From an optimization exercise on the open Yosys and OpenROAD flow, aimed at small area and a short achievable clock period; shortcuts taken in it are not production practice.
Where RTL was checked, it was by simulation tests only, not by an equivalence proof against the original.
Some runs may be left out. An edit can pass the tests and still lose a function that they never use.
The RTL of runs 2 and 3 was laid out without a check of its function.
No activity file was given, so power comes from the tool's default toggle rates.

==> flow/design.v <==
module alu32(input [31:0] SrcA, SrcB, input [3:0] ALUControl, output reg [31:0] ALUResult, output zero);
	reg c;
	always @ (*) begin
		c = 0;
		ALUResult = 32'b0;
		case (ALUControl)
			4'b0010: ALUResult = SrcA + SrcB;
			4'b0110: ALUResult = SrcA - SrcB;
			4'b0000: ALUResult = SrcA & SrcB;
			4'b0001: ALUResult = SrcA | SrcB;
			4'b0011: ALUResult = SrcA ^ SrcB;
			4'b0111: ALUResult = (SrcA[31] != SrcB[31]) ? SrcA[31] : (SrcA < SrcB);
			4'b1010: ALUResult = SrcB << SrcA;
			4'b1011: ALUResult = SrcB >> SrcA;
			4'b1100: ALUResult = ($signed(SrcB) >>> (SrcA));
			4'b1000: begin
				ALUResult[7:0] = SrcA[7:0] + SrcB[7:0];
				ALUResult[15:8] = SrcA[15:8] + SrcB[15:8];
				ALUResult[23:16] = SrcA[23:16] + SrcB[23:16];
				ALUResult[31:24] = SrcA[31:24] + SrcB[31:24];
			end
			4'b1001: begin		
				c = 0;
				{c, ALUResult[7:0]} = SrcA[7:0] + SrcB[7:0];
				if(c == 1) ALUResult[7:0] = 8'b11111111;
				c = 0;
				{c, ALUResult[15:8]} = SrcA[15:8] + SrcB[15:8];
				if(c == 1) ALUResult[15:8] = 8'b11111111;
				c = 0;
				{c, ALUResult[23:16]} = SrcA[23:16] + SrcB[23:16];
				if(c == 1) ALUResult[23:16] = 8'b11111111;
				c = 0;
				{c, ALUResult[31:24]} = SrcA[31:24] + SrcB[31:24];
				if(c == 1) ALUResult[31:24] = 8'b11111111;
			end
		endcase
	end
		assign zero = ALUResult ? 0 : 1;
endmodule
module branchEnable(input zero, branch, output PCSrcBeq);
	assign PCSrcBeq = (zero && branch) ? 1 : 0;
endmodule
module controlUnit(input [5:0] Opcode, funct, input [4:0] shamt, 
				   output RegWrite, RegDst, ALUSrc, Branch, MemWrite, MemToReg, PCSrcJal, PCSrcJr, PCSrcJ, output [3:0] ALUControl);
	wire [1:0] tmp;
	mainDecoder mainDec(Opcode, RegWrite, RegDst, ALUSrc, Branch, MemWrite, MemToReg, PCSrcJal, PCSrcJr, PCSrcJ, tmp); 
	ALUOpDecoder aluDec(tmp, funct, shamt, ALUControl);
endmodule
module mainDecoder(input [5:0] Opcode, output reg RegWrite, RegDst, ALUSrc, Branch, MemWrite, MemToReg, PCSrcJal, PCSrcJr, PCSrcJ, output reg [1:0] ALUOp);
	always @ (*) begin
		{RegWrite, RegDst, ALUSrc, ALUOp, Branch, MemWrite, MemToReg, PCSrcJal, PCSrcJr, PCSrcJ} = 11'b0;
		case (Opcode)
			6'b000000: {RegWrite, RegDst, ALUSrc, ALUOp, Branch, MemWrite, MemToReg, PCSrcJal, PCSrcJr, PCSrcJ} = 11'b11010000000;
			6'b100011: {RegWrite, RegDst, ALUSrc, ALUOp, Branch, MemWrite, MemToReg, PCSrcJal, PCSrcJr, PCSrcJ} = 11'b10100001000;
			6'b101011: {RegWrite, RegDst, ALUSrc, ALUOp, Branch, MemWrite, MemToReg, PCSrcJal, PCSrcJr, PCSrcJ} = 11'b00100010000;
			6'b000100: {RegWrite, RegDst, ALUSrc, ALUOp, Branch, MemWrite, MemToReg, PCSrcJal, PCSrcJr, PCSrcJ} = 11'b00001100000;
			6'b001000: {RegWrite, RegDst, ALUSrc, ALUOp, Branch, MemWrite, MemToReg, PCSrcJal, PCSrcJr, PCSrcJ} = 11'b10100000000;
			6'b000011: {RegWrite, RegDst, ALUSrc, ALUOp, Branch, MemWrite, MemToReg, PCSrcJal, PCSrcJr, PCSrcJ} = 11'b10000000100;
			6'b000010: {RegWrite, RegDst, ALUSrc, ALUOp, Branch, MemWrite, MemToReg, PCSrcJal, PCSrcJr, PCSrcJ} = 11'b00000000001;
			6'b000111: {RegWrite, RegDst, ALUSrc, ALUOp, Branch, MemWrite, MemToReg, PCSrcJal, PCSrcJr, PCSrcJ} = 11'b00000000010;
			6'b011111: {RegWrite, RegDst, ALUSrc, ALUOp, Branch, MemWrite, MemToReg, PCSrcJal, PCSrcJr, PCSrcJ} = 11'b11011000000;
		endcase
	end
endmodule
module ALUOpDecoder(input [1:0] ALUOp, input [5:0] funct, input [4:0] shamt, output reg [3:0] ALUControl);
	always @ (*) begin
		ALUControl = 4'b0010;
		case (ALUOp)
			0: ALUControl = 4'b0010;
			1: ALUControl = 4'b0110;
			2: begin
				case (funct)
					6'b100000: ALUControl = 4'b0010;
					6'b100010: ALUControl = 4'b0110;
					6'b100100: ALUControl = 4'b0000;
					6'b100101: ALUControl = 4'b0001;
					6'b101010: ALUControl = 4'b0111;
					6'b000100: ALUControl = 4'b1010;
					6'b000110: if(shamt == 0) ALUControl = 4'b1011;
					6'b000111: if(shamt == 0) ALUControl = 4'b1100;
				endcase
			   end
			3: begin
				if(shamt == 5'b00000 && funct == 6'b010000)
					ALUControl = 4'b1000;
				if(shamt == 5'b00100 && funct == 6'b010000)
					ALUControl = 4'b1001;
			   end
		endcase
	end
endmodule
module expander16_32(input [15:0] a, output [31:0] b);
	assign b = { {16{a[15]}}, a };
endmodule
module multiply4(input [31:0] in, output [31:0] out);
	assign out = in * 4;	
endmodule
module mux_2_1_5 (input [4:0] d0, d1, input select, output reg [4:0] y);
	always@ (*) begin
		if(select) y = d1;
		else y = d0;
	end
endmodule
module mux_2_1 (input [31:0] d0, d1, input select, output reg [31:0] y);
	always@ (*) begin
		if(select) y = d1;
		else y = d0;
	end
endmodule
module programCounter(input [31:0] PC, beqValue, jalValue, jrValue, input reset, clk, beq, jal, jr, j, output reg [31:0] newPC);
	always @ (posedge clk) begin
		if(reset)
			newPC <= 0;
		else if(beq)
			newPC <= beqValue;
		else if(jal || j)
			newPC <= jalValue;
		else if(jr)
			newPC <= jrValue;
		else 
			newPC <= PC + 4;
	end
endmodule
module regFile(input [4:0] A1, A2, A3, input CLK, WE3, input [31:0] WD3, output reg [31:0] RD1, RD2);
	reg [31:0] rf[31:0];
	always @ (*) begin
		RD1 = (A1 == 5'd0) ? 32'b0 : rf[A1];
		RD2 = (A2 == 5'd0) ? 32'b0 : rf[A2];
	end
	always @ (posedge CLK) begin
		if(WE3) begin
			if(A3 != 0)
				rf[A3] <= WD3;
		end
	end
endmodule
module processor( input         clk, reset,
                  output [31:0] PC,
                  input  [31:0] instruction,
                  output        WE,
                  output [31:0] address_to_mem,
                  output [31:0] data_to_mem,
                  input  [31:0] data_from_mem
                );
    wire RegWrite, RegDst, ALUSrc, Branch, MemWrite, MemToReg, PCSrcJal, PCSrcJr, PCSrcJ, zero, BranchEQ;
	wire [3:0] ALUControl;
	wire [4:0] A3, writeReg, wire31;
	wire [31:0] AluOut, expandedInst, expInstMult4, RD1, RD2, PCBranch, SrcB, Result, WD3, nextPC;
	controlUnit controlUnit(instruction[31:26], instruction[5:0], instruction[10:6], RegWrite, RegDst, ALUSrc, Branch, MemWrite, MemToReg, PCSrcJal, PCSrcJr, PCSrcJ, ALUControl);
	programCounter pCounter(PC, PCBranch, {PC[31:28], instruction[25:0], 2'b00},	RD1, reset, clk, BranchEQ, PCSrcJal, PCSrcJr, PCSrcJ, PC);
	regFile regFile(instruction[25:21], instruction[20:16], A3, clk, RegWrite, WD3, RD1, RD2);
	expander16_32 expander16_32(instruction[15:0], expandedInst);
	mux_2_1_5 regDest(instruction[20:16], instruction[15:11], RegDst, writeReg);
	mux_2_1 aluSrc(RD2, expandedInst, ALUSrc, SrcB);
	mux_2_1 memToReg(AluOut, data_from_mem, MemToReg, Result);
	alu32 alu32(RD1, SrcB, ALUControl, AluOut, zero);
	assign data_to_mem = RD2;
	assign address_to_mem = AluOut;
	assign WE = MemWrite;
	assign PCBranch = PC + 4 + expInstMult4;
	assign wire31 = 31;
	assign nextPC = PC + 4;
	branchEnable branchEnable(zero, Branch, BranchEQ);
	multiply4 mult4(expandedInst, expInstMult4);
	mux_2_1_5 a3Mux(writeReg, wire31, PCSrcJal, A3);
	mux_2_1 wd3Mux(Result, nextPC, PCSrcJal, WD3);
endmodule
==> flow/run.sh <==
#!/bin/bash
# synth_recipe.tcl (not shown) runs the flow's synth.tcl, then flattens the netlist and writes it again
# the make line also repeats each setting of config.mk as NAME=value (left out here)
make -C /OpenROAD-flow-scripts/flow DESIGN_CONFIG=/design/flow/config.mk WORK_HOME=/design/flow/orfs CLKGATE_MAP_FILE= SYNTH_SCRIPT=/design/flow/synth_recipe.tcl finish
==> flow/config.mk <==
export PLATFORM = sky130hd
export DESIGN_NAME = processor
export DESIGN_NICKNAME = processor
export VERILOG_FILES = /design/flow/design.v
export SDC_FILE = /design/flow/constraint.sdc
export NUM_CORES = 4
export LEC_CHECK = 0
export CAP_MARGIN = 20
export CORE_MARGIN = 2
export CORE_UTILIZATION = 40
export SLEW_MARGIN = 20
==> flow/constraint.sdc <==
create_clock -name core_clock -period 12.0 [get_ports {clk}]
set_input_delay 2.4000 -clock core_clock [delete_from_list [all_inputs] [get_ports {clk}]]
set_output_delay 2.4000 -clock core_clock [all_outputs]
set_load 0.01 [all_outputs]
Figure 1. PDN straps and rails (run 1).
Bar = 100 um. Pins as bars on the die edge.
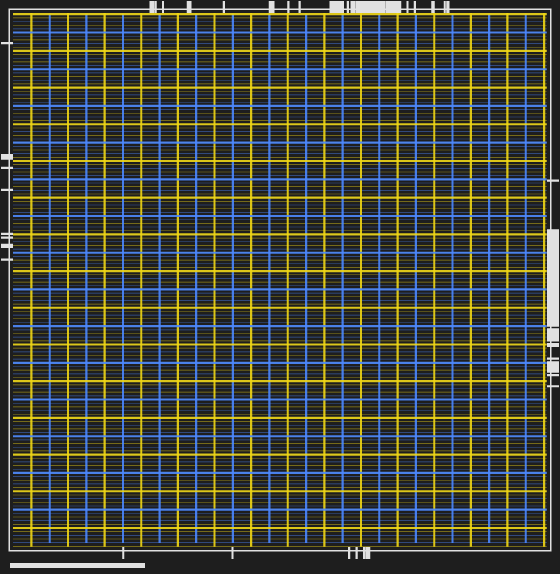
VDD -> blue
VSS -> yellow
met1 rails = 146
met4 straps = 29
rows = 145

Figure 2. Cell classes on the final placement (run 1).
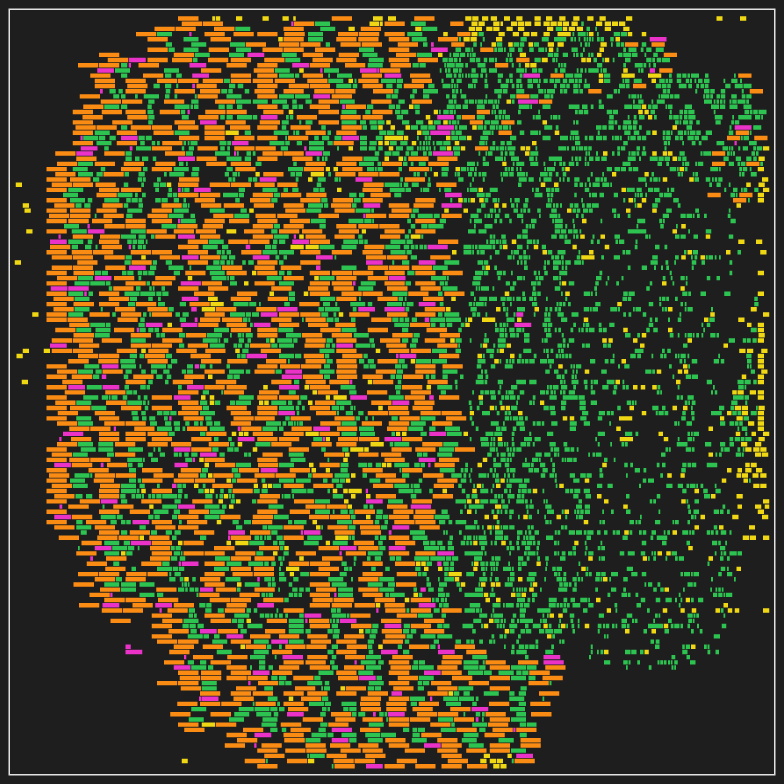
combinational and other logic -> green  # cells 3,472, share of their area 43%
other buffers and delay cells -> yellow  # cells 577, share of their area 7.2%
flops -> orange  # cells 1,056, share of their area 45%
clock drivers and dummy loads -> magenta  # cells 205, share of their area 5.3%

Figure 3. Routed clock nets over the placement (run 1).
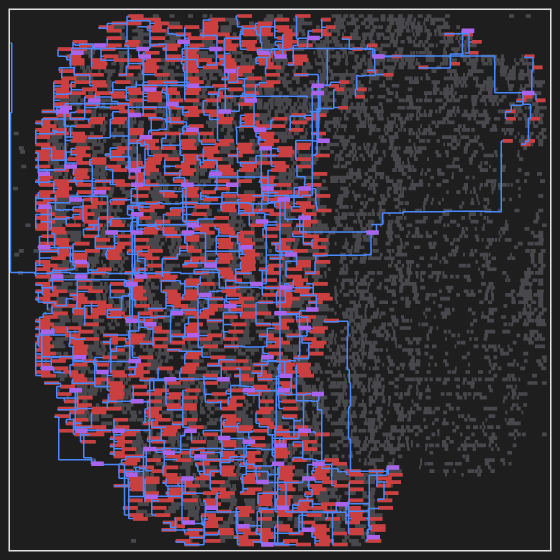
flip-flops -> red  # count 1,056
clock wires -> blue  # length 13,500 um
clock drivers -> purple  # count 111
routed clock nets = 112

run 1: worst max path at each step:
| stage | endpoint | cells past startpoint |
|---|---|---|
| 2_1_floorplan | address_to_mem[30] | 25 |
| 3_3_place_gp | address_to_mem[29] | 23 |
| 3_5_place_dp | address_to_mem[29] | 23 |
| 4_1_cts | address_to_mem[29] | 23 |
| 5_1_grt | address_to_mem[28] | 27 |
| 6_report | address_to_mem[30] | 24 |
run 1: cell usage after synthesis, drive strengths merged, types with 118 or more instances:
master / n / area [um2]
ha: 128 / 1600
nor2: 275 / 1030
mux4: 349 / 7860
inv: 128 / 480
mux2i: 309 / 3110
o21ai: 204 / 1040
nand3: 118 / 596
clkbuf: 164 / 616
edfxtp: 1024 / 30700
buf: 206 / 1490
a21oi: 180 / 905
a22oi: 223 / 1680
nand2: 302 / 1140
run 1: where the power goes:
group          total [uW]  leakage, uW  switching, uW  internal [uW]
registers            4640      0.00949           21.7           4620
logic                3520       0.0140           2440           1090
clock network        3580      0.00179           1550           2030
run 1: layout make-up:
| class | instances | area, um2 |
|---|---|---|
| repair buffers | 577 | 5050 |
| fillers | 13900 | 83300 |
| well taps | 2058 | 2570 |
| diodes | 4 | 10.0 |
| inverters | 130 | 488 |
| multi-input cells | 3342 | 29500 |
| clock inverters | 76 | 883 |
| clock buffers | 129 | 2850 |
| flip-flops and latches | 1056 | 31400 |
run 1: critical path: stages:
cell and delay (ns):
buf_2 0.30, or3_2 0.75, o221ai_1 0.24, a211oi_1 0.10
o31a_1 0.39, inv_1 0.22, ha_1 0.22, inv_1 0.06
fa_1 0.43, nand2b_1 0.13, a221oi_2 0.09, o311ai_0 0.55
buf_4 0.22, a32oi_1 0.17, o211ai_1 0.50, a2111oi_1 0.17
nor3_1 0.34, nor4_1 0.10, o31a_1 0.30, o41ai_2 0.34
o31ai_1 0.13, xor2_1 0.15, o221ai_1 0.34, clkdlybuf4s50_1 0.61
run 1: stage by stage:
stage / worst slack, ns / hold WS, ns
floorplan: 1.43 / 0.557
finish: 0.299 / 0.615
CTS: 0.0319 / 0.618
global route: 0.0120 / 0.634
detailed placement: 0.0605 / 0.604
global placement: 0.0798 / 0.604
run 1: flip-flops by register name (all words and copies together) (netlist names):
signal	flops
pCounter.newPC	32
regFile.rf	1024
==> impl_metrics.env, run 1 <==
export IMPL_status="finished clean"
export IMPL_fin_util_pct=46.6
export IMPL_hold_buffers=0
export IMPL_synth_compound_area_share_pct=13.9
export IMPL_dieArea_um2=160000
export IMPL_ys_warn_count=7
export IMPL_grt_use_met1_pct=45.1
export IMPL_reg2reg_slack_ns=4.03
export IMPL_instances_no_fill=7372
export IMPL_synth_top_family_by_area="multiplexers"
export IMPL_wl_met1_mm=107
export IMPL_cts_max_path_buffers=3
export IMPL_gp_congestion=1.05
export IMPL_placed_cells=7159
export IMPL_fin_tns_setup_ns=0
export IMPL_die_y_um=400
export IMPL_vdd_drop_max_mv=0.125
export IMPL_clk_pin_slew_ns=0.06
export IMPL_ios=163
export IMPL_clock_sinks=1056
export IMPL_firstDrtPassIters=6
export IMPL_ys_ff_latch=1056
export IMPL_postSynthCellCount=4867
export IMPL_nets=5418
export IMPL_clk_latency_ns=0.77
export IMPL_drc=0
export IMPL_skew_ns=0.0790
export IMPL_worst_pin_slew_ns=1.25
export IMPL_met2_length_mm=134
export IMPL_fin_area_um2=72800
export IMPL_r2r_start="regFile.rf[15][2]"
export IMPL_drtIter0Drc=7456
export IMPL_grt_use_met3_pct=8.27
export IMPL_fp_dieW_um=400
export IMPL_cts_tree="built"
export IMPL_vias=50700
export IMPL_synth_xor_area_share_pct=1.31
export IMPL_grtUsageTotal_pct=36.3
export IMPL_crit_arrival_ns=9.30
export IMPL_numPortBuffers=162
export IMPL_clock_root_buffer="clkbuf_16"
export IMPL_max_freq_mhz=85.5
export IMPL_yosysSeqAreaShare_pct=50.0
export IMPL_grt_busiest_layer="met2"
export IMPL_synthMuxAreaShare_pct=19.2
export IMPL_start_kind="input pin"
export IMPL_period_needed_ns=11.70
export IMPL_cp_end_kind="primary output"
export IMPL_ys_async_sr_fraction_pct=0
export IMPL_drive_above_1_share_pct=23.0
export IMPL_slew_violations=0
export IMPL_grt_remaining_overflow=0
export IMPL_hold_path_class="reg -> reg"
export IMPL_crit_required_ns=9.60
export IMPL_final_setup_viol_count=0
export IMPL_dp_hpwl_mm=209
export IMPL_grt_pass1_wl_mm=405
export IMPL_htreeDepth=3
export IMPL_initial_core_util_pct=40.2
export IMPL_routed_top_layer="met5"
export IMPL_area_growth_pct=15.9
export IMPL_ys_types=114
export IMPL_p_leak_uw=0.0253
export IMPL_r2r_end="pCounter.newPC[22]"
export IMPL_final_cell_mix="edfxtp_1, buf_4, mux4_2"
export IMPL_grt_pass1_vias=48700
export IMPL_synth_fa_ha_area_share_pct=2.74
export IMPL_wl_met3_mm=32.3
export IMPL_synth_enable_flop_cells=1024
export IMPL_max_cap_violations=0
export IMPL_netlist_area_um2=62800
export IMPL_wl_per_cell_um=40.5
export IMPL_worst_hold_startpoint="pCounter.newPC[31]"
export IMPL_grt_max_degree=83
export IMPL_rsz0062_at_grt="false"
export IMPL_cts_setup_buffers=0
export IMPL_whs_endpoint="pCounter.newPC[31]"
export IMPL_met2_usage_pct=56.3
export IMPL_power_density_nw_per_um2=161
export IMPL_hold_path_depth=2
export IMPL_routed_via_density=6.88
export IMPL_worstRegToRegCells=29
export IMPL_criticalPathCategory="in -> out"
export IMPL_slew_headroom_pct=16.9
export IMPL_core_um2=156000
export IMPL_critPathLaunch="instruction[19]"
export IMPL_ys_flop_type="edfxtp_1"
export IMPL_row_count=145
export IMPL_antenna_left=0
export IMPL_worstPathMaxFanout=17
export IMPL_placed_area_um2=68900
export IMPL_cts_buffers_inserted=111
export IMPL_wl_mm=298
export IMPL_antenna_found_initial=11
export IMPL_yosys_area_share_simple_pct=8.76
export IMPL_final_common_cell="edfxtp_1"
export IMPL_final_hold_viol_count=0
export IMPL_avgSynthCellArea_um2=12.9
export IMPL_power_uw=11700
export IMPL_min_period_over_period_pct=97.5
export IMPL_cts_resized=0
Figure 4. Signal wires by layer (run 1).
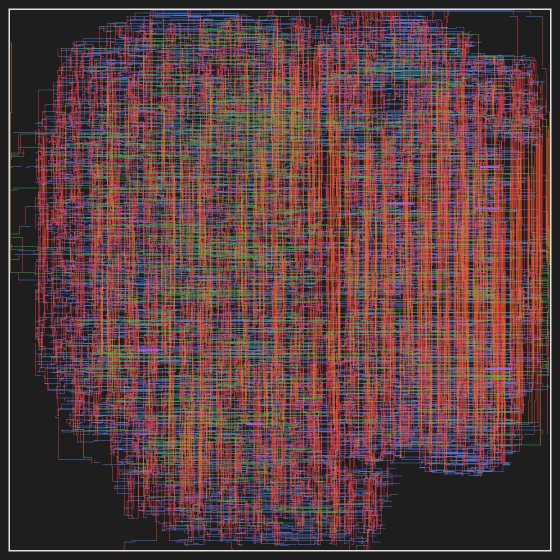

==> run 1 -> run 2 <==
==> flow/design.v (replaced) <==
module processor( input         clk, reset,
                  output [31:0] PC,
                  input  [31:0] instruction,
                  output        WE,
                  output [31:0] address_to_mem,
                  output [31:0] data_to_mem,
                  input  [31:0] data_from_mem
                );
    wire [5:0]  op  = instruction[31:26];
    wire [5:0]  fn  = instruction[5:0];
    wire [4:0]  rs  = instruction[25:21];
    wire [4:0]  rt  = instruction[20:16];
    wire [4:0]  rd  = instruction[15:11];
    wire [15:0] imm = instruction[15:0];
    wire [31:0] simm = {{16{imm[15]}}, imm};
    wire is_r    = (op == 6'b000000);
    wire is_sp3  = (op == 6'b011111);
    wire is_addi = (op == 6'b001000);
    wire is_lw   = (op == 6'b100011);
    wire is_sw   = (op == 6'b101011);
    wire is_beq  = (op == 6'b000100);
    wire is_j    = (op == 6'b000010);
    wire is_jal  = (op == 6'b000011);
    wire is_jr   = (op == 6'b000111);
    reg  [31:0] rf [1:31];
    reg  [31:0] A, B;
    integer r;
    always @(*) begin
        A = 32'd0; B = 32'd0;
        for (r = 1; r < 32; r = r + 1) begin
            A = A | ({32{rs == r}} & rf[r]);
            B = B | ({32{rt == r}} & rf[r]);
        end
    end
    reg [31:0] pc_q;
    assign PC = pc_q;
    wire [31:0] sum_imm = A + simm;
    assign address_to_mem = sum_imm;
    assign data_to_mem    = B;
    assign WE             = is_sw;
    wire        sub = fn[1];
    wire [31:0] addsub = sub ? (A - B) : (A + B);
    wire        slt = (A[31] != B[31]) ? A[31] : (A < B);
    wire        big = |A[31:5];
    wire [31:0] sll = big ? 32'd0 : (B << A[4:0]);
    wire [31:0] srl = big ? 32'd0 : (B >> A[4:0]);
    wire [31:0] sra5 = $signed(B) >>> A[4:0];
    wire [31:0] sra = big ? {32{B[31]}} : sra5;
    reg  [31:0] qb;
    reg  [8:0]  t;
    integer k;
    always @(*) begin
        for (k = 0; k < 4; k = k + 1) begin
            t = A[8*k +: 8] + B[8*k +: 8];
            qb[8*k +: 8] = (instruction[8] & t[8]) ? 8'hff : t[7:0];
        end
    end
    reg [31:0] rres;
    always @(*) begin
        if (fn[5]) begin
            if (fn[3])      rres = {31'd0, slt};
            else if (fn[2]) rres = fn[0] ? (A | B) : (A & B);
            else            rres = addsub;
        end else begin
            if (!fn[1])     rres = sll;
            else if (fn[0]) rres = sra;
            else            rres = srl;
        end
    end
    reg [31:0] wd;
    reg [4:0]  wa;
    reg        wen;
    wire [31:0] pc4 = pc_q + 32'd4;
    always @(*) begin
        wen = 1'b0; wa = rt; wd = rres;
        if (is_r)    begin wen = 1'b1; wa = rd; wd = rres; end
        if (is_sp3)  begin wen = 1'b1; wa = rd; wd = qb; end
        if (is_addi) begin wen = 1'b1; wa = rt; wd = sum_imm; end
        if (is_lw)   begin wen = 1'b1; wa = rt; wd = data_from_mem; end
        if (is_jal)  begin wen = 1'b1; wa = 5'd31; wd = pc4; end
    end
    always @(posedge clk)
        if (wen && wa != 5'd0) rf[wa] <= wd;
    wire [31:0] pcbr = pc4 + {simm[29:0], 2'b00};
    always @(posedge clk) begin
        if (reset)                     pc_q <= 32'd0;
        else if (is_beq && A == B)     pc_q <= pcbr;
        else if (is_j || is_jal)       pc_q <= {pc_q[31:28], instruction[25:0], 2'b00};
        else if (is_jr)                pc_q <= A;
        else                           pc_q <= pc4;
    end
endmodule
Figure 5. Signal wires by layer (run 2).
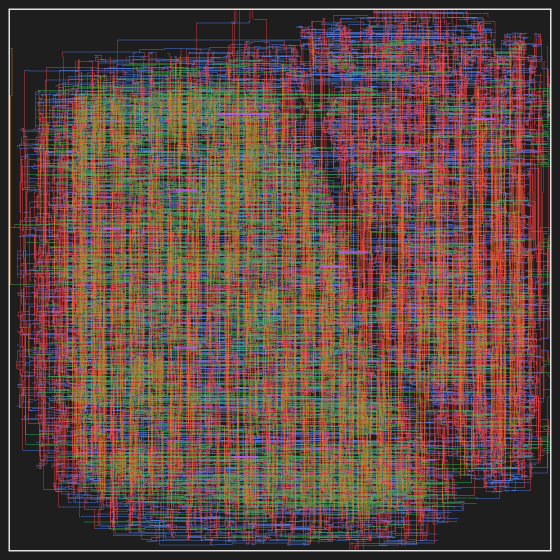
metal 5 -> purple  # wire length 172 um
metal 3 -> green  # wire length 58.4 mm
metal 1 -> blue  # wire length 122 mm
metal 4 -> orange  # wire length 37.2 mm
metal 2 -> red  # wire length 144 mm

Figure 6. PDN straps and rails (run 2).
Bar = 100 um. Pins as bars on the die edge.
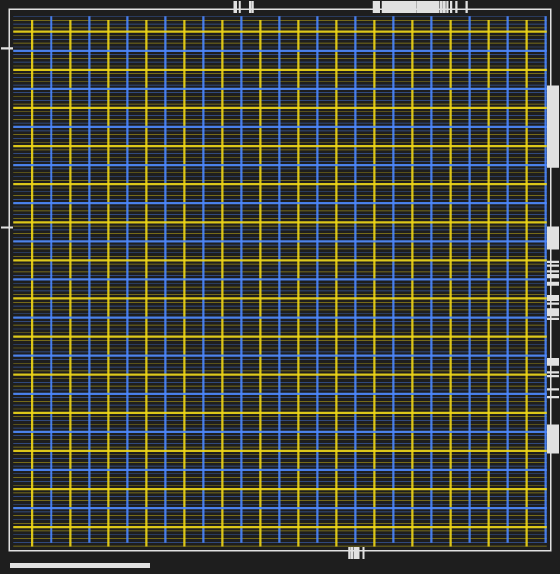
VSS -> yellow
VDD -> blue
met5 straps = 27
met1 rails = 140
signal pins = 163
met4 straps = 28
rows = 139

==> run 2 against run 1 <==
Net effect:
- the layout now fails its checks (negative setup slack)
- sequential power decreased by 12%
- clock power is 3% lower
- clock skew decreased by 0.032 ns
- count of clock-buffer cells in the layout shrank 2
- fmax down 2.6%
- register-to-register slack improved by 0.32 ns
- combinational power fell by 23%
- critical path depth unchanged
- final cell count increased by 2.1%
- global-route usage increased by 11 points
- routed wire length rose by 21%
- final area fell by 7.0%
- critical endpoint is now address_to_mem[31]
- largest cell class unchanged
==> impl_metrics.env, run 2 <==
export IMPL_skew_ns=0.0475
export IMPL_dp_slack_ns=-0.531
export IMPL_initial_core_util_pct=40.4
export IMPL_hold_buffers=0
export IMPL_wl_mm=362
export IMPL_gp_congestion=1.06
export IMPL_grt_pass1_wl_mm=474
export IMPL_reg2reg_slack_ns=4.35
export IMPL_grt_max_degree=57
export IMPL_cts_setup_buffers=0
export IMPL_r2r_start="rf[27][1]"
export IMPL_cts_resized=3
export IMPL_drc=0
export IMPL_fill_cells=13200
export IMPL_met2_usage_pct=65.7
export IMPL_worst_pin_slew_ns=1.31
export IMPL_ys_async_sr_fraction_pct=0
export IMPL_avgSynthCellArea_um2=11.0
export IMPL_hold_path_class="reg -> reg"
export IMPL_die_y_um=385
export IMPL_htreeDepth=3
export IMPL_p_leak_uw=0.0251
export IMPL_ys_top_cells_by_count="edfxtp_1, a22oi_1, and3_1"
export IMPL_vias=58500
export IMPL_grt_use_met1_pct=55.9
export IMPL_worstPathMaxFanout=12
export IMPL_yosysMostFrequentCell="edfxtp_1"
export IMPL_period_needed_ns=12.02
export IMPL_ys_warn_count=1
export IMPL_postSynthCellCount=5303
export IMPL_rsz0062_at_grt="false"
export IMPL_synthTopCellsByArea="edfxtp_1, a22oi_1, and3_1, ha_1, mux2i_1"
export IMPL_core_um2=144000
export IMPL_netlist_area_um2=58200
export IMPL_worstRegToRegCells=21
export IMPL_clk_pin_slew_ns=0.06
export IMPL_vdd_drop_max_mv=0.114
export IMPL_reg_largest_list="rf: 992 flops, pc_q: 32 flops"
export IMPL_cts_tree="built"
export IMPL_antenna_left=0
export IMPL_synth_area_leader_cell="edfxtp_1"
export IMPL_clk_latency_ns=0.78
export IMPL_slew_violations=0
export IMPL_drive_above_1_share_pct=13.0
export IMPL_fp_dieW_um=385
export IMPL_wl_per_cell_um=48.1
export IMPL_seq_area_um2=30400
export IMPL_largest_reg_flops=992
export IMPL_crit_arrival_ns=9.62
export IMPL_firstDrtPassIters=10
export IMPL_final_common_cell="edfxtp_1"
export IMPL_min_period_over_period_pct=100
export IMPL_max_freq_mhz=83.2
export IMPL_nets=5725
export IMPL_ys_flop_type="edfxtp_1"
export IMPL_status="finished with violations"
export IMPL_power_density_nw_per_um2=151
export IMPL_drtIter0Drc=13400
export IMPL_synth_enable_flop_cells=992
export IMPL_final_cell_mix="edfxtp_1, a22oi_1, and3_1"
export IMPL_netlist_area_leader_share_pct=51.2
export IMPL_dp_hpwl_mm=237
export IMPL_regMostFlops="rf"
export IMPL_cts_buffers_inserted=108
export IMPL_whs_endpoint="pc_q[29]"
export IMPL_cp_end_kind="primary output"
export IMPL_grt_use_met3_pct=21.9
export IMPL_numPortBuffers=162
export IMPL_max_cap_violations=0
export IMPL_row_count=139
export IMPL_start_kind="input pin"
export IMPL_worst_hold_startpoint="pc_q[29]"
export IMPL_ios=163
export IMPL_final_setup_viol_count=1
export IMPL_slew_headroom_pct=12.0
export IMPL_yosysSeqAreaShare_pct=52.3
export IMPL_grt_busiest_layer="met2"
export IMPL_clock_sinks=1024
export IMPL_r2r_end="rf[8][19]"
export IMPL_crit_required_ns=9.60
export IMPL_power_uw=10200
export IMPL_grtUsageTotal_pct=47.2
export IMPL_fin_util_pct=47.0
export IMPL_criticalPathCategory="in -> out"
export IMPL_ys_ff_latch=1024
export IMPL_antenna_found_initial=39
export IMPL_hold_path_depth=3
export IMPL_clock_root_buffer="clkbuf_16"
export IMPL_cts_max_path_buffers=3
export IMPL_grt_pass1_vias=53500
export IMPL_setup_ws_ns=-0.0165
export IMPL_dieArea_um2=149000
export IMPL_multi_input_area_um2=26600
export IMPL_area_growth_pct=16.3
export IMPL_final_hold_viol_count=0
export IMPL_routed_via_density=7.77
export IMPL_so_faults="negative setup slack"
export IMPL_ys_types=94
export IMPL_grt_remaining_overflow=0
-- run 2: cell types whose count changed in the layout (fill, tap and decap cells not counted), sizes merged, moves of 45 or more --
cell / delta
mux2: -74
a22oi: +378
or4: +45
and3: +412
mux2i: -140
a2111oi: +131
nand4: +91
buf: -77
mux4: -349
-- run 2: cell families after synthesis --
group / synth area share (%)
mux: 3.27
xor+xnor: 2.02
fa+ha+maj: 3.60
compound gates: 19.4
buf+inv: 3.69
flops: 52.3
simple gates: 15.7
-- run 2: report_power, final --
group          internal [uW]  switching (uW)
registers               4050            10.2
clock network           1910            1550
logic                    824            1890
total                   6780            3450
-- run 2: routing by layer --
layer,vias up,routed length (um)
met3,2086,58400
met4,20,37200
met2,6499,144000
met5,-,172
li1,21600,-
met1,28300,122000
-- run 2: per-stage QoR --
stage               instances  area [um2]  TNS (ns)  hold WS (ns)
floorplan                5303       58200         0         0.556
global placement         7287       64000     -1.57         0.585
detailed placement       7287       64000     -1.54         0.586
CTS                      7491       67600         0         0.595
global route             7499       67600         0         0.636
finish                   7527       67700   -0.0165         0.598
-- run 2: how the worst max path moves through the flow --
stage	start	endpoint	slack (ns)
floorplan	instruction[23]	address_to_mem[31]	1.89
global placement	instruction[25]	address_to_mem[31]	-0.53
detailed placement	instruction[25]	address_to_mem[31]	-0.53
CTS	instruction[25]	address_to_mem[31]	0.01
global route	instruction[25]	address_to_mem[31]	0.006
finish	instruction[25]	address_to_mem[31]	-0.02
-- run 2: area by class of cell --
class | instances | area share [%]
clock buffers | 127 | 4.13
flip-flops and latches | 1024 | 45.0
diodes | 35 | 0.129
repair buffers | 499 | 6.09
multi-input cells | 3737 | 39.3
inverters | 125 | 0.693
well taps | 1903 | 3.52
clock inverters | 77 | 1.14
-- run 2: worst max-delay path, stage by stage --
cell	delay, ns
clkdlybuf4s50_1	0.70
buf_4	0.28
nand2b_1	0.40
nor2_2	0.95
buf_4	0.43
a22oi_1	0.10
and3_1	0.20
and4_2	0.34
inv_2	0.10
ha_1	0.23
o21ai_0	0.13
o21a_1	0.24
o31ai_4	0.45
buf_4	0.22
a31oi_1	0.11
a31oi_1	0.24
nand2_1	0.14
o21ai_1	0.26
a41oi_1	0.19
o31ai_1	0.37
a221o_1	0.21
a21o_1	0.13
xnor2_1	0.15
clkdlybuf4s50_1	0.58
==> run 2 -> run 3 <==
--- a/flow/design.v
+++ b/flow/design.v
@@ -38,34 +38,40 @@
     assign address_to_mem = sum_imm;
     assign data_to_mem    = B;
     assign WE             = is_sw;
+    wire        qbm = op[4];
     wire        sub = fn[1];
-    wire [31:0] addsub = sub ? (A - B) : (A + B);
-    wire        slt = (A[31] != B[31]) ? A[31] : (A < B);
-    wire        big = |A[31:5];
-    wire [31:0] sll = big ? 32'd0 : (B << A[4:0]);
-    wire [31:0] srl = big ? 32'd0 : (B >> A[4:0]);
-    wire [31:0] sra5 = $signed(B) >>> A[4:0];
-    wire [31:0] sra = big ? {32{B[31]}} : sra5;
-    reg  [31:0] qb;
-    reg  [8:0]  t;
+    wire [31:0] Bx  = sub ? ~B : B;
+    wire        p   = ~qbm;
+    wire [34:0] ax  = {A[31:24], p, A[23:16], p, A[15:8], p, A[7:0]};
+    wire [34:0] bx  = {Bx[31:24], 1'b0, Bx[23:16], 1'b0, Bx[15:8], 1'b0, Bx[7:0]};
+    wire [35:0] S   = ax + bx + {34'd0, sub};
+    wire [3:0]  co  = {S[35], S[26], S[17], S[8]};
+    wire [31:0] sum = {S[34:27], S[25:18], S[16:9], S[7:0]};
+    wire        sat = instruction[8];
+    wire [31:0] addres = sum | {{8{sat & co[3]}}, {8{sat & co[2]}}, {8{sat & co[1]}}, {8{sat & co[0]}}};
+    wire        slt = (A[31] != B[31]) ? A[31] : sum[31];
+    wire        left = ~fn[1];
+    wire        fill = fn[0] & B[31];
+    wire        big  = |A[31:5];
+    reg  [31:0] Brev, shr_rev;
     integer k;
+    wire [63:0] shin = {{32{fill}}, left ? Brev : B};
+    wire [63:0] shw  = shin >> A[4:0];
+    wire [31:0] shr  = big ? {32{fill}} : shw[31:0];
     always @(*) begin
-        for (k = 0; k < 4; k = k + 1) begin
-            t = A[8*k +: 8] + B[8*k +: 8];
-            qb[8*k +: 8] = (instruction[8] & t[8]) ? 8'hff : t[7:0];
+        for (k = 0; k < 32; k = k + 1) begin
+            Brev[k] = B[31-k];
+            shr_rev[k] = shr[31-k];
         end
     end
+    wire [31:0] shres = left ? shr_rev : shr;
     reg [31:0] rres;
     always @(*) begin
-        if (fn[5]) begin
+        if (qbm | (fn[5] & ~fn[3] & ~fn[2])) rres = addres;
+        else if (fn[5]) begin
             if (fn[3])      rres = {31'd0, slt};
-            else if (fn[2]) rres = fn[0] ? (A | B) : (A & B);
-            else            rres = addsub;
-        end else begin
-            if (!fn[1])     rres = sll;
-            else if (fn[0]) rres = sra;
-            else            rres = srl;
-        end
+            else            rres = fn[0] ? (A | B) : (A & B);
+        end else            rres = shres;
     end
     reg [31:0] wd;
     reg [4:0]  wa;
@@ -74,7 +80,7 @@
     always @(*) begin
         wen = 1'b0; wa = rt; wd = rres;
         if (is_r)    begin wen = 1'b1; wa = rd; wd = rres; end
-        if (is_sp3)  begin wen = 1'b1; wa = rd; wd = qb; end
+        if (is_sp3)  begin wen = 1'b1; wa = rd; wd = rres; end
         if (is_addi) begin wen = 1'b1; wa = rt; wd = sum_imm; end
         if (is_lw)   begin wen = 1'b1; wa = rt; wd = data_from_mem; end
         if (is_jal)  begin wen = 1'b1; wa = 5'd31; wd = pc4; end
--- a/flow/config.mk
+++ b/flow/config.mk
@@ -7,5 +7,6 @@
 export LEC_CHECK = 0
 export CAP_MARGIN = 20
 export CORE_MARGIN = 2
-export CORE_UTILIZATION = 40
+export CORE_UTILIZATION = 50
+export SETUP_SLACK_MARGIN = 3
 export SLEW_MARGIN = 20
==> run 3 against run 2 <==
Net effect:
- fmax rose by 22%
- critical path type unchanged
- total power rose by 1.9%
- combinational power rose by 1%
- synthesized area fell by 4.2%
- count of clock-buffer cells in the layout fell by 6
- critical endpoint unchanged
- fails the layout checks on max-capacitance violations, max-slew violations
==> impl_metrics.env, run 3 <==
export IMPL_status="finished with violations"
export IMPL_so_faults="max-capacitance violations, max-slew violations"
export IMPL_netlist_area_leader_share_pct=53.4
export IMPL_initial_core_util_pct=50.4
export IMPL_r2r_start="rf[10][20]"
export IMPL_vdd_drop_max_mv=0.144
export IMPL_wl_per_cell_um=48.5
export IMPL_placed_cells=6399
export IMPL_dp_hpwl_mm=209
export IMPL_worst_pin_slew_ns=1.73
export IMPL_instances_no_fill=6841
export IMPL_clk_pin_slew_ns=0.06
export IMPL_nets=5462
export IMPL_min_period_over_period_pct=81.8
export IMPL_pg_seq_uw=4270
export IMPL_power_clock_fraction_pct=32.7
export IMPL_fp_dieW_um=338
export IMPL_internal_power_uw=7030
export IMPL_whs_endpoint="pc_q[29]"
export IMPL_grt_pass1_wl_mm=435
export IMPL_worst_hold_startpoint="pc_q[29]"
export IMPL_setup_ws_ns=2.19
export IMPL_comb_power_share_pct=26.4
export IMPL_sw_frac_of_total_pct=32.6
export IMPL_criticalPathCategory="in -> out"
export IMPL_dieArea_um2=114000
export IMPL_yosysMostFrequentCell="edfxtp_1"
export IMPL_grt_max_degree=43
export IMPL_final_setup_viol_count=0
export IMPL_largest_reg_flops=992
export IMPL_period_needed_ns=9.81
export IMPL_fin_util_pct=61.8
export IMPL_ys_async_sr_fraction_pct=0
export IMPL_row_count=122
export IMPL_vias=56500
export IMPL_cp_end_kind="primary output"
export IMPL_drtIter0Drc=13400
export IMPL_synthTopCellsByArea="edfxtp_1, a22oi_1, and3_1, ha_1, mux2i_1"
export IMPL_maxPowerGroup="sequential cells"
export IMPL_slew_headroom_pct=-15.5
export IMPL_antenna_found_initial=30
export IMPL_ys_flop_type="edfxtp_1"
export IMPL_reg_largest_list="rf: 992 flops, pc_q: 32 flops"
export IMPL_ys_warn_count=1
export IMPL_postSynthCellCount=4768
export IMPL_numPortBuffers=162
export IMPL_core_um2=111000
export IMPL_hold_path_depth=2
export IMPL_die_y_um=338
export IMPL_cp_slowest_cell="or4_1"
export IMPL_path_cells="buf_8, buf_16, and3b_2, buf_12, nand3_2, nand4_1, or4_1, or2_4, ha_4, a211o_1, a2111oi_4, nor3_4, o31ai_4, a311oi_2, o31ai_2, o21a_1, nor2_2, o41ai_4, o21bai_1, a21oi_2, xnor2_2, buf_2"
export IMPL_grtUsageTotal_pct=56.7
export IMPL_crit_required_ns=9.60
export IMPL_fin_tns_setup_ns=0
export IMPL_avgSynthCellArea_um2=11.7
export IMPL_max_cap_violations=1
export IMPL_worstPathMaxFanout=8
export IMPL_p_sw_uw=3400
export IMPL_area_growth_pct=22.6
export IMPL_power_density_nw_per_um2=153
export IMPL_max_stage_delay_ns=0.50
export IMPL_cts_tree="built"
export IMPL_regMostFlops="rf"
export IMPL_cts_max_path_buffers=3
export IMPL_dp_slack_ns=0.0809
export IMPL_wl_mm=332
export IMPL_final_hold_viol_count=0
export IMPL_critical_path_top_delay_family="compound AO/OA/AOI/OAI gates"
export IMPL_netlist_area_um2=55800
export IMPL_ys_top_cells_by_count="edfxtp_1, a22oi_1, and3_1"
export IMPL_gp_congestion=1.07
export IMPL_hold_path_class="reg -> reg"
export IMPL_crit_arrival_ns=7.41
export IMPL_r2r_end="rf[15][10]"
export IMPL_clock_root_buffer="clkbuf_16"
export IMPL_firstDrtPassIters=14
export IMPL_worst_path_buf_inv=4
export IMPL_skew_ns=0.0785
export IMPL_worstRegToRegCells=15
export IMPL_synth_area_leader_cell="edfxtp_1"
export IMPL_final_common_cell="edfxtp_1"
export IMPL_reg2reg_slack_ns=5.62
export IMPL_synth_enable_flop_cells=992
export IMPL_slew_violations=5
export IMPL_fill_cells=8832
export IMPL_ios=163
run 3: changes by cell type after synthesis, sizes merged, moves of 20 or more:
| cell | delta |
|---|---|
| a2111oi | -23 |
| a21oi | -57 |
| a222oi | +29 |
| a31oi | -22 |
| and3 | -66 |
| buf | +47 |
| clkbuf | -102 |
| mux2i | -43 |
| mux4 | +26 |
| nand2 | -111 |
| nand3 | +59 |
| nor2 | -66 |
| o211ai | -20 |
| o21ai | -68 |
run 3: worst max path at each step:
stage | start | end | slack, ns | cells past startpoint
after global placement | instruction[23] | address_to_mem[31] | 0.14 | 23
after floorplan | instruction[22] | address_to_mem[31] | 2.67 | 24
after detailed placement | instruction[23] | address_to_mem[31] | 0.08 | 23
after CTS | instruction[25] | address_to_mem[31] | 2.39 | 25
after global routing | instruction[21] | address_to_mem[28] | 2.02 | 23
final | instruction[22] | address_to_mem[31] | 2.19 | 22
run 3: repair_timing:
| action | in CTS | in global routing |
|---|---|---|
| cloned | 11 | 1 |
| gates resized for setup | 311 | 76 |
| setup endpoints to repair | 802 | 370 |
| buffers inserted | 177 | 29 |
| endpoints found under the hold margin | 0 | 0 |
| pin swaps | 113 | 52 |
run 3: kinds of logic (layout without fill, tap and decap cells):
kind of cell               Yosys count  in the layout  synth area share (%)
AOI/OAI and AO/OA                 1314           1315                  17.6
xor gates and xnor gates           143            143                  2.25
adders and majority gates          159            159                  3.61
buffers and inverters              481           1034                  3.61
DFF                               1024           1024                  54.6
muxes                              160            160                  3.47
other                                0             29                     0
and+or+nand+nor                   1487           1489                  14.9
run 3: cell type report:
cell class / count / area [um2] / share of cell area, %
sequential: 1024 / 30400 / 44.5
tap: 1488 / 1860 / 2.72
inverter: 119 / 447 / 0.654
antenna: 29 / 72.6 / 0.106
clock buffer: 121 / 2730 / 3.99
clock inverter: 74 / 795 / 1.16
multi-input combinational: 3266 / 25400 / 37.1
timing repair buffer: 720 / 6640 / 9.71
run 3: routing by layer:
| metal | part of all wire, % | track usage [%] | wire length [um] | up-vias |
|---|---|---|---|---|
| met4 | 13 | 52.5 | 42400 | 24 |
| li1 | - | - | - | 20300 |
| met5 | 0.15 | 2.60 | 510 | - |
| met1 | 31 | 63.9 | 102000 | 26600 |
| met2 | 38 | 75.9 | 126000 | 6961 |
| met3 | 18 | 30.3 | 60400 | 2583 |
Figure 7. Clock wiring as the flow saved it (run 3).
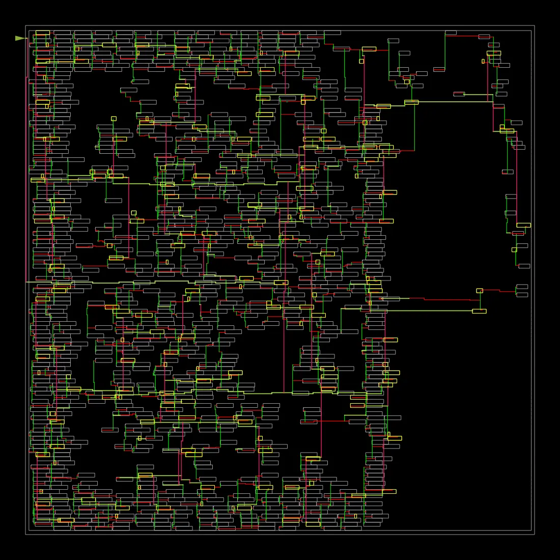
clk pwr: 3410 uW
Num Clock Sinks: 1,024

Figure 8. PDN straps and rails (run 3).
Bar = 100 um. Pins as bars on the die edge.
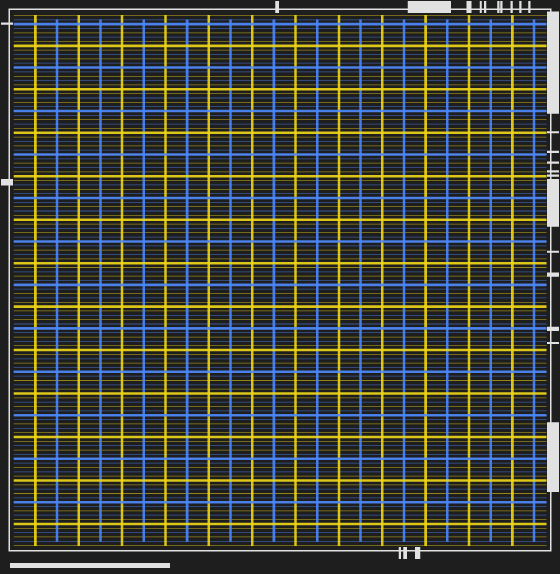
VSS -> yellow
VDD -> blue
met1 rails = 123
met4 straps = 24
met5 straps = 24
signal pins = 163

--- run 4: outline of the changes from run 3 ---
flow/design.v: 98 -> 2044 lines; modules unchanged: 0
  processor: edited, 98 -> 101 lines
  rd_dec: new, 84 lines
  rd_port2: new, 547 lines
  rd_port1: new, 451 lines
  rd_or: new, 34 lines
  addr_add: new, 356 lines
  alu_add: new, 423 lines
  g_inv: new, 3 lines
  g_nand2: new, 3 lines
  g_nand3: new, 3 lines
  g_nand4: new, 3 lines
  g_nor2: new, 3 lines
  g_or3: new, 3 lines
  g_nor4: new, 3 lines
  g_o31ai: new, 3 lines
  g_o311ai: new, 3 lines
  g_o41ai: new, 3 lines
  g_a222oi: new, 3 lines
  g_a21oi: new, 3 lines
  g_o21ai: new, 3 lines
  g_xor2: new, 3 lines
  g_maj3: new, 3 lines
  g_maj3n: new, 3 lines
==> module g_nand3 as of run 4 <==
module g_nand3(input a, b, c, output y);
    assign y = ~(a & b & c);
endmodule
==> module g_or3 as of run 4 <==
module g_or3(input a, b, c, output y);
    assign y = a | b | c;
endmodule
==> module g_a21oi as of run 4 <==
module g_a21oi(input a1, a2, b, output y);
    assign y = ~((a1 & a2) | b);
endmodule
==> module g_inv as of run 4 <==
module g_inv(input a, output y);
    assign y = ~a;
endmodule
==> module g_a222oi as of run 4 <==
module g_a222oi(input a1, a2, b1, b2, c1, c2, output y);
    assign y = ~((a1 & a2) | (b1 & b2) | (c1 & c2));
endmodule
==> module g_nor2 as of run 4 <==
module g_nor2(input a, b, output y);
    assign y = ~(a | b);
endmodule
==> module g_xor2 as of run 4 <==
module g_xor2(input a, b, output y);
    assign y = a ^ b;
endmodule
==> module g_maj3 as of run 4 <==
module g_maj3(input a, b, c, output y);
    assign y = (a & b) | (a & c) | (b & c);
endmodule
==> module g_o31ai as of run 4 <==
module g_o31ai(input a, b, c, d, output y);
    assign y = ~((a | b | c) & d);
endmodule
==> module g_maj3n as of run 4 <==
module g_maj3n(input a, b, c, output y);
    assign y = ~((a & b) | (a & c) | (b & c));
endmodule
==> module g_nand2 as of run 4 <==
module g_nand2(input a, b, output y);
    assign y = ~(a & b);
endmodule
==> module processor as of run 4 <==
module processor( input         clk, reset,
                  output [31:0] PC,
                  input  [31:0] instruction,
                  output        WE,
                  output [31:0] address_to_mem,
                  output [31:0] data_to_mem,
                  input  [31:0] data_from_mem
                );
    wire [5:0]  op  = instruction[31:26];
    wire [5:0]  fn  = instruction[5:0];
    wire [4:0]  rs  = instruction[25:21];
    wire [4:0]  rt  = instruction[20:16];
    wire [4:0]  rd  = instruction[15:11];
    wire [15:0] imm = instruction[15:0];
    wire [31:0] simm = {{16{imm[15]}}, imm};
    wire is_r    = (op == 6'b000000);
    wire is_sp3  = (op == 6'b011111);
    wire is_addi = (op == 6'b001000);
    wire is_lw   = (op == 6'b100011);
    wire is_sw   = (op == 6'b101011);
    wire is_beq  = (op == 6'b000100);
    wire is_j    = (op == 6'b000010);
    wire is_jal  = (op == 6'b000011);
    wire is_jr   = (op == 6'b000111);
    reg  [31:0] rf [1:31];
    wire [31*32-1:0] rf_flat;
    genvar gi;
    generate for (gi = 1; gi < 32; gi = gi + 1) begin : fl
        assign rf_flat[32*(gi-1) +: 32] = rf[gi];
    end endgenerate
    wire [31:1] sal, sah, sbl, sbh;
    wire [31:0] ao1, ao2, ao3, ap1, ap2, ap3, bo1, bo2, bo3, A, B, Bm;
    rd_dec   dec_a  (.s(rs), .sl(sal), .sh(sah));
    rd_dec   dec_b  (.s(rt), .sl(sbl), .sh(sbh));
    rd_port2 port_a (.q(rf_flat), .sl(sal), .sh(sah), .o0_1(ao1), .o0_2(ao2), .o0_3(ao3),
                     .o1_1(ap1), .o1_2(ap2), .o1_3(ap3));
    rd_port1 port_b (.q(rf_flat), .sl(sbl), .sh(sbh), .o0_1(bo1), .o0_2(bo2), .o0_3(bo3));
    rd_or    or_a   (.o1(ap1), .o2(ap2), .o3(ap3), .y(A));
    rd_or    or_b   (.o1(bo1), .o2(bo2), .o3(bo3), .y(B));
    rd_or    or_bm  (.o1(bo1), .o2(bo2), .o3(bo3), .y(Bm));
    reg [31:0] pc_q;
    assign PC = pc_q;
    wire [31:0] sum_imm;
    addr_add addr_add (.o1(ao1), .o2(ao2), .o3(ao3), .a(A), .imm(imm), .y(sum_imm));
    assign address_to_mem = sum_imm;
    assign data_to_mem    = Bm;
    assign WE             = is_sw;
    wire        qbm = op[4];
    wire        sub = fn[1];
    wire [31:0] sum;
    wire [3:0]  co;
    alu_add alu_add (.o1(ap1), .o2(ap2), .o3(ap3), .a(A), .b(B), .sub(sub), .qbm(qbm), .y(sum), .co(co));
    wire        sat = instruction[8];
    wire [31:0] addres = sum | {{8{sat & co[3]}}, {8{sat & co[2]}}, {8{sat & co[1]}}, {8{sat & co[0]}}};
    wire        slt = (A[31] != B[31]) ? A[31] : sum[31];
    wire        left = ~fn[1];
    wire        fill = fn[0] & B[31];
    wire        big  = |A[31:5];
    reg  [31:0] Brev, shr_rev;
    integer k;
    wire [63:0] shin = {{32{fill}}, left ? Brev : B};
    wire [63:0] shw  = shin >> A[4:0];
    wire [31:0] shr  = big ? {32{fill}} : shw[31:0];
    always @(*) begin
        for (k = 0; k < 32; k = k + 1) begin
            Brev[k] = B[31-k];
            shr_rev[k] = shr[31-k];
        end
    end
    wire [31:0] shres = left ? shr_rev : shr;
    reg [31:0] rres;
    always @(*) begin
        if (qbm | (fn[5] & ~fn[3] & ~fn[2])) rres = addres;
        else if (fn[5]) begin
            if (fn[3])      rres = {31'd0, slt};
            else            rres = fn[0] ? (A | B) : (A & B);
        end else            rres = shres;
    end
    reg [31:0] wd;
    reg [4:0]  wa;
    reg        wen;
    wire [31:0] pc4 = pc_q + 32'd4;
    always @(*) begin
        wen = 1'b0; wa = rt; wd = rres;
        if (is_r)    begin wen = 1'b1; wa = rd; wd = rres; end
        if (is_sp3)  begin wen = 1'b1; wa = rd; wd = rres; end
        if (is_addi) begin wen = 1'b1; wa = rt; wd = sum_imm; end
        if (is_lw)   begin wen = 1'b1; wa = rt; wd = data_from_mem; end
        if (is_jal)  begin wen = 1'b1; wa = 5'd31; wd = pc4; end
    end
    always @(posedge clk)
        if (wen && wa != 5'd0) rf[wa] <= wd;
    wire [31:0] pcbr = pc4 + {simm[29:0], 2'b00};
    always @(posedge clk) begin
        if (reset)                     pc_q <= 32'd0;
        else if (is_beq && A == B)     pc_q <= pcbr;
        else if (is_j || is_jal)       pc_q <= {pc_q[31:28], instruction[25:0], 2'b00};
        else if (is_jr)                pc_q <= A;
        else                           pc_q <= pc4;
    end
endmodule
==> module g_o21ai as of run 4 <==
module g_o21ai(input a1, a2, b, output y);
    assign y = ~((a1 | a2) & b);
endmodule
==> module rd_or as of run 4 <==
module rd_or(input [31:0] o1, input [31:0] o2, input [31:0] o3, output [31:0] y);
    g_or3 r0 (.a(o1[0]), .b(o2[0]), .c(o3[0]), .y(y[0]));
    g_or3 r1 (.a(o1[1]), .b(o2[1]), .c(o3[1]), .y(y[1]));
    g_or3 r2 (.a(o1[2]), .b(o2[2]), .c(o3[2]), .y(y[2]));
    g_or3 r3 (.a(o1[3]), .b(o2[3]), .c(o3[3]), .y(y[3]));
    g_or3 r4 (.a(o1[4]), .b(o2[4]), .c(o3[4]), .y(y[4]));
    g_or3 r5 (.a(o1[5]), .b(o2[5]), .c(o3[5]), .y(y[5]));
    g_or3 r6 (.a(o1[6]), .b(o2[6]), .c(o3[6]), .y(y[6]));
    g_or3 r7 (.a(o1[7]), .b(o2[7]), .c(o3[7]), .y(y[7]));
    g_or3 r8 (.a(o1[8]), .b(o2[8]), .c(o3[8]), .y(y[8]));
    g_or3 r9 (.a(o1[9]), .b(o2[9]), .c(o3[9]), .y(y[9]));
    g_or3 r10 (.a(o1[10]), .b(o2[10]), .c(o3[10]), .y(y[10]));
    g_or3 r11 (.a(o1[11]), .b(o2[11]), .c(o3[11]), .y(y[11]));
    g_or3 r12 (.a(o1[12]), .b(o2[12]), .c(o3[12]), .y(y[12]));
    g_or3 r13 (.a(o1[13]), .b(o2[13]), .c(o3[13]), .y(y[13]));
    g_or3 r14 (.a(o1[14]), .b(o2[14]), .c(o3[14]), .y(y[14]));
    g_or3 r15 (.a(o1[15]), .b(o2[15]), .c(o3[15]), .y(y[15]));
    g_or3 r16 (.a(o1[16]), .b(o2[16]), .c(o3[16]), .y(y[16]));
    g_or3 r17 (.a(o1[17]), .b(o2[17]), .c(o3[17]), .y(y[17]));
    g_or3 r18 (.a(o1[18]), .b(o2[18]), .c(o3[18]), .y(y[18]));
    g_or3 r19 (.a(o1[19]), .b(o2[19]), .c(o3[19]), .y(y[19]));
    g_or3 r20 (.a(o1[20]), .b(o2[20]), .c(o3[20]), .y(y[20]));
    g_or3 r21 (.a(o1[21]), .b(o2[21]), .c(o3[21]), .y(y[21]));
    g_or3 r22 (.a(o1[22]), .b(o2[22]), .c(o3[22]), .y(y[22]));
    g_or3 r23 (.a(o1[23]), .b(o2[23]), .c(o3[23]), .y(y[23]));
    g_or3 r24 (.a(o1[24]), .b(o2[24]), .c(o3[24]), .y(y[24]));
    g_or3 r25 (.a(o1[25]), .b(o2[25]), .c(o3[25]), .y(y[25]));
    g_or3 r26 (.a(o1[26]), .b(o2[26]), .c(o3[26]), .y(y[26]));
    g_or3 r27 (.a(o1[27]), .b(o2[27]), .c(o3[27]), .y(y[27]));
    g_or3 r28 (.a(o1[28]), .b(o2[28]), .c(o3[28]), .y(y[28]));
    g_or3 r29 (.a(o1[29]), .b(o2[29]), .c(o3[29]), .y(y[29]));
    g_or3 r30 (.a(o1[30]), .b(o2[30]), .c(o3[30]), .y(y[30]));
    g_or3 r31 (.a(o1[31]), .b(o2[31]), .c(o3[31]), .y(y[31]));
endmodule
==> module g_nor4 as of run 4 <==
module g_nor4(input a, b, c, d, output y);
    assign y = ~(a | b | c | d);
endmodule
==> module rd_dec as of run 4 <==
module rd_dec(input [4:0] s, output [31:1] sl, output [31:1] sh);
    wire [4:0] sn;
    wire [3:0] lo_n;
    wire [7:0] hi_n;
    g_inv i0 (.a(s[0]), .y(sn[0]));
    g_inv i1 (.a(s[1]), .y(sn[1]));
    g_inv i2 (.a(s[2]), .y(sn[2]));
    g_inv i3 (.a(s[3]), .y(sn[3]));
    g_inv i4 (.a(s[4]), .y(sn[4]));
    g_nand2 l0 (.a(sn[0]), .b(sn[1]), .y(lo_n[0]));
    g_nand2 l1 (.a(s[0]), .b(sn[1]), .y(lo_n[1]));
    g_nand2 l2 (.a(sn[0]), .b(s[1]), .y(lo_n[2]));
    g_nand2 l3 (.a(s[0]), .b(s[1]), .y(lo_n[3]));
    g_nand3 h0 (.a(sn[2]), .b(sn[3]), .c(sn[4]), .y(hi_n[0]));
    g_nand3 h1 (.a(s[2]), .b(sn[3]), .c(sn[4]), .y(hi_n[1]));
    g_nand3 h2 (.a(sn[2]), .b(s[3]), .c(sn[4]), .y(hi_n[2]));
    g_nand3 h3 (.a(s[2]), .b(s[3]), .c(sn[4]), .y(hi_n[3]));
    g_nand3 h4 (.a(sn[2]), .b(sn[3]), .c(s[4]), .y(hi_n[4]));
    g_nand3 h5 (.a(s[2]), .b(sn[3]), .c(s[4]), .y(hi_n[5]));
    g_nand3 h6 (.a(sn[2]), .b(s[3]), .c(s[4]), .y(hi_n[6]));
    g_nand3 h7 (.a(s[2]), .b(s[3]), .c(s[4]), .y(hi_n[7]));
    g_nor2 sl1 (.a(lo_n[1]), .b(hi_n[0]), .y(sl[1]));
    g_nor2 sh1 (.a(lo_n[1]), .b(hi_n[0]), .y(sh[1]));
    g_nor2 sl2 (.a(lo_n[2]), .b(hi_n[0]), .y(sl[2]));
    g_nor2 sh2 (.a(lo_n[2]), .b(hi_n[0]), .y(sh[2]));
    g_nor2 sl3 (.a(lo_n[3]), .b(hi_n[0]), .y(sl[3]));
    g_nor2 sh3 (.a(lo_n[3]), .b(hi_n[0]), .y(sh[3]));
    g_nor2 sl4 (.a(lo_n[0]), .b(hi_n[1]), .y(sl[4]));
    g_nor2 sh4 (.a(lo_n[0]), .b(hi_n[1]), .y(sh[4]));
    g_nor2 sl5 (.a(lo_n[1]), .b(hi_n[1]), .y(sl[5]));
    g_nor2 sh5 (.a(lo_n[1]), .b(hi_n[1]), .y(sh[5]));
    g_nor2 sl6 (.a(lo_n[2]), .b(hi_n[1]), .y(sl[6]));
    g_nor2 sh6 (.a(lo_n[2]), .b(hi_n[1]), .y(sh[6]));
    g_nor2 sl7 (.a(lo_n[3]), .b(hi_n[1]), .y(sl[7]));
    g_nor2 sh7 (.a(lo_n[3]), .b(hi_n[1]), .y(sh[7]));
    g_nor2 sl8 (.a(lo_n[0]), .b(hi_n[2]), .y(sl[8]));
    g_nor2 sh8 (.a(lo_n[0]), .b(hi_n[2]), .y(sh[8]));
    g_nor2 sl9 (.a(lo_n[1]), .b(hi_n[2]), .y(sl[9]));
    g_nor2 sh9 (.a(lo_n[1]), .b(hi_n[2]), .y(sh[9]));
    g_nor2 sl10 (.a(lo_n[2]), .b(hi_n[2]), .y(sl[10]));
    g_nor2 sh10 (.a(lo_n[2]), .b(hi_n[2]), .y(sh[10]));
    g_nor2 sl11 (.a(lo_n[3]), .b(hi_n[2]), .y(sl[11]));
    g_nor2 sh11 (.a(lo_n[3]), .b(hi_n[2]), .y(sh[11]));
    g_nor2 sl12 (.a(lo_n[0]), .b(hi_n[3]), .y(sl[12]));
    g_nor2 sh12 (.a(lo_n[0]), .b(hi_n[3]), .y(sh[12]));
    g_nor2 sl13 (.a(lo_n[1]), .b(hi_n[3]), .y(sl[13]));
    g_nor2 sh13 (.a(lo_n[1]), .b(hi_n[3]), .y(sh[13]));
    g_nor2 sl14 (.a(lo_n[2]), .b(hi_n[3]), .y(sl[14]));
    g_nor2 sh14 (.a(lo_n[2]), .b(hi_n[3]), .y(sh[14]));
    g_nor2 sl15 (.a(lo_n[3]), .b(hi_n[3]), .y(sl[15]));
    g_nor2 sh15 (.a(lo_n[3]), .b(hi_n[3]), .y(sh[15]));
    g_nor2 sl16 (.a(lo_n[0]), .b(hi_n[4]), .y(sl[16]));
    g_nor2 sh16 (.a(lo_n[0]), .b(hi_n[4]), .y(sh[16]));
    g_nor2 sl17 (.a(lo_n[1]), .b(hi_n[4]), .y(sl[17]));
    g_nor2 sh17 (.a(lo_n[1]), .b(hi_n[4]), .y(sh[17]));
    g_nor2 sl18 (.a(lo_n[2]), .b(hi_n[4]), .y(sl[18]));
    g_nor2 sh18 (.a(lo_n[2]), .b(hi_n[4]), .y(sh[18]));
    g_nor2 sl19 (.a(lo_n[3]), .b(hi_n[4]), .y(sl[19]));
    g_nor2 sh19 (.a(lo_n[3]), .b(hi_n[4]), .y(sh[19]));
    g_nor2 sl20 (.a(lo_n[0]), .b(hi_n[5]), .y(sl[20]));
    g_nor2 sh20 (.a(lo_n[0]), .b(hi_n[5]), .y(sh[20]));
    g_nor2 sl21 (.a(lo_n[1]), .b(hi_n[5]), .y(sl[21]));
    g_nor2 sh21 (.a(lo_n[1]), .b(hi_n[5]), .y(sh[21]));
    g_nor2 sl22 (.a(lo_n[2]), .b(hi_n[5]), .y(sl[22]));
    g_nor2 sh22 (.a(lo_n[2]), .b(hi_n[5]), .y(sh[22]));
    g_nor2 sl23 (.a(lo_n[3]), .b(hi_n[5]), .y(sl[23]));
    g_nor2 sh23 (.a(lo_n[3]), .b(hi_n[5]), .y(sh[23]));
    g_nor2 sl24 (.a(lo_n[0]), .b(hi_n[6]), .y(sl[24]));
    g_nor2 sh24 (.a(lo_n[0]), .b(hi_n[6]), .y(sh[24]));
    g_nor2 sl25 (.a(lo_n[1]), .b(hi_n[6]), .y(sl[25]));
    g_nor2 sh25 (.a(lo_n[1]), .b(hi_n[6]), .y(sh[25]));
    g_nor2 sl26 (.a(lo_n[2]), .b(hi_n[6]), .y(sl[26]));
    g_nor2 sh26 (.a(lo_n[2]), .b(hi_n[6]), .y(sh[26]));
    g_nor2 sl27 (.a(lo_n[3]), .b(hi_n[6]), .y(sl[27]));
    g_nor2 sh27 (.a(lo_n[3]), .b(hi_n[6]), .y(sh[27]));
    g_nor2 sl28 (.a(lo_n[0]), .b(hi_n[7]), .y(sl[28]));
    g_nor2 sh28 (.a(lo_n[0]), .b(hi_n[7]), .y(sh[28]));
    g_nor2 sl29 (.a(lo_n[1]), .b(hi_n[7]), .y(sl[29]));
    g_nor2 sh29 (.a(lo_n[1]), .b(hi_n[7]), .y(sh[29]));
    g_nor2 sl30 (.a(lo_n[2]), .b(hi_n[7]), .y(sl[30]));
    g_nor2 sh30 (.a(lo_n[2]), .b(hi_n[7]), .y(sh[30]));
    g_nor2 sl31 (.a(lo_n[3]), .b(hi_n[7]), .y(sl[31]));
    g_nor2 sh31 (.a(lo_n[3]), .b(hi_n[7]), .y(sh[31]));
endmodule
==> module g_o41ai as of run 4 <==
module g_o41ai(input a, b, c, d, e, output y);
    assign y = ~((a | b | c | d) & e);
endmodule
==> module g_nand4 as of run 4 <==
module g_nand4(input a, b, c, d, output y);
    assign y = ~(a & b & c & d);
endmodule
==> module g_o311ai as of run 4 <==
module g_o311ai(input a, b, c, d, e, output y);
    assign y = ~((a | b | c) & d & e);
endmodule
--- a/flow/config.mk
+++ b/flow/config.mk
@@ -9,4 +9,6 @@
 export CORE_MARGIN = 2
 export CORE_UTILIZATION = 50
-export SETUP_SLACK_MARGIN = 3
-export SLEW_MARGIN = 20
+export SETUP_SLACK_MARGIN = 4
+export SLEW_MARGIN = 40
+export SYNTH_HIERARCHICAL = 1
+export SYNTH_MINIMUM_KEEP_SIZE = 0
==> run 4 against run 3 <==
Net effect:
- the run now finishes clean
- non-clock buffer count increased by 68
- first-iteration DRC count is 3.2% lower
- clock skew down 0.021 ns
- worst setup slack improved by 1.5 ns
- sequential share of layout area decreased by 0.056 points
- combinational power grew 15%
- highest routed layer unchanged
==> impl_metrics.env, run 4 <==
export IMPL_wl_mm=257
export IMPL_postSynthCellCount=4274
export IMPL_cts_max_path_buffers=3
export IMPL_regMostFlops="rf"
export IMPL_vias=50800
export IMPL_htreeDepth=3
export IMPL_instances_no_fill=6580
export IMPL_ios=163
export IMPL_rsz0062_at_grt="true"
export IMPL_period_needed_ns=8.31
export IMPL_clk_pin_slew_ns=0.06
export IMPL_crit_arrival_ns=5.91
export IMPL_drc=0
export IMPL_final_common_cell="edfxtp_1"
export IMPL_p_leak_uw=0.0238
export IMPL_max_freq_mhz=120
export IMPL_fp_dieW_um=333
export IMPL_grtUsageTotal_pct=44.3
export IMPL_power_density_nw_per_um2=156
export IMPL_path_common_cell="buf_6"
export IMPL_seq_area_um2=30400
export IMPL_path_cells="buf_12, clkinvlp_4, buf_6, nand3_4, nor2_1, buf_6, a222oi_1, nand4_1, o31ai_4, buf_6, inv_4, a21oi_2, o21ai_2, a21oi_2, buf_4, o21ai_4, xor2_2, buf_2"
export IMPL_netlist_area_um2=54200
export IMPL_max_cap_violations=0
export IMPL_slew_headroom_pct=32.9
export IMPL_drtIter0Drc=13000
export IMPL_fill_cells=8299
export IMPL_max_stage_delay_ns=0.53
export IMPL_nets=5257
export IMPL_status="finished clean"
export IMPL_clock_sinks=1024
export IMPL_ys_warn_count=9
export IMPL_placed_cells=5995
export IMPL_initial_core_util_pct=50.5
export IMPL_grt_max_degree=46
export IMPL_routed_via_density=7.71
export IMPL_avgSynthCellArea_um2=12.7
export IMPL_hold_buffers=0
export IMPL_final_hold_viol_count=0
export IMPL_whs_ns=0.615
export IMPL_dieArea_um2=111000
export IMPL_numPortBuffers=162
export IMPL_min_period_over_period_pct=69.3
export IMPL_grt_remaining_overflow=0
export IMPL_worst_pin_slew_ns=1.01
export IMPL_setup_ws_ns=3.69
export IMPL_antenna_found_initial=6
export IMPL_fin_tns_setup_ns=0
export IMPL_worstPathMaxFanout=16
export IMPL_clock_root_buffer="clkbuf_16"
export IMPL_grt_pass1_wl_mm=348
export IMPL_largest_reg_flops=992
export IMPL_gp_congestion=1.09
export IMPL_core_um2=107000
export IMPL_drive_above_1_share_pct=28.3
export IMPL_cp_slowest_cell="nand4_1"
export IMPL_final_setup_viol_count=0
export IMPL_die_y_um=333
export IMPL_dp_hpwl_mm=180
export IMPL_area_growth_pct=26.2
run 4: report_power, final:
group	internal [uW]	switching (uW)	leakage [uW]	total [uW]
clock network	1820	1430	0.00160	3250
registers	4280	10.1	0.00917	4290
logic	967	2200	0.0130	3170
total	7060	3640	0.0238	10700
run 4: area by class of cell:
cell class	instances	share of cell area, %
inverter	172	0.991
timing repair buffer	788	9.81
multi-input combinational	2997	37.2
tap	1403	2.57
clock inverter	63	0.836
sequential	1024	44.5
antenna	1	0.00366
clock buffer	132	4.11
run 4: worst paths after layout:
check / startpoint / endpoint / slack [ns] / depth (start not counted)
setup / recovery: instruction[23] / address_to_mem[31] / 3.69 / 18
hold reg to reg: pc_q[30] / pc_q[30] / 0.62 / 2
hold / removal: pc_q[30] / pc_q[30] / 0.62 / 2
setup reg to reg: rf[13][24] / pc_q[18] / 6.17 / 14
run 4: repair_timing:
item                                    4_1_cts  5_1_grt
hold endpoints to repair                      0        0
gates resized for setup                     478      221
endpoints found under the setup margin     1086      968
pin swaps                                   291      161
cloned                                        6        6
buffers inserted                            282       95
run 4: critical path, delay by kind of cell:
family	cells	cell delay, ns
AO/OA/AOI/OAI	6	1.37
XOR/XNOR	1	0.23
buffers and inverters	8	1.09
AND/OR/NAND/NOR	3	0.80
run 4: metrics by stage:
| stage | instance area (um2) | util [%] | power, uW |
|---|---|---|---|
| final | 68400 | 63.7 | 10700 |
| after CTS | 66800 | 62.3 | 10400 |
| after floorplan | 54200 | - | 5770 |
| after global routing | 68400 | 63.7 | 10900 |
| after global placement | 59400 | 55.3 | 7030 |
| after detailed placement | 59600 | 55.5 | 7040 |
run 4: routing by layer:
| layer | vias up | GRT usage (%) | part of all wire (%) |
|---|---|---|---|
| met5 | - | 0.304 | 0.028 |
| met4 | 6 | 22.6 | 7.1 |
| met3 | 1057 | 16.8 | 16 |
| met2 | 4775 | 67.2 | 43 |
| met1 | 24700 | 55.3 | 34 |
| li1 | 20200 | - | - |
Figure 9. Clock wiring as the flow saved it (run 4).
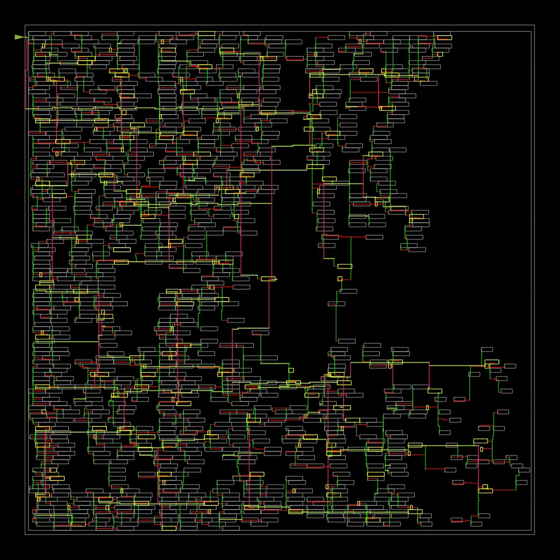
clk pwr: 3250 uW
clk_skew: 0.0576 ns
cts bufs inserted: 106
Seq cells: 1,024
# clk buffers: 132

Figure 10. Cell classes on the final placement (run 4).
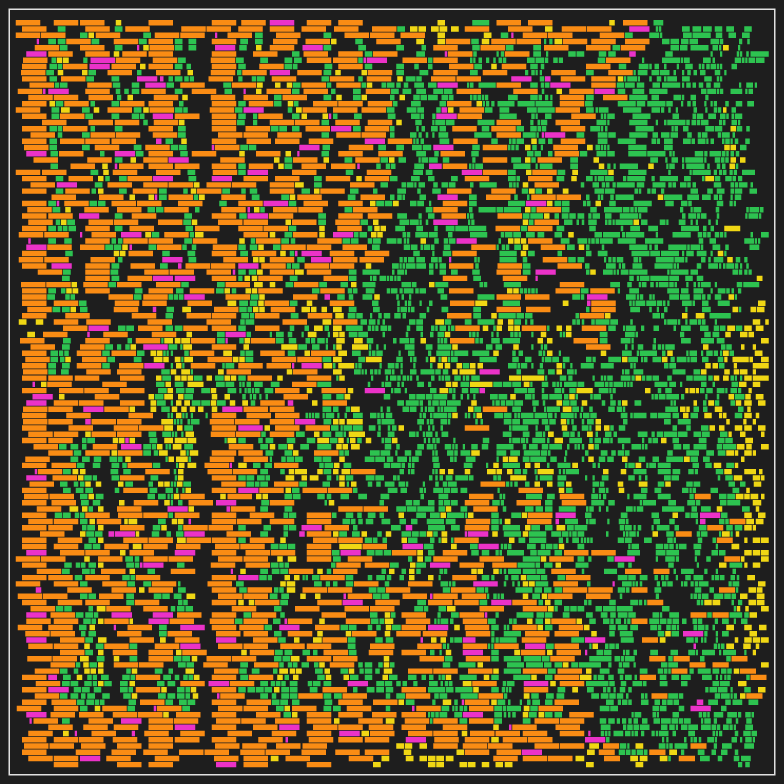
other buffers and delay cells -> yellow  # cells 788, share of their area 10%
clock drivers and dummy loads -> magenta  # cells 195, share of their area 5.1%
flops -> orange  # cells 1,024, share of their area 46%
combinational and other logic -> green  # cells 3,169, share of their area 39%

==> run 4 -> run 5 <==
--- a/flow/config.mk
+++ b/flow/config.mk
@@ -8,7 +8,10 @@
 export CAP_MARGIN = 20
 export CORE_MARGIN = 2
 export CORE_UTILIZATION = 50
+export CTS_CLUSTER_DIAMETER = 70
+export CTS_CLUSTER_SIZE = 20
 export SETUP_SLACK_MARGIN = 4
 export SLEW_MARGIN = 40
 export SYNTH_HIERARCHICAL = 1
 export SYNTH_MINIMUM_KEEP_SIZE = 0
+export TNS_END_PERCENT = 10
Figure 11. PDN straps and rails (run 5).
Bar = 100 um. Pins as bars on the die edge.
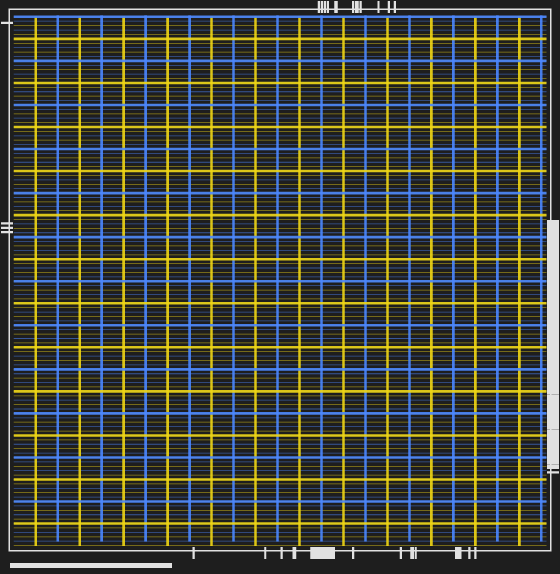
VDD -> blue
VSS -> yellow
met5 straps = 24
met1 rails = 121
rows = 120
signal pins = 163

Figure 12. Signal wires by layer (run 5).
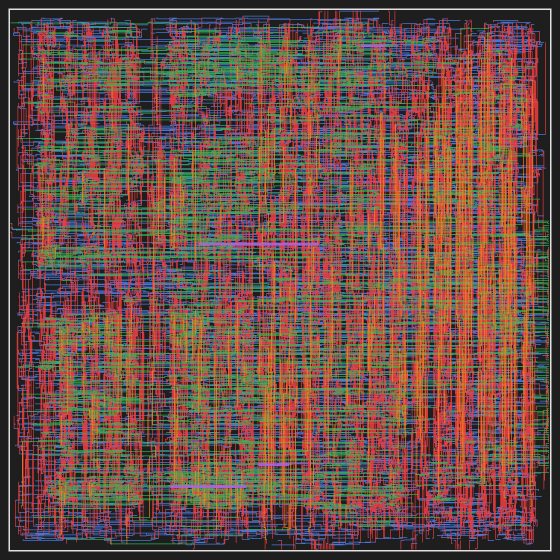
metal 3 -> green  # wire length 40.7 mm
metal 2 -> red  # wire length 109 mm
metal 5 -> purple  # wire length 148 um
metal 4 -> orange  # wire length 15,900 um
metal 1 -> blue  # wire length 86.7 mm

==> run 5 against run 4 <==
Net effect:
- core utilization shrank 2.8 points
- worst setup slack lost 0.062 ns
- combinational power decreased by 5%
- via count is 2.4% lower
- still clean
- largest cell class unchanged
- final area down 4.3%
- flip-flop and latch count unchanged
==> impl_metrics.env, run 5 <==
export IMPL_power_density_nw_per_um2=150
export IMPL_dieArea_um2=111000
export IMPL_core_um2=107000
export IMPL_clk_pin_slew_ns=0.06
export IMPL_grtUsageTotal_pct=44.0
export IMPL_clk_latency_ns=0.70
export IMPL_firstDrtPassIters=17
export IMPL_p_sw_uw=3410
export IMPL_placed_cells=5995
export IMPL_hold_buffers=0
export IMPL_fill_cells=8581
export IMPL_p_leak_uw=0.0224
export IMPL_worst_pin_slew_ns=1.00
export IMPL_drtIter0Drc=13000
export IMPL_whs_ns=0.611
export IMPL_initial_core_util_pct=50.5
export IMPL_sw_frac_of_total_pct=34.9
export IMPL_largest_reg_flops=992
export IMPL_power_clock_fraction_pct=25.5
export IMPL_netlist_area_um2=54200
export IMPL_drc=0
export IMPL_cp_end_kind="primary output"
export IMPL_power_uw=9790
export IMPL_multi_input_area_um2=24800
export IMPL_row_count=120
export IMPL_routed_via_density=7.78
export IMPL_gp_congestion=1.09
export IMPL_internal_power_uw=6380
export IMPL_vias=49500
export IMPL_regMostFlops="rf"
export IMPL_final_cell_mix="edfxtp_1, a222oi_1, buf_4"
export IMPL_crit_required_ns=9.60
export IMPL_die_y_um=333
export IMPL_comb_power_share_pct=30.9
export IMPL_start_kind="input pin"
export IMPL_nets=5092
export IMPL_postSynthCellCount=4274
export IMPL_antenna_found_initial=6
export IMPL_worstPathMaxFanout=7
export IMPL_clock_root_buffer="clkbuf_16"
export IMPL_final_setup_viol_count=0
export IMPL_max_freq_mhz=119
export IMPL_clock_sinks=1024
export IMPL_cts_max_path_buffers=3
export IMPL_fin_tns_setup_ns=0
export IMPL_status="finished clean"
export IMPL_grt_pass1_vias=45400
export IMPL_htreeDepth=3
export IMPL_seq_area_um2=30400
export IMPL_slew_headroom_pct=33.3
export IMPL_area_growth_pct=20.7
export IMPL_final_hold_viol_count=0
export IMPL_wl_met3_mm=40.7
export IMPL_vdd_drop_max_mv=0.163
export IMPL_hold_path_class="reg -> reg"
export IMPL_wl_met1_mm=86.7
export IMPL_grt_max_degree=46
export IMPL_numPortBuffers=162
export IMPL_dp_hpwl_mm=180
export IMPL_ios=163
export IMPL_routed_top_layer="met5"
export IMPL_skew_ns=0.0614
export IMPL_cts_tree="built"
export IMPL_criticalPathCategory="in -> out"
export IMPL_fin_util_pct=61.0
-- run 5: stage by stage --
stage	instance area [um2]	setup slack [ns]
global placement	59400	1.70
floorplan	54200	4.16
CTS	64900	3.94
detailed placement	59600	1.81
finish	65500	3.63
global route	65500	3.66
-- run 5: metal layers --
metal	up-vias	global-route usage [%]
li1	19800	-
met3	853	15.1
met4	8	21.7
met1	24200	56.1
met5	-	0.434
met2	4621	66.9
-- run 5: area by class of cell --
| cell class | instances | share of cell area [%] |
|---|---|---|
| well taps | 1403 | 2.68 |
| clock buffers | 78 | 2.88 |
| flip-flops and latches | 1024 | 46.5 |
| diodes | 4 | 0.0153 |
| clock inverters | 30 | 0.501 |
| repair buffers | 658 | 8.51 |
| multi-input cells | 2997 | 37.9 |
| inverters | 172 | 1.01 |
-- run 5: final timing paths --
path / from / to / slack, ns / cells past startpoint
min: pc_q[30] / pc_q[30] / 0.61 / 2
max reg2reg: rf[22][9] / rf[16][11] / 5.85 / 13
min reg2reg: pc_q[30] / pc_q[30] / 0.61 / 2
max: instruction[24] / address_to_mem[22] / 3.63 / 18
-- run 5: timing repair --
| action | 4_1_cts | 5_1_grt |
|---|---|---|
| gates cloned | 11 | 1 |
| resized for setup | 423 | 68 |
| setup buffers | 212 | 34 |
| pin swaps | 258 | 60 |
| setup endpoints to repair | 1086 | 1035 |
-- run 5: critical path, cell delays in order --
cell	delay [ns]
buf_12	0.10
clkinvlp_4	0.17
buf_4	0.19
nand3_4	0.16
buf_4	0.17
buf_12	0.10
nor2_4	0.07
a222oi_1	0.57
nand4_1	0.17
buf_4	0.20
nor4_4	0.40
nor2_2	0.13
a21oi_2	0.19
o21ai_1	0.13
a21oi_2	0.12
o21ai_1	0.14
xor2_1	0.34
buf_2	0.20
-- run 5: power by group through the flow --
stage	sequential, uW	clock [uW]	combinational, uW
after global routing	4280	2620	3100
final	4280	2490	3020
after global placement	4360	0	2670
after floorplan	4370	0	1400
after detailed placement	4360	0	2680
after CTS	4280	2490	2830
Figure 13. Clock wiring as the flow saved it (run 5).
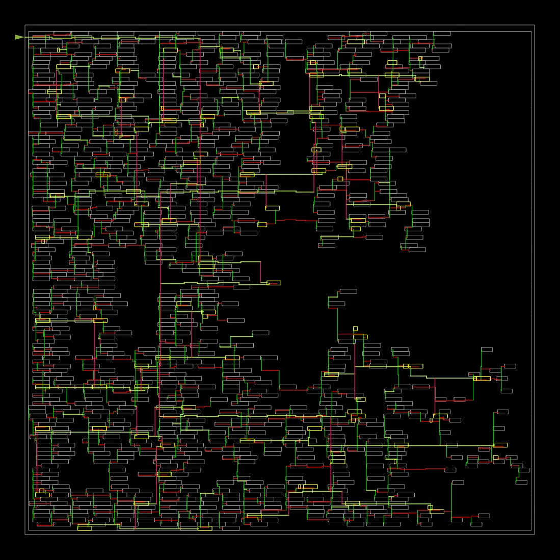

==> run 6: too many edits to list; what changed since run 5 <==
flow/design.v: 2044 -> 1036 lines; modules unchanged: 13
  processor: edited, 101 -> 104 lines
  rd_dec: edited, 84 -> 53 lines
  rd_port: new, 452 lines
  addr_add: edited, 356 -> 357 lines
  removed: rd_port2, rd_port1, alu_add, g_o311ai, g_o41ai, g_maj3, g_maj3n
==> module rd_dec as of run 6 <==
module rd_dec(input [4:0] s, output [31:1] sel);
    wire [4:0] sn;
    wire [3:0] lo_n;
    wire [7:0] hi_n;
    g_inv i0 (.a(s[0]), .y(sn[0]));
    g_inv i1 (.a(s[1]), .y(sn[1]));
    g_inv i2 (.a(s[2]), .y(sn[2]));
    g_inv i3 (.a(s[3]), .y(sn[3]));
    g_inv i4 (.a(s[4]), .y(sn[4]));
    g_nand2 l0 (.a(sn[0]), .b(sn[1]), .y(lo_n[0]));
    g_nand2 l1 (.a(s[0]), .b(sn[1]), .y(lo_n[1]));
    g_nand2 l2 (.a(sn[0]), .b(s[1]), .y(lo_n[2]));
    g_nand2 l3 (.a(s[0]), .b(s[1]), .y(lo_n[3]));
    g_nand3 h0 (.a(sn[2]), .b(sn[3]), .c(sn[4]), .y(hi_n[0]));
    g_nand3 h1 (.a(s[2]), .b(sn[3]), .c(sn[4]), .y(hi_n[1]));
    g_nand3 h2 (.a(sn[2]), .b(s[3]), .c(sn[4]), .y(hi_n[2]));
    g_nand3 h3 (.a(s[2]), .b(s[3]), .c(sn[4]), .y(hi_n[3]));
    g_nand3 h4 (.a(sn[2]), .b(sn[3]), .c(s[4]), .y(hi_n[4]));
    g_nand3 h5 (.a(s[2]), .b(sn[3]), .c(s[4]), .y(hi_n[5]));
    g_nand3 h6 (.a(sn[2]), .b(s[3]), .c(s[4]), .y(hi_n[6]));
    g_nand3 h7 (.a(s[2]), .b(s[3]), .c(s[4]), .y(hi_n[7]));
    g_nor2 s1 (.a(lo_n[1]), .b(hi_n[0]), .y(sel[1]));
    g_nor2 s2 (.a(lo_n[2]), .b(hi_n[0]), .y(sel[2]));
    g_nor2 s3 (.a(lo_n[3]), .b(hi_n[0]), .y(sel[3]));
    g_nor2 s4 (.a(lo_n[0]), .b(hi_n[1]), .y(sel[4]));
    g_nor2 s5 (.a(lo_n[1]), .b(hi_n[1]), .y(sel[5]));
    g_nor2 s6 (.a(lo_n[2]), .b(hi_n[1]), .y(sel[6]));
    g_nor2 s7 (.a(lo_n[3]), .b(hi_n[1]), .y(sel[7]));
    g_nor2 s8 (.a(lo_n[0]), .b(hi_n[2]), .y(sel[8]));
    g_nor2 s9 (.a(lo_n[1]), .b(hi_n[2]), .y(sel[9]));
    g_nor2 s10 (.a(lo_n[2]), .b(hi_n[2]), .y(sel[10]));
    g_nor2 s11 (.a(lo_n[3]), .b(hi_n[2]), .y(sel[11]));
    g_nor2 s12 (.a(lo_n[0]), .b(hi_n[3]), .y(sel[12]));
    g_nor2 s13 (.a(lo_n[1]), .b(hi_n[3]), .y(sel[13]));
    g_nor2 s14 (.a(lo_n[2]), .b(hi_n[3]), .y(sel[14]));
    g_nor2 s15 (.a(lo_n[3]), .b(hi_n[3]), .y(sel[15]));
    g_nor2 s16 (.a(lo_n[0]), .b(hi_n[4]), .y(sel[16]));
    g_nor2 s17 (.a(lo_n[1]), .b(hi_n[4]), .y(sel[17]));
    g_nor2 s18 (.a(lo_n[2]), .b(hi_n[4]), .y(sel[18]));
    g_nor2 s19 (.a(lo_n[3]), .b(hi_n[4]), .y(sel[19]));
    g_nor2 s20 (.a(lo_n[0]), .b(hi_n[5]), .y(sel[20]));
    g_nor2 s21 (.a(lo_n[1]), .b(hi_n[5]), .y(sel[21]));
    g_nor2 s22 (.a(lo_n[2]), .b(hi_n[5]), .y(sel[22]));
    g_nor2 s23 (.a(lo_n[3]), .b(hi_n[5]), .y(sel[23]));
    g_nor2 s24 (.a(lo_n[0]), .b(hi_n[6]), .y(sel[24]));
    g_nor2 s25 (.a(lo_n[1]), .b(hi_n[6]), .y(sel[25]));
    g_nor2 s26 (.a(lo_n[2]), .b(hi_n[6]), .y(sel[26]));
    g_nor2 s27 (.a(lo_n[3]), .b(hi_n[6]), .y(sel[27]));
    g_nor2 s28 (.a(lo_n[0]), .b(hi_n[7]), .y(sel[28]));
    g_nor2 s29 (.a(lo_n[1]), .b(hi_n[7]), .y(sel[29]));
    g_nor2 s30 (.a(lo_n[2]), .b(hi_n[7]), .y(sel[30]));
    g_nor2 s31 (.a(lo_n[3]), .b(hi_n[7]), .y(sel[31]));
endmodule
==> module processor as of run 6 <==
module processor( input         clk, reset,
                  output [31:0] PC,
                  input  [31:0] instruction,
                  output        WE,
                  output [31:0] address_to_mem,
                  output [31:0] data_to_mem,
                  input  [31:0] data_from_mem
                );
    wire [5:0]  op  = instruction[31:26];
    wire [5:0]  fn  = instruction[5:0];
    wire [4:0]  rs  = instruction[25:21];
    wire [4:0]  rt  = instruction[20:16];
    wire [4:0]  rd  = instruction[15:11];
    wire [15:0] imm = instruction[15:0];
    wire [31:0] simm = {{16{imm[15]}}, imm};
    wire is_r    = (op == 6'b000000);
    wire is_sp3  = (op == 6'b011111);
    wire is_addi = (op == 6'b001000);
    wire is_lw   = (op == 6'b100011);
    wire is_sw   = (op == 6'b101011);
    wire is_beq  = (op == 6'b000100);
    wire is_j    = (op == 6'b000010);
    wire is_jal  = (op == 6'b000011);
    wire is_jr   = (op == 6'b000111);
    reg  [31:0] rf [1:31];
    wire [31*32-1:0] rf_flat;
    genvar gi;
    generate for (gi = 1; gi < 32; gi = gi + 1) begin : fl
        assign rf_flat[32*(gi-1) +: 32] = rf[gi];
    end endgenerate
    wire [31:1] sa, sb;
    wire [31:0] ao1, ao2, ao3, bo1, bo2, bo3, A, B, Bm;
    rd_dec  dec_a  (.s(rs), .sel(sa));
    rd_dec  dec_b  (.s(rt), .sel(sb));
    rd_port port_a (.q(rf_flat), .sel(sa), .o1(ao1), .o2(ao2), .o3(ao3));
    rd_port port_b (.q(rf_flat), .sel(sb), .o1(bo1), .o2(bo2), .o3(bo3));
    rd_or   or_a   (.o1(ao1), .o2(ao2), .o3(ao3), .y(A));
    rd_or   or_b   (.o1(bo1), .o2(bo2), .o3(bo3), .y(B));
    rd_or   or_bm  (.o1(bo1), .o2(bo2), .o3(bo3), .y(Bm));
    reg [31:0] pc_q;
    assign PC = pc_q;
    wire [31:0] sum_imm;
    addr_add addr_add (.o1(ao1), .o2(ao2), .o3(ao3), .a(A), .imm(imm), .y(sum_imm));
    assign address_to_mem = sum_imm;
    assign data_to_mem    = Bm;
    assign WE             = is_sw;
    wire        qbm = op[4];
    wire        sub = fn[1];
    wire [31:0] Bx  = sub ? ~B : B;
    wire        p   = ~qbm;
    wire [34:0] ax  = {A[31:24], p, A[23:16], p, A[15:8], p, A[7:0]};
    wire [34:0] bx  = {Bx[31:24], 1'b0, Bx[23:16], 1'b0, Bx[15:8], 1'b0, Bx[7:0]};
    wire [35:0] S   = ax + bx + {34'd0, sub};
    wire [3:0]  co  = {S[35], S[26], S[17], S[8]};
    wire [31:0] sum = {S[34:27], S[25:18], S[16:9], S[7:0]};
    wire        sat = instruction[8];
    wire [31:0] addres = sum | {{8{sat & co[3]}}, {8{sat & co[2]}}, {8{sat & co[1]}}, {8{sat & co[0]}}};
    wire        slt = (A[31] != B[31]) ? A[31] : sum[31];
    wire        left = ~fn[1];
    wire        fill = fn[0] & B[31];
    wire        big  = |A[31:5];
    reg  [31:0] Brev, shr_rev;
    integer k;
    wire [63:0] shin = {{32{fill}}, left ? Brev : B};
    wire [63:0] shw  = shin >> A[4:0];
    wire [31:0] shr  = big ? {32{fill}} : shw[31:0];
    always @(*) begin
        for (k = 0; k < 32; k = k + 1) begin
            Brev[k] = B[31-k];
            shr_rev[k] = shr[31-k];
        end
    end
    wire [31:0] shres = left ? shr_rev : shr;
    reg [31:0] rres;
    always @(*) begin
        if (qbm | (fn[5] & ~fn[3] & ~fn[2])) rres = addres;
        else if (fn[5]) begin
            if (fn[3])      rres = {31'd0, slt};
            else            rres = fn[0] ? (A | B) : (A & B);
        end else            rres = shres;
    end
    reg [31:0] wd;
    reg [4:0]  wa;
    reg        wen;
    wire [31:0] pc4 = pc_q + 32'd4;
    always @(*) begin
        wen = 1'b0; wa = rt; wd = rres;
        if (is_r)    begin wen = 1'b1; wa = rd; wd = rres; end
        if (is_sp3)  begin wen = 1'b1; wa = rd; wd = rres; end
        if (is_addi) begin wen = 1'b1; wa = rt; wd = sum_imm; end
        if (is_lw)   begin wen = 1'b1; wa = rt; wd = data_from_mem; end
        if (is_jal)  begin wen = 1'b1; wa = 5'd31; wd = pc4; end
    end
    always @(posedge clk)
        if (wen && wa != 5'd0) rf[wa] <= wd;
    wire [31:0] pcbr = pc4 + {simm[29:0], 2'b00};
    always @(posedge clk) begin
        if (reset)                     pc_q <= 32'd0;
        else if (is_beq && A == B)     pc_q <= pcbr;
        else if (is_j || is_jal)       pc_q <= {pc_q[31:28], instruction[25:0], 2'b00};
        else if (is_jr)                pc_q <= A;
        else                           pc_q <= pc4;
    end
endmodule
--- a/flow/config.mk
+++ b/flow/config.mk
@@ -9,9 +9,6 @@
 export CORE_MARGIN = 2
 export CORE_UTILIZATION = 50
-export CTS_CLUSTER_DIAMETER = 70
-export CTS_CLUSTER_SIZE = 20
 export SETUP_SLACK_MARGIN = 4
-export SLEW_MARGIN = 40
+export SLEW_MARGIN = 20
 export SYNTH_HIERARCHICAL = 1
 export SYNTH_MINIMUM_KEEP_SIZE = 0
-export TNS_END_PERCENT = 10
Figure 14. Clock wiring as the flow saved it (run 6).
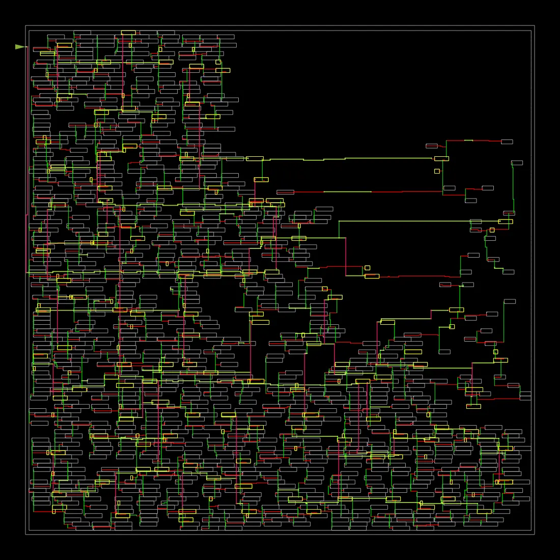
clk pwr: 3240 uW
worst skew pair latency: 0.75 ns
# clk buffers: 134

Figure 15. PDN straps and rails (run 6).
Bar = 100 um. Pins as bars on the die edge.
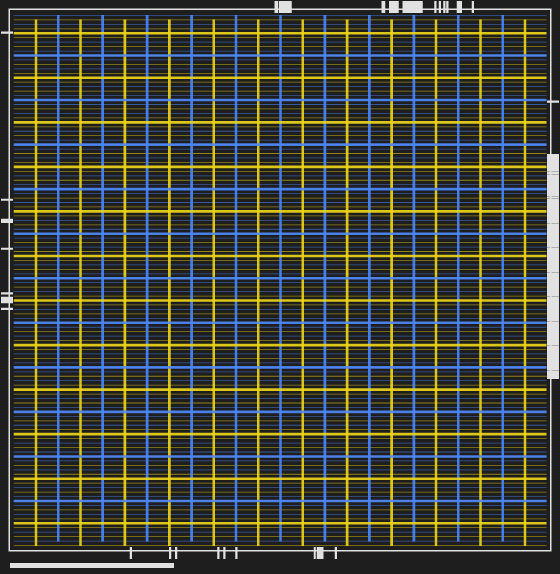
VDD -> blue
VSS -> yellow
rows = 119
met1 rails = 120
met4 straps = 23

==> run 6 against run 5 <==
Net effect:
- the layout now fails its checks (max-slew violations)
- fmax fell by 0.46%
- clock skew shrank 0.012 ns
- critical path depth shrank 1
- worst hold slack better by 0.014 ns
- critical path type unchanged
- largest cell class unchanged
==> impl_metrics.env, run 6 <==
export IMPL_status="finished with violations"
export IMPL_so_faults="max-slew violations"
export IMPL_htreeDepth=3
export IMPL_ys_flop_type="edfxtp_1"
export IMPL_ios=163
export IMPL_critical_path_top_delay_family="compound AO/OA/AOI/OAI gates"
export IMPL_vdd_drop_max_mv=0.125
export IMPL_start_kind="input pin"
export IMPL_synthTopCellsByArea="edfxtp_1, a222oi_1, ha_1, xor2_1, mux4_2"
export IMPL_yosysSeqAreaShare_pct=57.4
export IMPL_clock_sinks=1024
export IMPL_whs_ns=0.625
export IMPL_power_uw=10600
export IMPL_instances_no_fill=6253
export IMPL_max_freq_mhz=119
export IMPL_dp_slack_ns=1.23
export IMPL_reg_largest_list="rf: 992 flops, pc_q: 32 flops"
export IMPL_netlist_area_leader_share_pct=56.2
export IMPL_max_cap_violations=0
export IMPL_final_common_cell="edfxtp_1"
export IMPL_dp_hpwl_mm=174
export IMPL_largest_reg_flops=992
export IMPL_grtUsageTotal_pct=47.3
export IMPL_routed_via_density=7.90
export IMPL_reg2reg_slack_ns=6.21
export IMPL_slew_violations=2
export IMPL_gp_congestion=1.08
export IMPL_postSynthCellCount=4079
export IMPL_final_setup_viol_count=0
export IMPL_cp_slowest_cell="a222oi_1"
export IMPL_path_cells="buf_12, clkinvlp_4, nand3_4, nor2_4, buf_12, a222oi_1, nand4_1, buf_6, nor4_4, buf_4, o21ai_4, a21oi_4, o21ai_2, a21oi_2, o21ai_4, xor2_2, buf_2"
export IMPL_crit_end="address_to_mem[30]"
export IMPL_placed_area_um2=58300
export IMPL_hold_buffers=0
export IMPL_synth_enable_flop_cells=992
export IMPL_regMostFlops="rf"
export IMPL_ys_async_sr_fraction_pct=0
export IMPL_slew_headroom_pct=-35.1
export IMPL_final_cell_mix="edfxtp_1, a222oi_1, buf_4"
export IMPL_wl_mm=266
export IMPL_drive_above_1_share_pct=26.8
export IMPL_grt_pass1_wl_mm=357
export IMPL_fp_dieW_um=330
export IMPL_period_needed_ns=8.41
export IMPL_vias=49400
export IMPL_nets=4965
export IMPL_clk_pin_slew_ns=0.09
export IMPL_firstDrtPassIters=15
export IMPL_wl_per_cell_um=42.5
export IMPL_placed_cells=5720
export IMPL_hold_path_depth=2
export IMPL_clock_root_buffer="clkbuf_16"
export IMPL_avgSynthCellArea_um2=13.0
export IMPL_fin_area_um2=66800
export IMPL_p_leak_uw=0.0227
export IMPL_critPathLaunch="instruction[23]"
export IMPL_antenna_found_initial=15
export IMPL_netlist_area_um2=53000
export IMPL_antenna_left=0
export IMPL_cts_max_path_buffers=3
export IMPL_ys_ff_latch=1024
export IMPL_area_growth_pct=26.0
export IMPL_cts_tree="built"
export IMPL_worst_path_buf_inv=6
export IMPL_worst_pin_slew_ns=2.03
export IMPL_fin_tns_setup_ns=0
export IMPL_min_period_over_period_pct=70.1
export IMPL_core_um2=105000
export IMPL_setup_ws_ns=3.59
export IMPL_grt_max_degree=48
export IMPL_ys_types=80
export IMPL_row_count=119
export IMPL_criticalPathCategory="in -> out"
export IMPL_crit_arrival_ns=6.01
export IMPL_cp_depth=17
export IMPL_initial_core_util_pct=50.4
export IMPL_fin_util_pct=63.5
export IMPL_r2r_start="rf[13][10]"
export IMPL_skew_ns=0.0496
export IMPL_yosysMostFrequentCell="edfxtp_1"
export IMPL_worstPathMaxFanout=6
export IMPL_dieArea_um2=109000
export IMPL_ys_top_cells_by_count="edfxtp_1, a222oi_1, nor2_1"
export IMPL_cts_buffers_inserted=106
export IMPL_crit_required_ns=9.60
export IMPL_grt_remaining_overflow=0
export IMPL_worst_hold_startpoint="pc_q[1]"
export IMPL_grt_pass1_vias=44900
export IMPL_synth_area_leader_cell="edfxtp_1"
export IMPL_ys_warn_count=8
export IMPL_rsz0062_at_grt="true"
export IMPL_die_y_um=330
export IMPL_fill_cells=8060
export IMPL_drc=0
export IMPL_max_stage_delay_ns=0.68
export IMPL_numPortBuffers=162
export IMPL_power_density_nw_per_um2=159
export IMPL_drtIter0Drc=12800
export IMPL_worstRegToRegCells=14
export IMPL_cp_end_kind="primary output"
export IMPL_r2r_end="rf[7][8]"
export IMPL_final_hold_viol_count=0
export IMPL_hold_path_class="reg -> reg"
==> run 6: final cells by class <==
| type | count | area (um2) | area share (%) |
|---|---|---|---|
| sequential | 1024 | 30400 | 45.5 |
| multi-input combinational | 2824 | 24700 | 37.0 |
| timing repair buffer | 670 | 5990 | 8.97 |
| clock buffer | 134 | 2760 | 4.13 |
| tap | 1391 | 1740 | 2.61 |
| clock inverter | 60 | 594 | 0.890 |
| inverter | 146 | 581 | 0.869 |
| antenna | 4 | 10.0 | 0.0150 |
==> run 6: worst min-delay path by stage <==
stage	to	slack (ns)
2_1_floorplan	pc_q[1]	0.56
3_3_place_gp	pc_q[1]	0.57
3_5_place_dp	pc_q[1]	0.60
4_1_cts	pc_q[1]	0.62
5_1_grt	pc_q[1]	0.64
6_report	pc_q[1]	0.63
==> run 6: kinds of logic after synthesis <==
logic type	Yosys count	synth area share, %
mux	136	3.75
fa+ha+maj	127	3.02
buf+inv	252	1.91
compound gates	1293	20.8
flops	1024	57.4
xor+xnor	175	2.89
simple gates	1072	10.3
==> run 6: worst reg2reg max path, delay by kind of cell, from the launching register on <==
kind / cells / cell delay, ns
buffers and inverters: 2 / 0.54
flip-flops: 1 / 0.38
AND/OR/NAND/NOR: 6 / 2.46
AO/OA/AOI/OAI: 6 / 2.16
==> run 6: Yosys stat by module, one instance, submodules excluded, excerpt <==
module	cells	area, um2
g_o21ai	1	5.00
g_o31ai	1	12.5
g_nand4	1	6.26
g_a222oi	1	10.0
addr_add	35	319
g_nand3	1	5.00
g_or3	1	6.26
g_inv	1	3.75
processor	2615	41700
==> run 6: routing by layer <==
layer,vias to the layer above,global-route usage (%),part of all wire [%]
li1,19300,-,-
met1,24100,59.8,33
met2,4991,66.5,41
met3,1000,18.3,17
met4,12,33.4,9.0
met5,-,0.565,0.066
==> run 6: timing repair <==
action                                  in CTS  in global routing
cloned                                      18                  4
setup buffers                              239                 74
pin swaps                                  240                129
endpoints found under the setup margin    1086                962
gates resized for setup                    454                205
==> run 6: report_power, final <==
group / switching, uW / internal, uW
registers: 8.69 / 4270
clock network: 1460 / 1780
logic: 2140 / 956
==> run 6 -> run 7 <==
--- a/flow/config.mk
+++ b/flow/config.mk
@@ -8,7 +8,10 @@
 export CAP_MARGIN = 20
 export CORE_MARGIN = 2
 export CORE_UTILIZATION = 50
+export CTS_CLUSTER_DIAMETER = 70
+export CTS_CLUSTER_SIZE = 20
 export SETUP_SLACK_MARGIN = 4
-export SLEW_MARGIN = 20
+export SLEW_MARGIN = 40
 export SYNTH_HIERARCHICAL = 1
 export SYNTH_MINIMUM_KEEP_SIZE = 0
+export TNS_END_PERCENT = 10
Figure 16. Cell classes on the final placement (run 7).
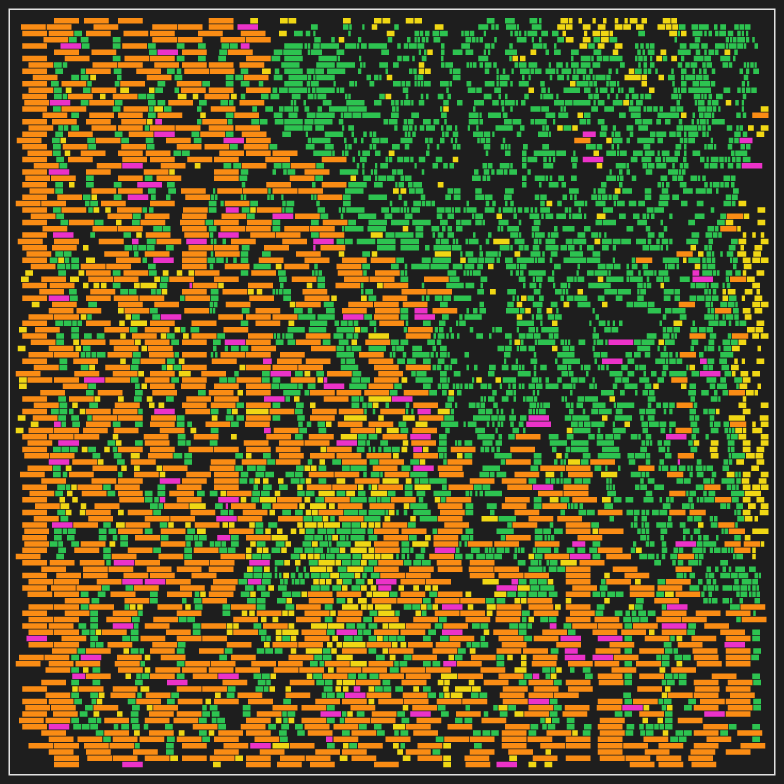
combinational and other logic -> green  # cells 2,962, share of their area 39%
flops -> orange  # cells 1,024, share of their area 48%
clock drivers and dummy loads -> magenta  # cells 112, share of their area 3.7%
other buffers and delay cells -> yellow  # cells 645, share of their area 9.3%

==> run 7 against run 6 <==
Net effect:
- now clean on timing, DRC and antenna
- fmax up 1.7%
- synthesized area did not move
- register-to-register slack lost 0.12 ns
- core utilization is 1.5 points lower
- sequential power about the same
- clock power decreased by about 20%
- first-iteration DRC count grew 2.4%
- combinational power shrank 4%
- via count fell by 0.98%
- die area did not move
- final cell count decreased by 1.8%
- largest cell class unchanged
==> impl_metrics.env, run 7 <==
export IMPL_status="finished clean"
export IMPL_fin_util_pct=62.0
export IMPL_period_needed_ns=8.27
export IMPL_antenna_found_initial=12
export IMPL_ys_ff_latch=1024
export IMPL_wl_per_cell_um=42.1
export IMPL_final_setup_viol_count=0
export IMPL_placed_cells=5753
export IMPL_instances_no_fill=6138
export IMPL_area_growth_pct=23.1
export IMPL_skew_ns=0.0449
export IMPL_criticalPathCategory="in -> out"
export IMPL_htreeDepth=3
export IMPL_cts_max_path_buffers=3
export IMPL_ys_flop_type="edfxtp_1"
export IMPL_critical_path_top_delay_family="compound AO/OA/AOI/OAI gates"
export IMPL_p_leak_uw=0.0221
export IMPL_initial_core_util_pct=50.4
export IMPL_clk_pin_slew_ns=0.05
export IMPL_yosysSeqAreaShare_pct=57.4
export IMPL_dp_hpwl_mm=174
export IMPL_crit_required_ns=9.60
export IMPL_ios=163
export IMPL_fin_area_um2=65300
export IMPL_vdd_drop_max_mv=0.133
export IMPL_dp_slack_ns=1.66
export IMPL_worstRegToRegCells=15
export IMPL_synthTopCellsByArea="edfxtp_1, a222oi_1, ha_1, xor2_1, mux4_2"
export IMPL_cp_end_kind="primary output"
export IMPL_placed_area_um2=58800
export IMPL_grt_pass1_vias=44500
export IMPL_max_stage_delay_ns=0.47
export IMPL_grt_max_degree=64
export IMPL_grt_remaining_overflow=0
export IMPL_final_hold_viol_count=0
export IMPL_hold_path_depth=2
export IMPL_vias=48900
export IMPL_wl_mm=258
export IMPL_worst_path_buf_inv=7
export IMPL_yosysMostFrequentCell="edfxtp_1"
export IMPL_worstPathMaxFanout=6
export IMPL_ys_async_sr_fraction_pct=0
export IMPL_routed_via_density=7.97
export IMPL_hold_buffers=0
export IMPL_antenna_left=0
export IMPL_regMostFlops="rf"
export IMPL_min_period_over_period_pct=68.9
export IMPL_cts_tree="built"
export IMPL_crit_arrival_ns=5.87
export IMPL_core_um2=105000
export IMPL_setup_ws_ns=3.73
export IMPL_largest_reg_flops=992
export IMPL_worst_hold_startpoint="pc_q[1]"
export IMPL_grtUsageTotal_pct=45.8
export IMPL_drive_above_1_share_pct=24.8
export IMPL_worst_pin_slew_ns=0.969
export IMPL_row_count=119
export IMPL_numPortBuffers=162
export IMPL_fp_dieW_um=330
export IMPL_ys_warn_count=8
export IMPL_whs_ns=0.632
export IMPL_netlist_area_leader_share_pct=56.2
export IMPL_grt_pass1_wl_mm=347
export IMPL_dieArea_um2=109000
export IMPL_max_freq_mhz=121
export IMPL_firstDrtPassIters=13
export IMPL_start_kind="input pin"
export IMPL_fin_tns_setup_ns=0
export IMPL_final_common_cell="edfxtp_1"
export IMPL_netlist_area_um2=53000
export IMPL_clk_latency_ns=0.71
export IMPL_power_density_nw_per_um2=151
export IMPL_ys_types=80
export IMPL_final_cell_mix="edfxtp_1, a222oi_1, buf_4"
export IMPL_die_y_um=330
export IMPL_rsz0062_at_grt="true"
export IMPL_hold_path_class="reg -> reg"
export IMPL_slew_violations=0
export IMPL_max_cap_violations=0
export IMPL_reg_largest_list="rf: 992 flops, pc_q: 32 flops"
export IMPL_r2r_start="rf[16][17]"
export IMPL_reg2reg_slack_ns=6.09
export IMPL_whs_endpoint="pc_q[1]"
export IMPL_ys_top_cells_by_count="edfxtp_1, a222oi_1, nor2_1"
export IMPL_drtIter0Drc=13100
export IMPL_power_uw=9860
export IMPL_synth_enable_flop_cells=992
export IMPL_clock_sinks=1024
export IMPL_postSynthCellCount=4079
export IMPL_avgSynthCellArea_um2=13.0
export IMPL_path_common_cell="buf_4"
export IMPL_slew_headroom_pct=35.4
export IMPL_clock_root_buffer="clkbuf_16"
export IMPL_path_cells="buf_6, inv_2, nand3_4, nor2_4, buf_16, buf_4, a222oi_1, nand4_1, buf_4, nor4_4, buf_4, nor2_1, a21oi_2, o21ai_2, a21oi_2, o21ai_2, xor2_2, buf_2"
export IMPL_nets=4900
export IMPL_r2r_end="rf[17][6]"
export IMPL_synth_area_leader_cell="edfxtp_1"
export IMPL_gp_congestion=1.04
export IMPL_drc=0
export IMPL_cp_slowest_cell="a222oi_1"
Figure 17. Clock wiring as the flow saved it (run 7).
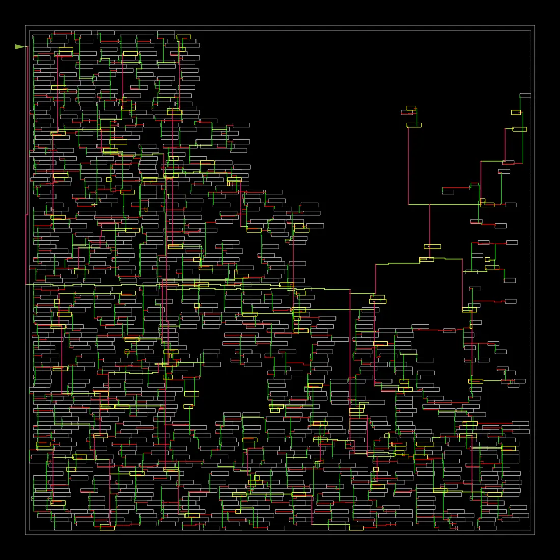
clk pwr: 2600 uW
cts bufs inserted: 74
# clk buffers: 77

-- run 7: where the power goes --
part           total [uW]  internal, uW  leakage (uW)  switching [uW]
logic                2990           918        0.0117            2080
clock network        2600          1250       0.00115            1350
registers            4270          4260       0.00917            9.09
-- run 7: modules after synthesis (local to each module, per instance), excerpt --
module     area (um2)  cells
addr_add          319     35
g_a222oi         10.0      1
processor       41700   2615
g_nand3          5.00      1
g_o31ai          12.5      1
g_nand2          3.75      1
g_a21oi          8.76      1
g_or3            6.26      1
g_xor2           8.76      1
g_nor4           12.5      1
g_nand4          6.26      1
g_o21ai          5.00      1
g_inv            3.75      1
g_nor2           3.75      1
-- run 7: worst max-delay path by stage --
stage,from,end,depth (start not counted)
finish,instruction[24],address_to_mem[31],18
global route,instruction[23],address_to_mem[30],17
CTS,instruction[17],data_to_mem[15],10
detailed placement,instruction[25],rf[21][31],18
global placement,instruction[25],rf[21][31],18
floorplan,instruction[25],rf[10][4],19
-- run 7: worst min-delay path: stages, from the launching register on --
cell and delay (ns):
dfxtp_1 0.40, a22oi_1 0.09, nor2_1 0.10
-- run 7: timing repair --
item,4_1_cts,5_1_grt
setup buffers,219,35
endpoints found under the hold margin,0,0
setup endpoints to repair,1086,1026
pin swaps,210,85
gates cloned,10,4
resized for setup,414,83
-- run 7: metal layers --
| metal | track usage (%) | vias up | part of all wire, % |
|---|---|---|---|
| met2 | 64.2 | 4908 | 41 |
| met1 | 61.8 | 24000 | 35 |
| met5 | 0 | - | 0.012 |
| li1 | - | 19100 | - |
| met3 | 14.4 | 869 | 17 |
| met4 | 28.9 | 6 | 7.9 |
-- run 7: cell families after synthesis --
| logic type | Yosys count | share of synthesized area (%) |
|---|---|---|
| buffers and inverters | 252 | 1.91 |
| AND/OR/NAND/NOR | 1072 | 10.3 |
| flip-flops | 1024 | 57.4 |
| AO/OA/AOI/OAI | 1293 | 20.8 |
| XOR/XNOR | 175 | 2.89 |
| adder cells (fa/ha/maj) | 127 | 3.02 |
| multiplexers | 136 | 3.75 |
-- run 7: layout make-up --
class / instances / area, um2
Antenna cell: 4 / 10.0
Tap cell: 1391 / 1740
Fill cell: 8178 / 40000
Clock inverter: 35 / 495
Sequential cell: 1024 / 30400
Clock buffer: 77 / 1880
Timing Repair Buffer: 645 / 5920
Multi-Input combinational cell: 2816 / 24200
Inverter: 146 / 566
==> run 7 -> run 8 <==
--- a/flow/design.v
+++ b/flow/design.v
@@ -58,39 +58,36 @@
     wire        slt = (A[31] != B[31]) ? A[31] : sum[31];
     wire        left = ~fn[1];
     wire        fill = fn[0] & B[31];
-    wire        big  = |A[31:5];
-    reg  [31:0] Brev, shr_rev;
+    wire [31:0] shr;
+    shifter shifter (.b(B), .n(A[4:0]), .left(left), .fill(fill), .y(shr));
+    wire        big;
+    big_amt big_amt (.o1(ao1), .o2(ao2), .o3(ao3), .big(big));
+    wire        fa  = is_r & fn[5];
+    wire        s_add  = (fa & ~fn[3] & ~fn[2]) | is_sp3;
+    wire        s_and  = fa & fn[2] & ~fn[0];
+    wire        s_or   = fa & fn[2] & fn[0];
+    wire        s_slt  = fa & fn[3];
+    wire        s_sh   = is_r & ~fn[5];
+    wire        s_srl  = s_sh & ~left & ~big;
+    wire        s_sll  = s_sh & left & ~big;
+    wire        s_fill = s_sh & big & fill;
+    reg  [31:0] shl;
     integer k;
-    wire [63:0] shin = {{32{fill}}, left ? Brev : B};
-    wire [63:0] shw  = shin >> A[4:0];
-    wire [31:0] shr  = big ? {32{fill}} : shw[31:0];
-    always @(*) begin
-        for (k = 0; k < 32; k = k + 1) begin
-            Brev[k] = B[31-k];
-            shr_rev[k] = shr[31-k];
-        end
-    end
-    wire [31:0] shres = left ? shr_rev : shr;
-    reg [31:0] rres;
-    always @(*) begin
-        if (qbm | (fn[5] & ~fn[3] & ~fn[2])) rres = addres;
-        else if (fn[5]) begin
-            if (fn[3])      rres = {31'd0, slt};
-            else            rres = fn[0] ? (A | B) : (A & B);
-        end else            rres = shres;
-    end
-    reg [31:0] wd;
-    reg [4:0]  wa;
-    reg        wen;
+    always @(*)
+        for (k = 0; k < 32; k = k + 1) shl[k] = shr[31-k];
     wire [31:0] pc4 = pc_q + 32'd4;
-    always @(*) begin
-        wen = 1'b0; wa = rt; wd = rres;
-        if (is_r)    begin wen = 1'b1; wa = rd; wd = rres; end
-        if (is_sp3)  begin wen = 1'b1; wa = rd; wd = rres; end
-        if (is_addi) begin wen = 1'b1; wa = rt; wd = sum_imm; end
-        if (is_lw)   begin wen = 1'b1; wa = rt; wd = data_from_mem; end
-        if (is_jal)  begin wen = 1'b1; wa = 5'd31; wd = pc4; end
-    end
+    wire [31:0] wd = ({32{s_add}}   & addres)
+                   | ({32{s_and}}   & (A & B))
+                   | ({32{s_or}}    & (A | B))
+                   | ({32{s_slt}}   & {31'd0, slt})
+                   | ({32{s_srl}}   & shr)
+                   | ({32{s_sll}}   & shl)
+                   | {32{s_fill}}
+                   | ({32{is_addi}} & sum_imm)
+                   | ({32{is_lw}}   & data_from_mem)
+                   | ({32{is_jal}}  & pc4);
+    wire        wen = is_r | is_sp3 | is_addi | is_lw | is_jal;
+    wire [4:0]  wa  = is_jal ? 5'd31 : ((is_r | is_sp3) ? rd : rt);
     always @(posedge clk)
         if (wen && wa != 5'd0) rf[wa] <= wd;
     wire [31:0] pcbr = pc4 + {simm[29:0], 2'b00};
@@ -102,6 +99,17 @@
         else                           pc_q <= pc4;
     end
 endmodule
+module shifter(input [31:0] b, input [4:0] n, input left, input fill, output [31:0] y);
+    reg [31:0] x;
+    integer k;
+    always @(*)
+        for (k = 0; k < 32; k = k + 1) x[k] = left ? b[31-k] : b[k];
+    wire [63:0] w = {{32{fill}}, x} >> n;
+    assign y = w[31:0];
+endmodule
+module big_amt(input [31:0] o1, input [31:0] o2, input [31:0] o3, output big);
+    assign big = |{o1[31:5], o2[31:5], o3[31:5]};
+endmodule
 module rd_dec(input [4:0] s, output [31:1] sel);
     wire [4:0] sn;
     wire [3:0] lo_n;
Figure 18. Clock wiring as the flow saved it (run 8).
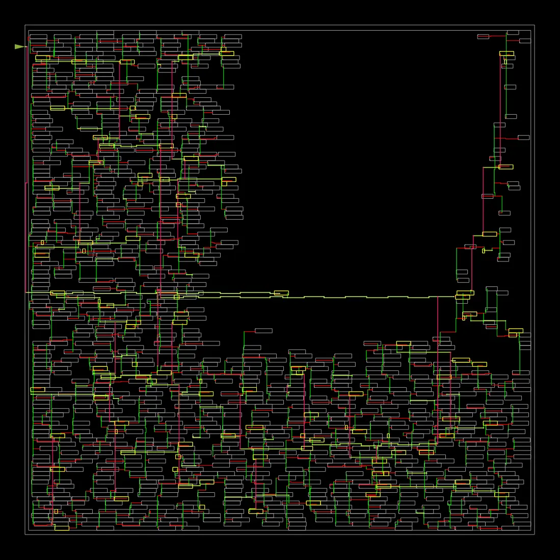
cts bufs inserted: 70
clk pwr: 2430 uW

Figure 19. Signal wires by layer (run 8).
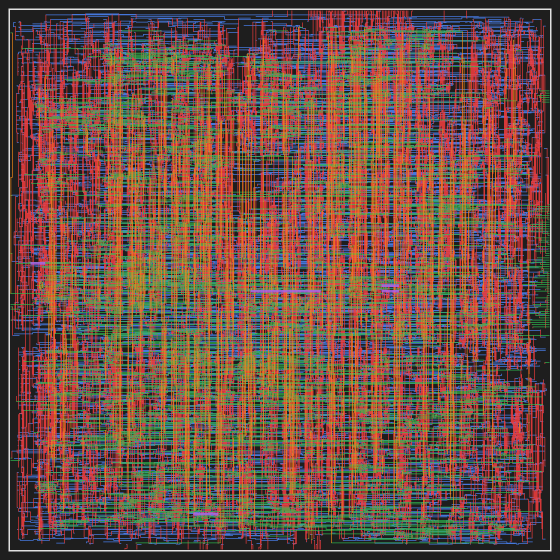
metal 1 -> blue  # wire length 87.3 mm
metal 3 -> green  # wire length 40.6 mm
metal 4 -> orange  # wire length 24.0 mm
metal 2 -> red  # wire length 106 mm
metal 5 -> purple  # wire length 81.0 um

==> run 8 against run 7 <==
Net effect:
- core utilization fell by 1.0 points
- final cell count fell by 0.73%
- count of clock-buffer cells in the layout rose by 2
- die area rose by 0.13%
- clock power fell by 7%
- first-iteration DRC count fell by 10%
- total power fell by 11%
- sequential share of layout area rose by 0.76 points
- critical path type unchanged
- highest routed layer unchanged
==> impl_metrics.env, run 8 <==
export IMPL_status="finished clean"
export IMPL_grt_use_met3_pct=17.2
export IMPL_crit_arrival_ns=5.93
export IMPL_area_growth_pct=20.9
export IMPL_ys_top_cells_by_count="edfxtp_1, a222oi_1, nand2_1"
export IMPL_grt_pass1_wl_mm=347
export IMPL_hold_path_class="reg -> reg"
export IMPL_cts_max_path_buffers=3
export IMPL_dieArea_um2=109000
export IMPL_ys_types=95
export IMPL_fp_dieW_um=330
export IMPL_netlist_area_leader_share_pct=56.1
export IMPL_rsz0062_at_grt="true"
export IMPL_worstPathMaxFanout=10
export IMPL_p_leak_uw=0.0221
export IMPL_core_um2=105000
export IMPL_max_freq_mhz=120
export IMPL_vias=47900
export IMPL_synthTopCellsByArea="edfxtp_1, a222oi_1, ha_1, xor2_1, nand2_1"
export IMPL_final_common_cell="edfxtp_1"
export IMPL_clock_root_buffer="clkbuf_16"
export IMPL_grt_busiest_layer="met2"
export IMPL_critical_path_top_delay_family="compound AO/OA/AOI/OAI gates"
export IMPL_cp_slowest_cell="a222oi_1"
export IMPL_final_cell_mix="edfxtp_1, a222oi_1, buf_4"
export IMPL_grt_pass1_vias=44500
export IMPL_dp_hpwl_mm=172
export IMPL_regMostFlops="rf"
export IMPL_routed_top_layer="met5"
export IMPL_yosysMostFrequentCell="edfxtp_1"
export IMPL_grt_remaining_overflow=0
export IMPL_crit_required_ns=9.60
export IMPL_dp_slack_ns=1.74
export IMPL_path_cells="buf_12, clkinvlp_4, buf_4, nand3_4, nor2_4, buf_4, a222oi_1, nand4_1, buf_6, nor4_4, buf_4, nor2_2, a21oi_2, o21ai_2, a21oi_2, o21ai_2, xor2_2, buf_2"
export IMPL_reg_largest_list="rf: 992 flops, pc_q: 32 flops"
export IMPL_htreeDepth=3
export IMPL_cts_tree="built"
export IMPL_routed_via_density=7.86
export IMPL_initial_core_util_pct=50.5
export IMPL_final_setup_viol_count=0
export IMPL_slew_headroom_pct=35.0
export IMPL_power_density_nw_per_um2=136
export IMPL_min_period_over_period_pct=69.4
export IMPL_antenna_left=0
export IMPL_path_common_cell="buf_4"
export IMPL_grt_max_degree=48
export IMPL_drtIter0Drc=11800
export IMPL_cp_end_kind="primary output"
export IMPL_postSynthCellCount=4096
export IMPL_gp_congestion=1.11
export IMPL_avgSynthCellArea_um2=13.0
export IMPL_setup_ws_ns=3.67
export IMPL_yosysSeqAreaShare_pct=57.3
export IMPL_ys_ff_latch=1024
export IMPL_wl_mm=258
export IMPL_firstDrtPassIters=13
export IMPL_clk_pin_slew_ns=0.05
export IMPL_largest_reg_flops=992
export IMPL_skew_ns=0.0628
export IMPL_ys_warn_count=9
export IMPL_period_needed_ns=8.33
export IMPL_nets=4854
export IMPL_start_kind="input pin"
export IMPL_die_y_um=330
export IMPL_worst_path_buf_inv=7
export IMPL_netlist_area_um2=53100
export IMPL_final_hold_viol_count=0
export IMPL_power_uw=8750
export IMPL_grt_use_met1_pct=57.1
export IMPL_max_stage_delay_ns=0.55
export IMPL_antenna_found_initial=6
export IMPL_ys_async_sr_fraction_pct=0
export IMPL_max_cap_violations=0
export IMPL_drive_above_1_share_pct=22.6
export IMPL_clock_sinks=1024
export IMPL_worst_pin_slew_ns=0.973
export IMPL_hold_buffers=0
export IMPL_synth_enable_flop_cells=992
export IMPL_synth_area_leader_cell="edfxtp_1"
export IMPL_fill_cells=8360
export IMPL_fin_tns_setup_ns=0
export IMPL_wl_met3_mm=40.6
export IMPL_criticalPathCategory="in -> out"
export IMPL_fin_area_um2=64200
export IMPL_drc=0
export IMPL_met2_length_mm=106
export IMPL_wl_per_cell_um=42.4
export IMPL_row_count=119
export IMPL_numPortBuffers=162
export IMPL_slew_violations=0
export IMPL_placed_area_um2=58300
export IMPL_fin_util_pct=61.0
export IMPL_vdd_drop_max_mv=0.146
export IMPL_ios=163
export IMPL_clk_latency_ns=0.71
export IMPL_grtUsageTotal_pct=46.1
export IMPL_ys_flop_type="edfxtp_1"
export IMPL_met2_usage_pct=66.0
export IMPL_wl_met1_mm=87.3
run 8: cell types whose count changed after synthesis, sizes merged, moves of 14 or more:
cell,before,now
nor2,266,250
o21ai,171,201
mux2i,59,81
a31oi,26,12
clkbuf,72,58
inv,143,125
mux4,47,21
run 8: report_power, final:
part	total (uW)	switching [uW]	internal (uW)
logic	2400	1590	806
registers	3920	7.66	3910
clock network	2430	1270	1160
run 8: layout make-up:
class                      instances  area [um2]  share of cell area, %
tap                             1391        1740                   2.71
inverter                         127         489                  0.762
sequential                      1024       30400                   47.4
clock inverter                    27         349                  0.544
multi-input combinational       2864       24100                   37.6
timing repair buffer             574        5240                   8.16
clock buffer                      79        1820                   2.83
antenna                            7        17.5                 0.0273
run 8: path summary, 6_finish.rpt:
kind | from | slack (ns) | endpoint | cells after the start
max | instruction[24] | 3.67 | address_to_mem[28] | 18
min | pc_q[1] | 0.56 | pc_q[1] | 2
max reg2reg | rf[16][2] | 6.02 | rf[28][25] | 15
min reg2reg | pc_q[1] | 0.56 | pc_q[1] | 2
run 8: Yosys stat by module (local to each module, per instance), a selection:
module | times used | flip-flops and latches | cell area [um2] | cells
addr_add | 1 | 0 | 319 | 35
g_a21oi | 52 | 0 | 8.76 | 1
g_inv | 41 | 0 | 3.75 | 1
g_nand2 | 114 | 0 | 3.75 | 1
g_nand3 | 80 | 0 | 5.00 | 1
g_nand4 | 128 | 0 | 6.26 | 1
g_nor4 | 30 | 0 | 12.5 | 1
g_or3 | 96 | 0 | 6.26 | 1
g_xor2 | 31 | 0 | 8.76 | 1
shifter | 1 | 0 | 2820 | 359
run 8: through the flow:
stage	cells	hold slack (ns)
2_1_floorplan	4096	0.556
3_3_place_gp	5749	0.524
3_5_place_dp	5751	0.543
4_1_cts	6069	0.558
5_1_grt	6086	0.587
6_report	6093	0.561
run 8: cell families (layout without fill, tap and decap cells):
kind of cell,after synthesis,count (layout),synth area share [%]
buffers and inverters,224,807,1.84
XOR/XNOR,166,166,2.74
flip-flops,1024,1024,57.3
adder cells (fa/ha/maj),127,127,3.02
other,0,7,0
AND/OR/NAND/NOR,1065,1081,10.3
multiplexers,137,137,3.16
AO/OA/AOI/OAI,1353,1353,21.6
run 8: timing repair:
item,in CTS,in global routing
setup buffers,198,14
endpoints found under the setup margin,1086,1015
gates cloned,14,3
resized for setup,416,44
pin swaps,227,21
==> run 8 -> run 9 <==
==> flow/flow/run.sh (new file) <==
#!/bin/bash
bash standard.sh "BUFFER_PORTS_ARGS=-buffer_cell sky130_fd_sc_hd__buf_2" finish > standard.log 2>&1
==> flow/standard.sh (new file) <==
#!/bin/bash
# synth_recipe.tcl (not shown) runs the flow's synth.tcl, then flattens the netlist and writes it again
# the make line also repeats each setting of config.mk as NAME=value (left out here)
make -C /OpenROAD-flow-scripts/flow DESIGN_CONFIG=/design/flow/config.mk WORK_HOME=/design/flow/orfs CLKGATE_MAP_FILE= SYNTH_SCRIPT=/design/flow/synth_recipe.tcl "${@:-finish}"
removed: flow/run.sh
Figure 20. Clock wiring as the flow saved it (run 9).
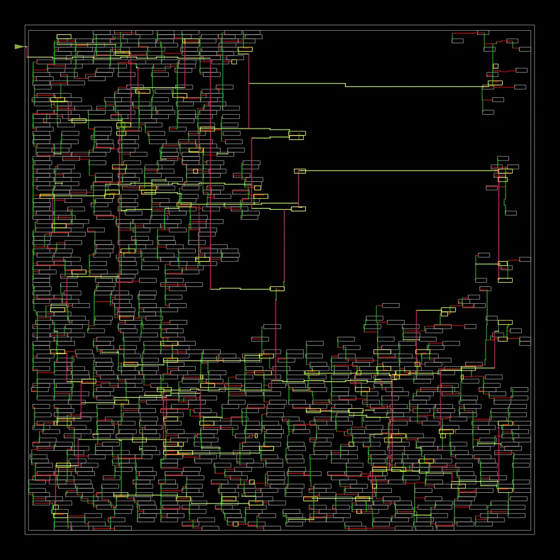
worst skew pair latency: 0.71 ns
clk_skew: 0.0559 ns
cts bufs inserted: 69
# clk buffers: 73

==> run 9 against run 8 <==
Net effect:
- first-iteration DRC count is 10% lower
- synthesized cell count unchanged
- flip-flop and latch count unchanged
- final cell count down 0.90%
- die area unchanged
- combinational power down 3%
- worst setup slack improved by 0.099 ns
- routed wire length down 4.4%
- count of clock-buffer cells in the layout shrank 6
- final area down 0.61%
- total power barely moved
- critical path type is now in -> reg
- largest cell class unchanged
- largest power group unchanged
==> impl_metrics.env, run 9 <==
export IMPL_status="finished clean"
export IMPL_drtIter0Drc=10500
export IMPL_dp_hpwl_mm=165
export IMPL_start_kind="input pin"
export IMPL_wl_per_cell_um=40.9
export IMPL_path_common_cell="buf_4"
export IMPL_firstDrtPassIters=14
export IMPL_row_count=119
export IMPL_grt_pass1_wl_mm=333
export IMPL_core_um2=105000
export IMPL_ios=163
export IMPL_clock_root_buffer="clkbuf_16"
export IMPL_placed_area_um2=57600
export IMPL_final_cell_mix="edfxtp_1, a222oi_1, buf_4"
export IMPL_rsz0062_at_grt="true"
export IMPL_criticalPathCategory="in -> reg"
export IMPL_yosysSeqAreaShare_pct=57.3
export IMPL_grt_max_degree=51
export IMPL_antenna_left=0
export IMPL_synth_enable_flop_cells=992
export IMPL_fp_dieW_um=330
export IMPL_reg_largest_list="rf: 992 flops, pc_q: 32 flops"
export IMPL_final_hold_viol_count=0
export IMPL_worst_path_buf_inv=5
export IMPL_crit_required_ns=12.33
export IMPL_power_density_nw_per_um2=137
export IMPL_ys_flop_type="edfxtp_1"
export IMPL_grt_pass1_vias=43100
export IMPL_vdd_drop_max_mv=0.118
export IMPL_min_period_over_period_pct=68.6
export IMPL_nets=4788
export IMPL_vias=47000
export IMPL_crit_arrival_ns=8.56
export IMPL_wl_mm=247
export IMPL_htreeDepth=3
export IMPL_dieArea_um2=109000
export IMPL_fin_area_um2=63800
export IMPL_critical_path_top_delay_family="compound AO/OA/AOI/OAI gates"
export IMPL_max_stage_delay_ns=0.57
export IMPL_cts_max_path_buffers=3
export IMPL_max_cap_violations=0
export IMPL_cp_slowest_cell="nand3_1"
export IMPL_grt_remaining_overflow=0
export IMPL_ys_top_cells_by_count="edfxtp_1, a222oi_1, nand2_1"
export IMPL_antenna_found_initial=15
export IMPL_hold_path_class="reg -> reg"
export IMPL_ys_ff_latch=1024
export IMPL_slew_headroom_pct=38.5
export IMPL_ys_types=95
export IMPL_numPortBuffers=162
export IMPL_avgSynthCellArea_um2=13.0
export IMPL_worst_pin_slew_ns=0.913
export IMPL_p_leak_uw=0.0221
export IMPL_synth_area_leader_cell="edfxtp_1"
export IMPL_netlist_area_leader_share_pct=56.1
export IMPL_cts_setup_buffers=147
export IMPL_drive_above_1_share_pct=24.4
export IMPL_grtUsageTotal_pct=43.9
export IMPL_multi_input_area_um2=24000
export IMPL_slew_violations=0
export IMPL_fin_tns_setup_ns=0
export IMPL_path_cells="buf_2, inv_1, nand3_1, nor2_2, buf_4, a222oi_1, nand3_1, or3_1, buf_4, mux2_2, mux4_2, nor2_1, a21oi_1, a221oi_2, a221oi_1, mux2i_1, o21ai_0, a211oi_1, o211ai_1, buf_4"
export IMPL_die_y_um=330
export IMPL_power_uw=8740
export IMPL_final_common_cell="edfxtp_1"
export IMPL_synthTopCellsByArea="edfxtp_1, a222oi_1, ha_1, xor2_1, nand2_1"
export IMPL_yosysMostFrequentCell="edfxtp_1"
export IMPL_ys_warn_count=9
export IMPL_seq_area_um2=30400
export IMPL_worstPathMaxFanout=32
export IMPL_drc=0
export IMPL_whs_ns=0.628
export IMPL_ys_async_sr_fraction_pct=0
export IMPL_area_growth_pct=20.2
export IMPL_fin_util_pct=60.6
export IMPL_hold_buffers=0
export IMPL_netlist_area_um2=53100
export IMPL_fill_cells=8351
export IMPL_max_freq_mhz=121
export IMPL_clock_sinks=1024
export IMPL_regMostFlops="rf"
export IMPL_routed_via_density=7.78
export IMPL_largest_reg_flops=992
export IMPL_cts_tree="built"
export IMPL_clk_pin_slew_ns=0.07
export IMPL_initial_core_util_pct=50.5
export IMPL_cp_end_kind="flip-flop"
export IMPL_gp_congestion=1.07
export IMPL_postSynthCellCount=4096
export IMPL_final_setup_viol_count=0
export IMPL_cts_resized=295
export IMPL_period_needed_ns=8.23
Figure 21. Signal wires by layer (run 9).
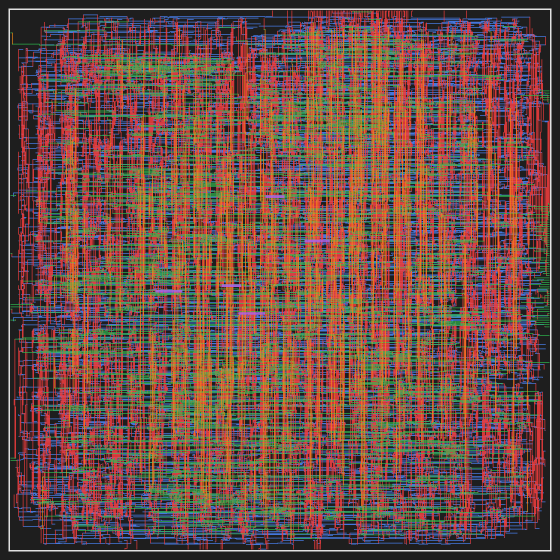
metal 2 -> red  # wire length 105 mm
metal 5 -> purple  # wire length 63.5 um
metal 4 -> orange  # wire length 19,600 um
metal 3 -> green  # wire length 37.5 mm
metal 1 -> blue  # wire length 84.9 mm

-- run 9: cell types whose count changed in the layout (fill, tap and decap cells not counted), sizes merged, moves of 2 or more --
cell / change
clkdlybuf4s50: -119
buf: +84
diode: +12
dlygate4sd2: -12
nor2: -12
clkdlybuf4s15: -9
bufinv: +3
bufbuf: +2
clkbuf: -2
or3: -2
-- run 9: per-layer routing --
layer,part of all wire [%],vias to the layer above,GRT usage [%]
met1,34,23200,56.0
met5,0.026,-,0
met4,8.0,10,29.4
met2,42,4049,63.8
li1,-,19000,-
met3,15,815,14.3
-- run 9: layout make-up --
type / count / area share, %
clock buffer: 73 / 2.80
multi-input combinational: 2849 / 37.6
timing repair buffer: 524 / 7.66
sequential: 1024 / 47.7
inverter: 127 / 0.763
clock inverter: 31 / 0.680
antenna: 19 / 0.0745
tap: 1391 / 2.73
-- run 9: cell families (layout without fill, tap and decap cells) --
group | Yosys count | after routing | share of synthesized area [%]
AND/OR/NAND/NOR | 1065 | 1066 | 10.3
AO/OA/AOI/OAI | 1353 | 1353 | 21.6
other | 0 | 19 | 0
flip-flops | 1024 | 1024 | 57.3
XOR/XNOR | 166 | 166 | 2.74
multiplexers | 137 | 137 | 3.16
adder cells (fa/ha/maj) | 127 | 127 | 3.02
buffers and inverters | 224 | 755 | 1.84
-- run 9: worst paths after layout --
path	depth (start not counted)	slack (ns)	end	startpoint
setup reg to reg	15	6.13	rf[28][16]	rf[25][0]
hold reg to reg	2	0.63	pc_q[29]	pc_q[29]
setup / recovery	20	3.77	rf[8][30]	instruction[18]
hold / removal	2	0.63	pc_q[29]	pc_q[29]
-- run 9: metrics by stage --
step                      worst slack [ns]  cells
after global routing                  3.79   6019
final                                 3.77   6038
after global placement                2.20   5709
after CTS                             3.90   5988
after floorplan                       4.00   4096
after detailed placement              2.33   5728
-- run 9: where the power goes --
group / total, uW / switching (uW) / internal [uW]
sequential: 3920 / 7.47 / 3910
combinational: 2320 / 1550 / 773
clock: 2500 / 1290 / 1210
-- run 9: per-module statistics from Yosys (local to each module, per instance), excerpt --
module,flops+latches,cells
addr_add,0,35
big_amt,0,28
g_a222oi,0,1
g_inv,0,1
g_nand2,0,1
g_nand3,0,1
g_nand4,0,1
g_nor2,0,1
g_nor4,0,1
g_o31ai,0,1
g_or3,0,1
g_xor2,0,1
processor,1024,2245
shifter,0,359

-- what the ideal ports hide --
How much do the figures lean on ideal ports? The routed layouts below were timed once more, with nothing changed but the port constraints. Step 1 (the two cells are an assumption about what drives the block):
set clk [get_ports {clk}]
set_driving_cell -lib_cell sky130_fd_sc_hd__clkbuf_16 $clk
set_driving_cell -lib_cell sky130_fd_sc_hd__buf_2 [delete_from_list [all_inputs] $clk]
Step 2 moves the port delays by t, midway between the first and last clock arrival at a register: inputs arrive t later, outputs are due t later. That takes back most of the time a late clock gives input paths. Three values: ideal, step 1, step 2; two values: the first two.
run | shift t [ns] | slack for setup (ns) | worst setup path at the end | worst register clock-pin slew, ns | pins driven straight from the clock port
run 1 | 0.808 | 0.299 / 0.174 / 0.174 | input to output | 0.09 / 0.09 | 1
run 2 | 0.836 | -0.017 / -0.079 / -0.079 | input to output | 0.09 / 0.09 | 1
run 3 | 0.799 | 2.188 / 2.124 / 2.124 | input to output | 0.07 / 0.07 | 1
run 4 | 0.786 | 3.688 / 3.618 / 3.167 | input to register | 0.07 / 0.07 | 1
run 5 | 0.748 | 3.626 / 3.549 / 2.930 | input to register | 0.09 / 0.09 | 1
run 6 | 0.794 | 3.587 / 3.516 / 3.121 | input to register | 0.09 / 0.09 | 1
run 7 | 0.760 | 3.727 / 3.671 / 3.034 | input to register | 0.09 / 0.09 | 1
run 8 | 0.754 | 3.666 / 3.598 / 2.989 | input to register | 0.09 / 0.09 | 1
run 9 | 0.762 | 3.765 / 3.736 / 3.045 | input to register | 0.09 / 0.09 | 1
For run 9, which loses most, drivers alone change the setup slack by -0.029 ns; drivers and shift together by -0.720 ns.
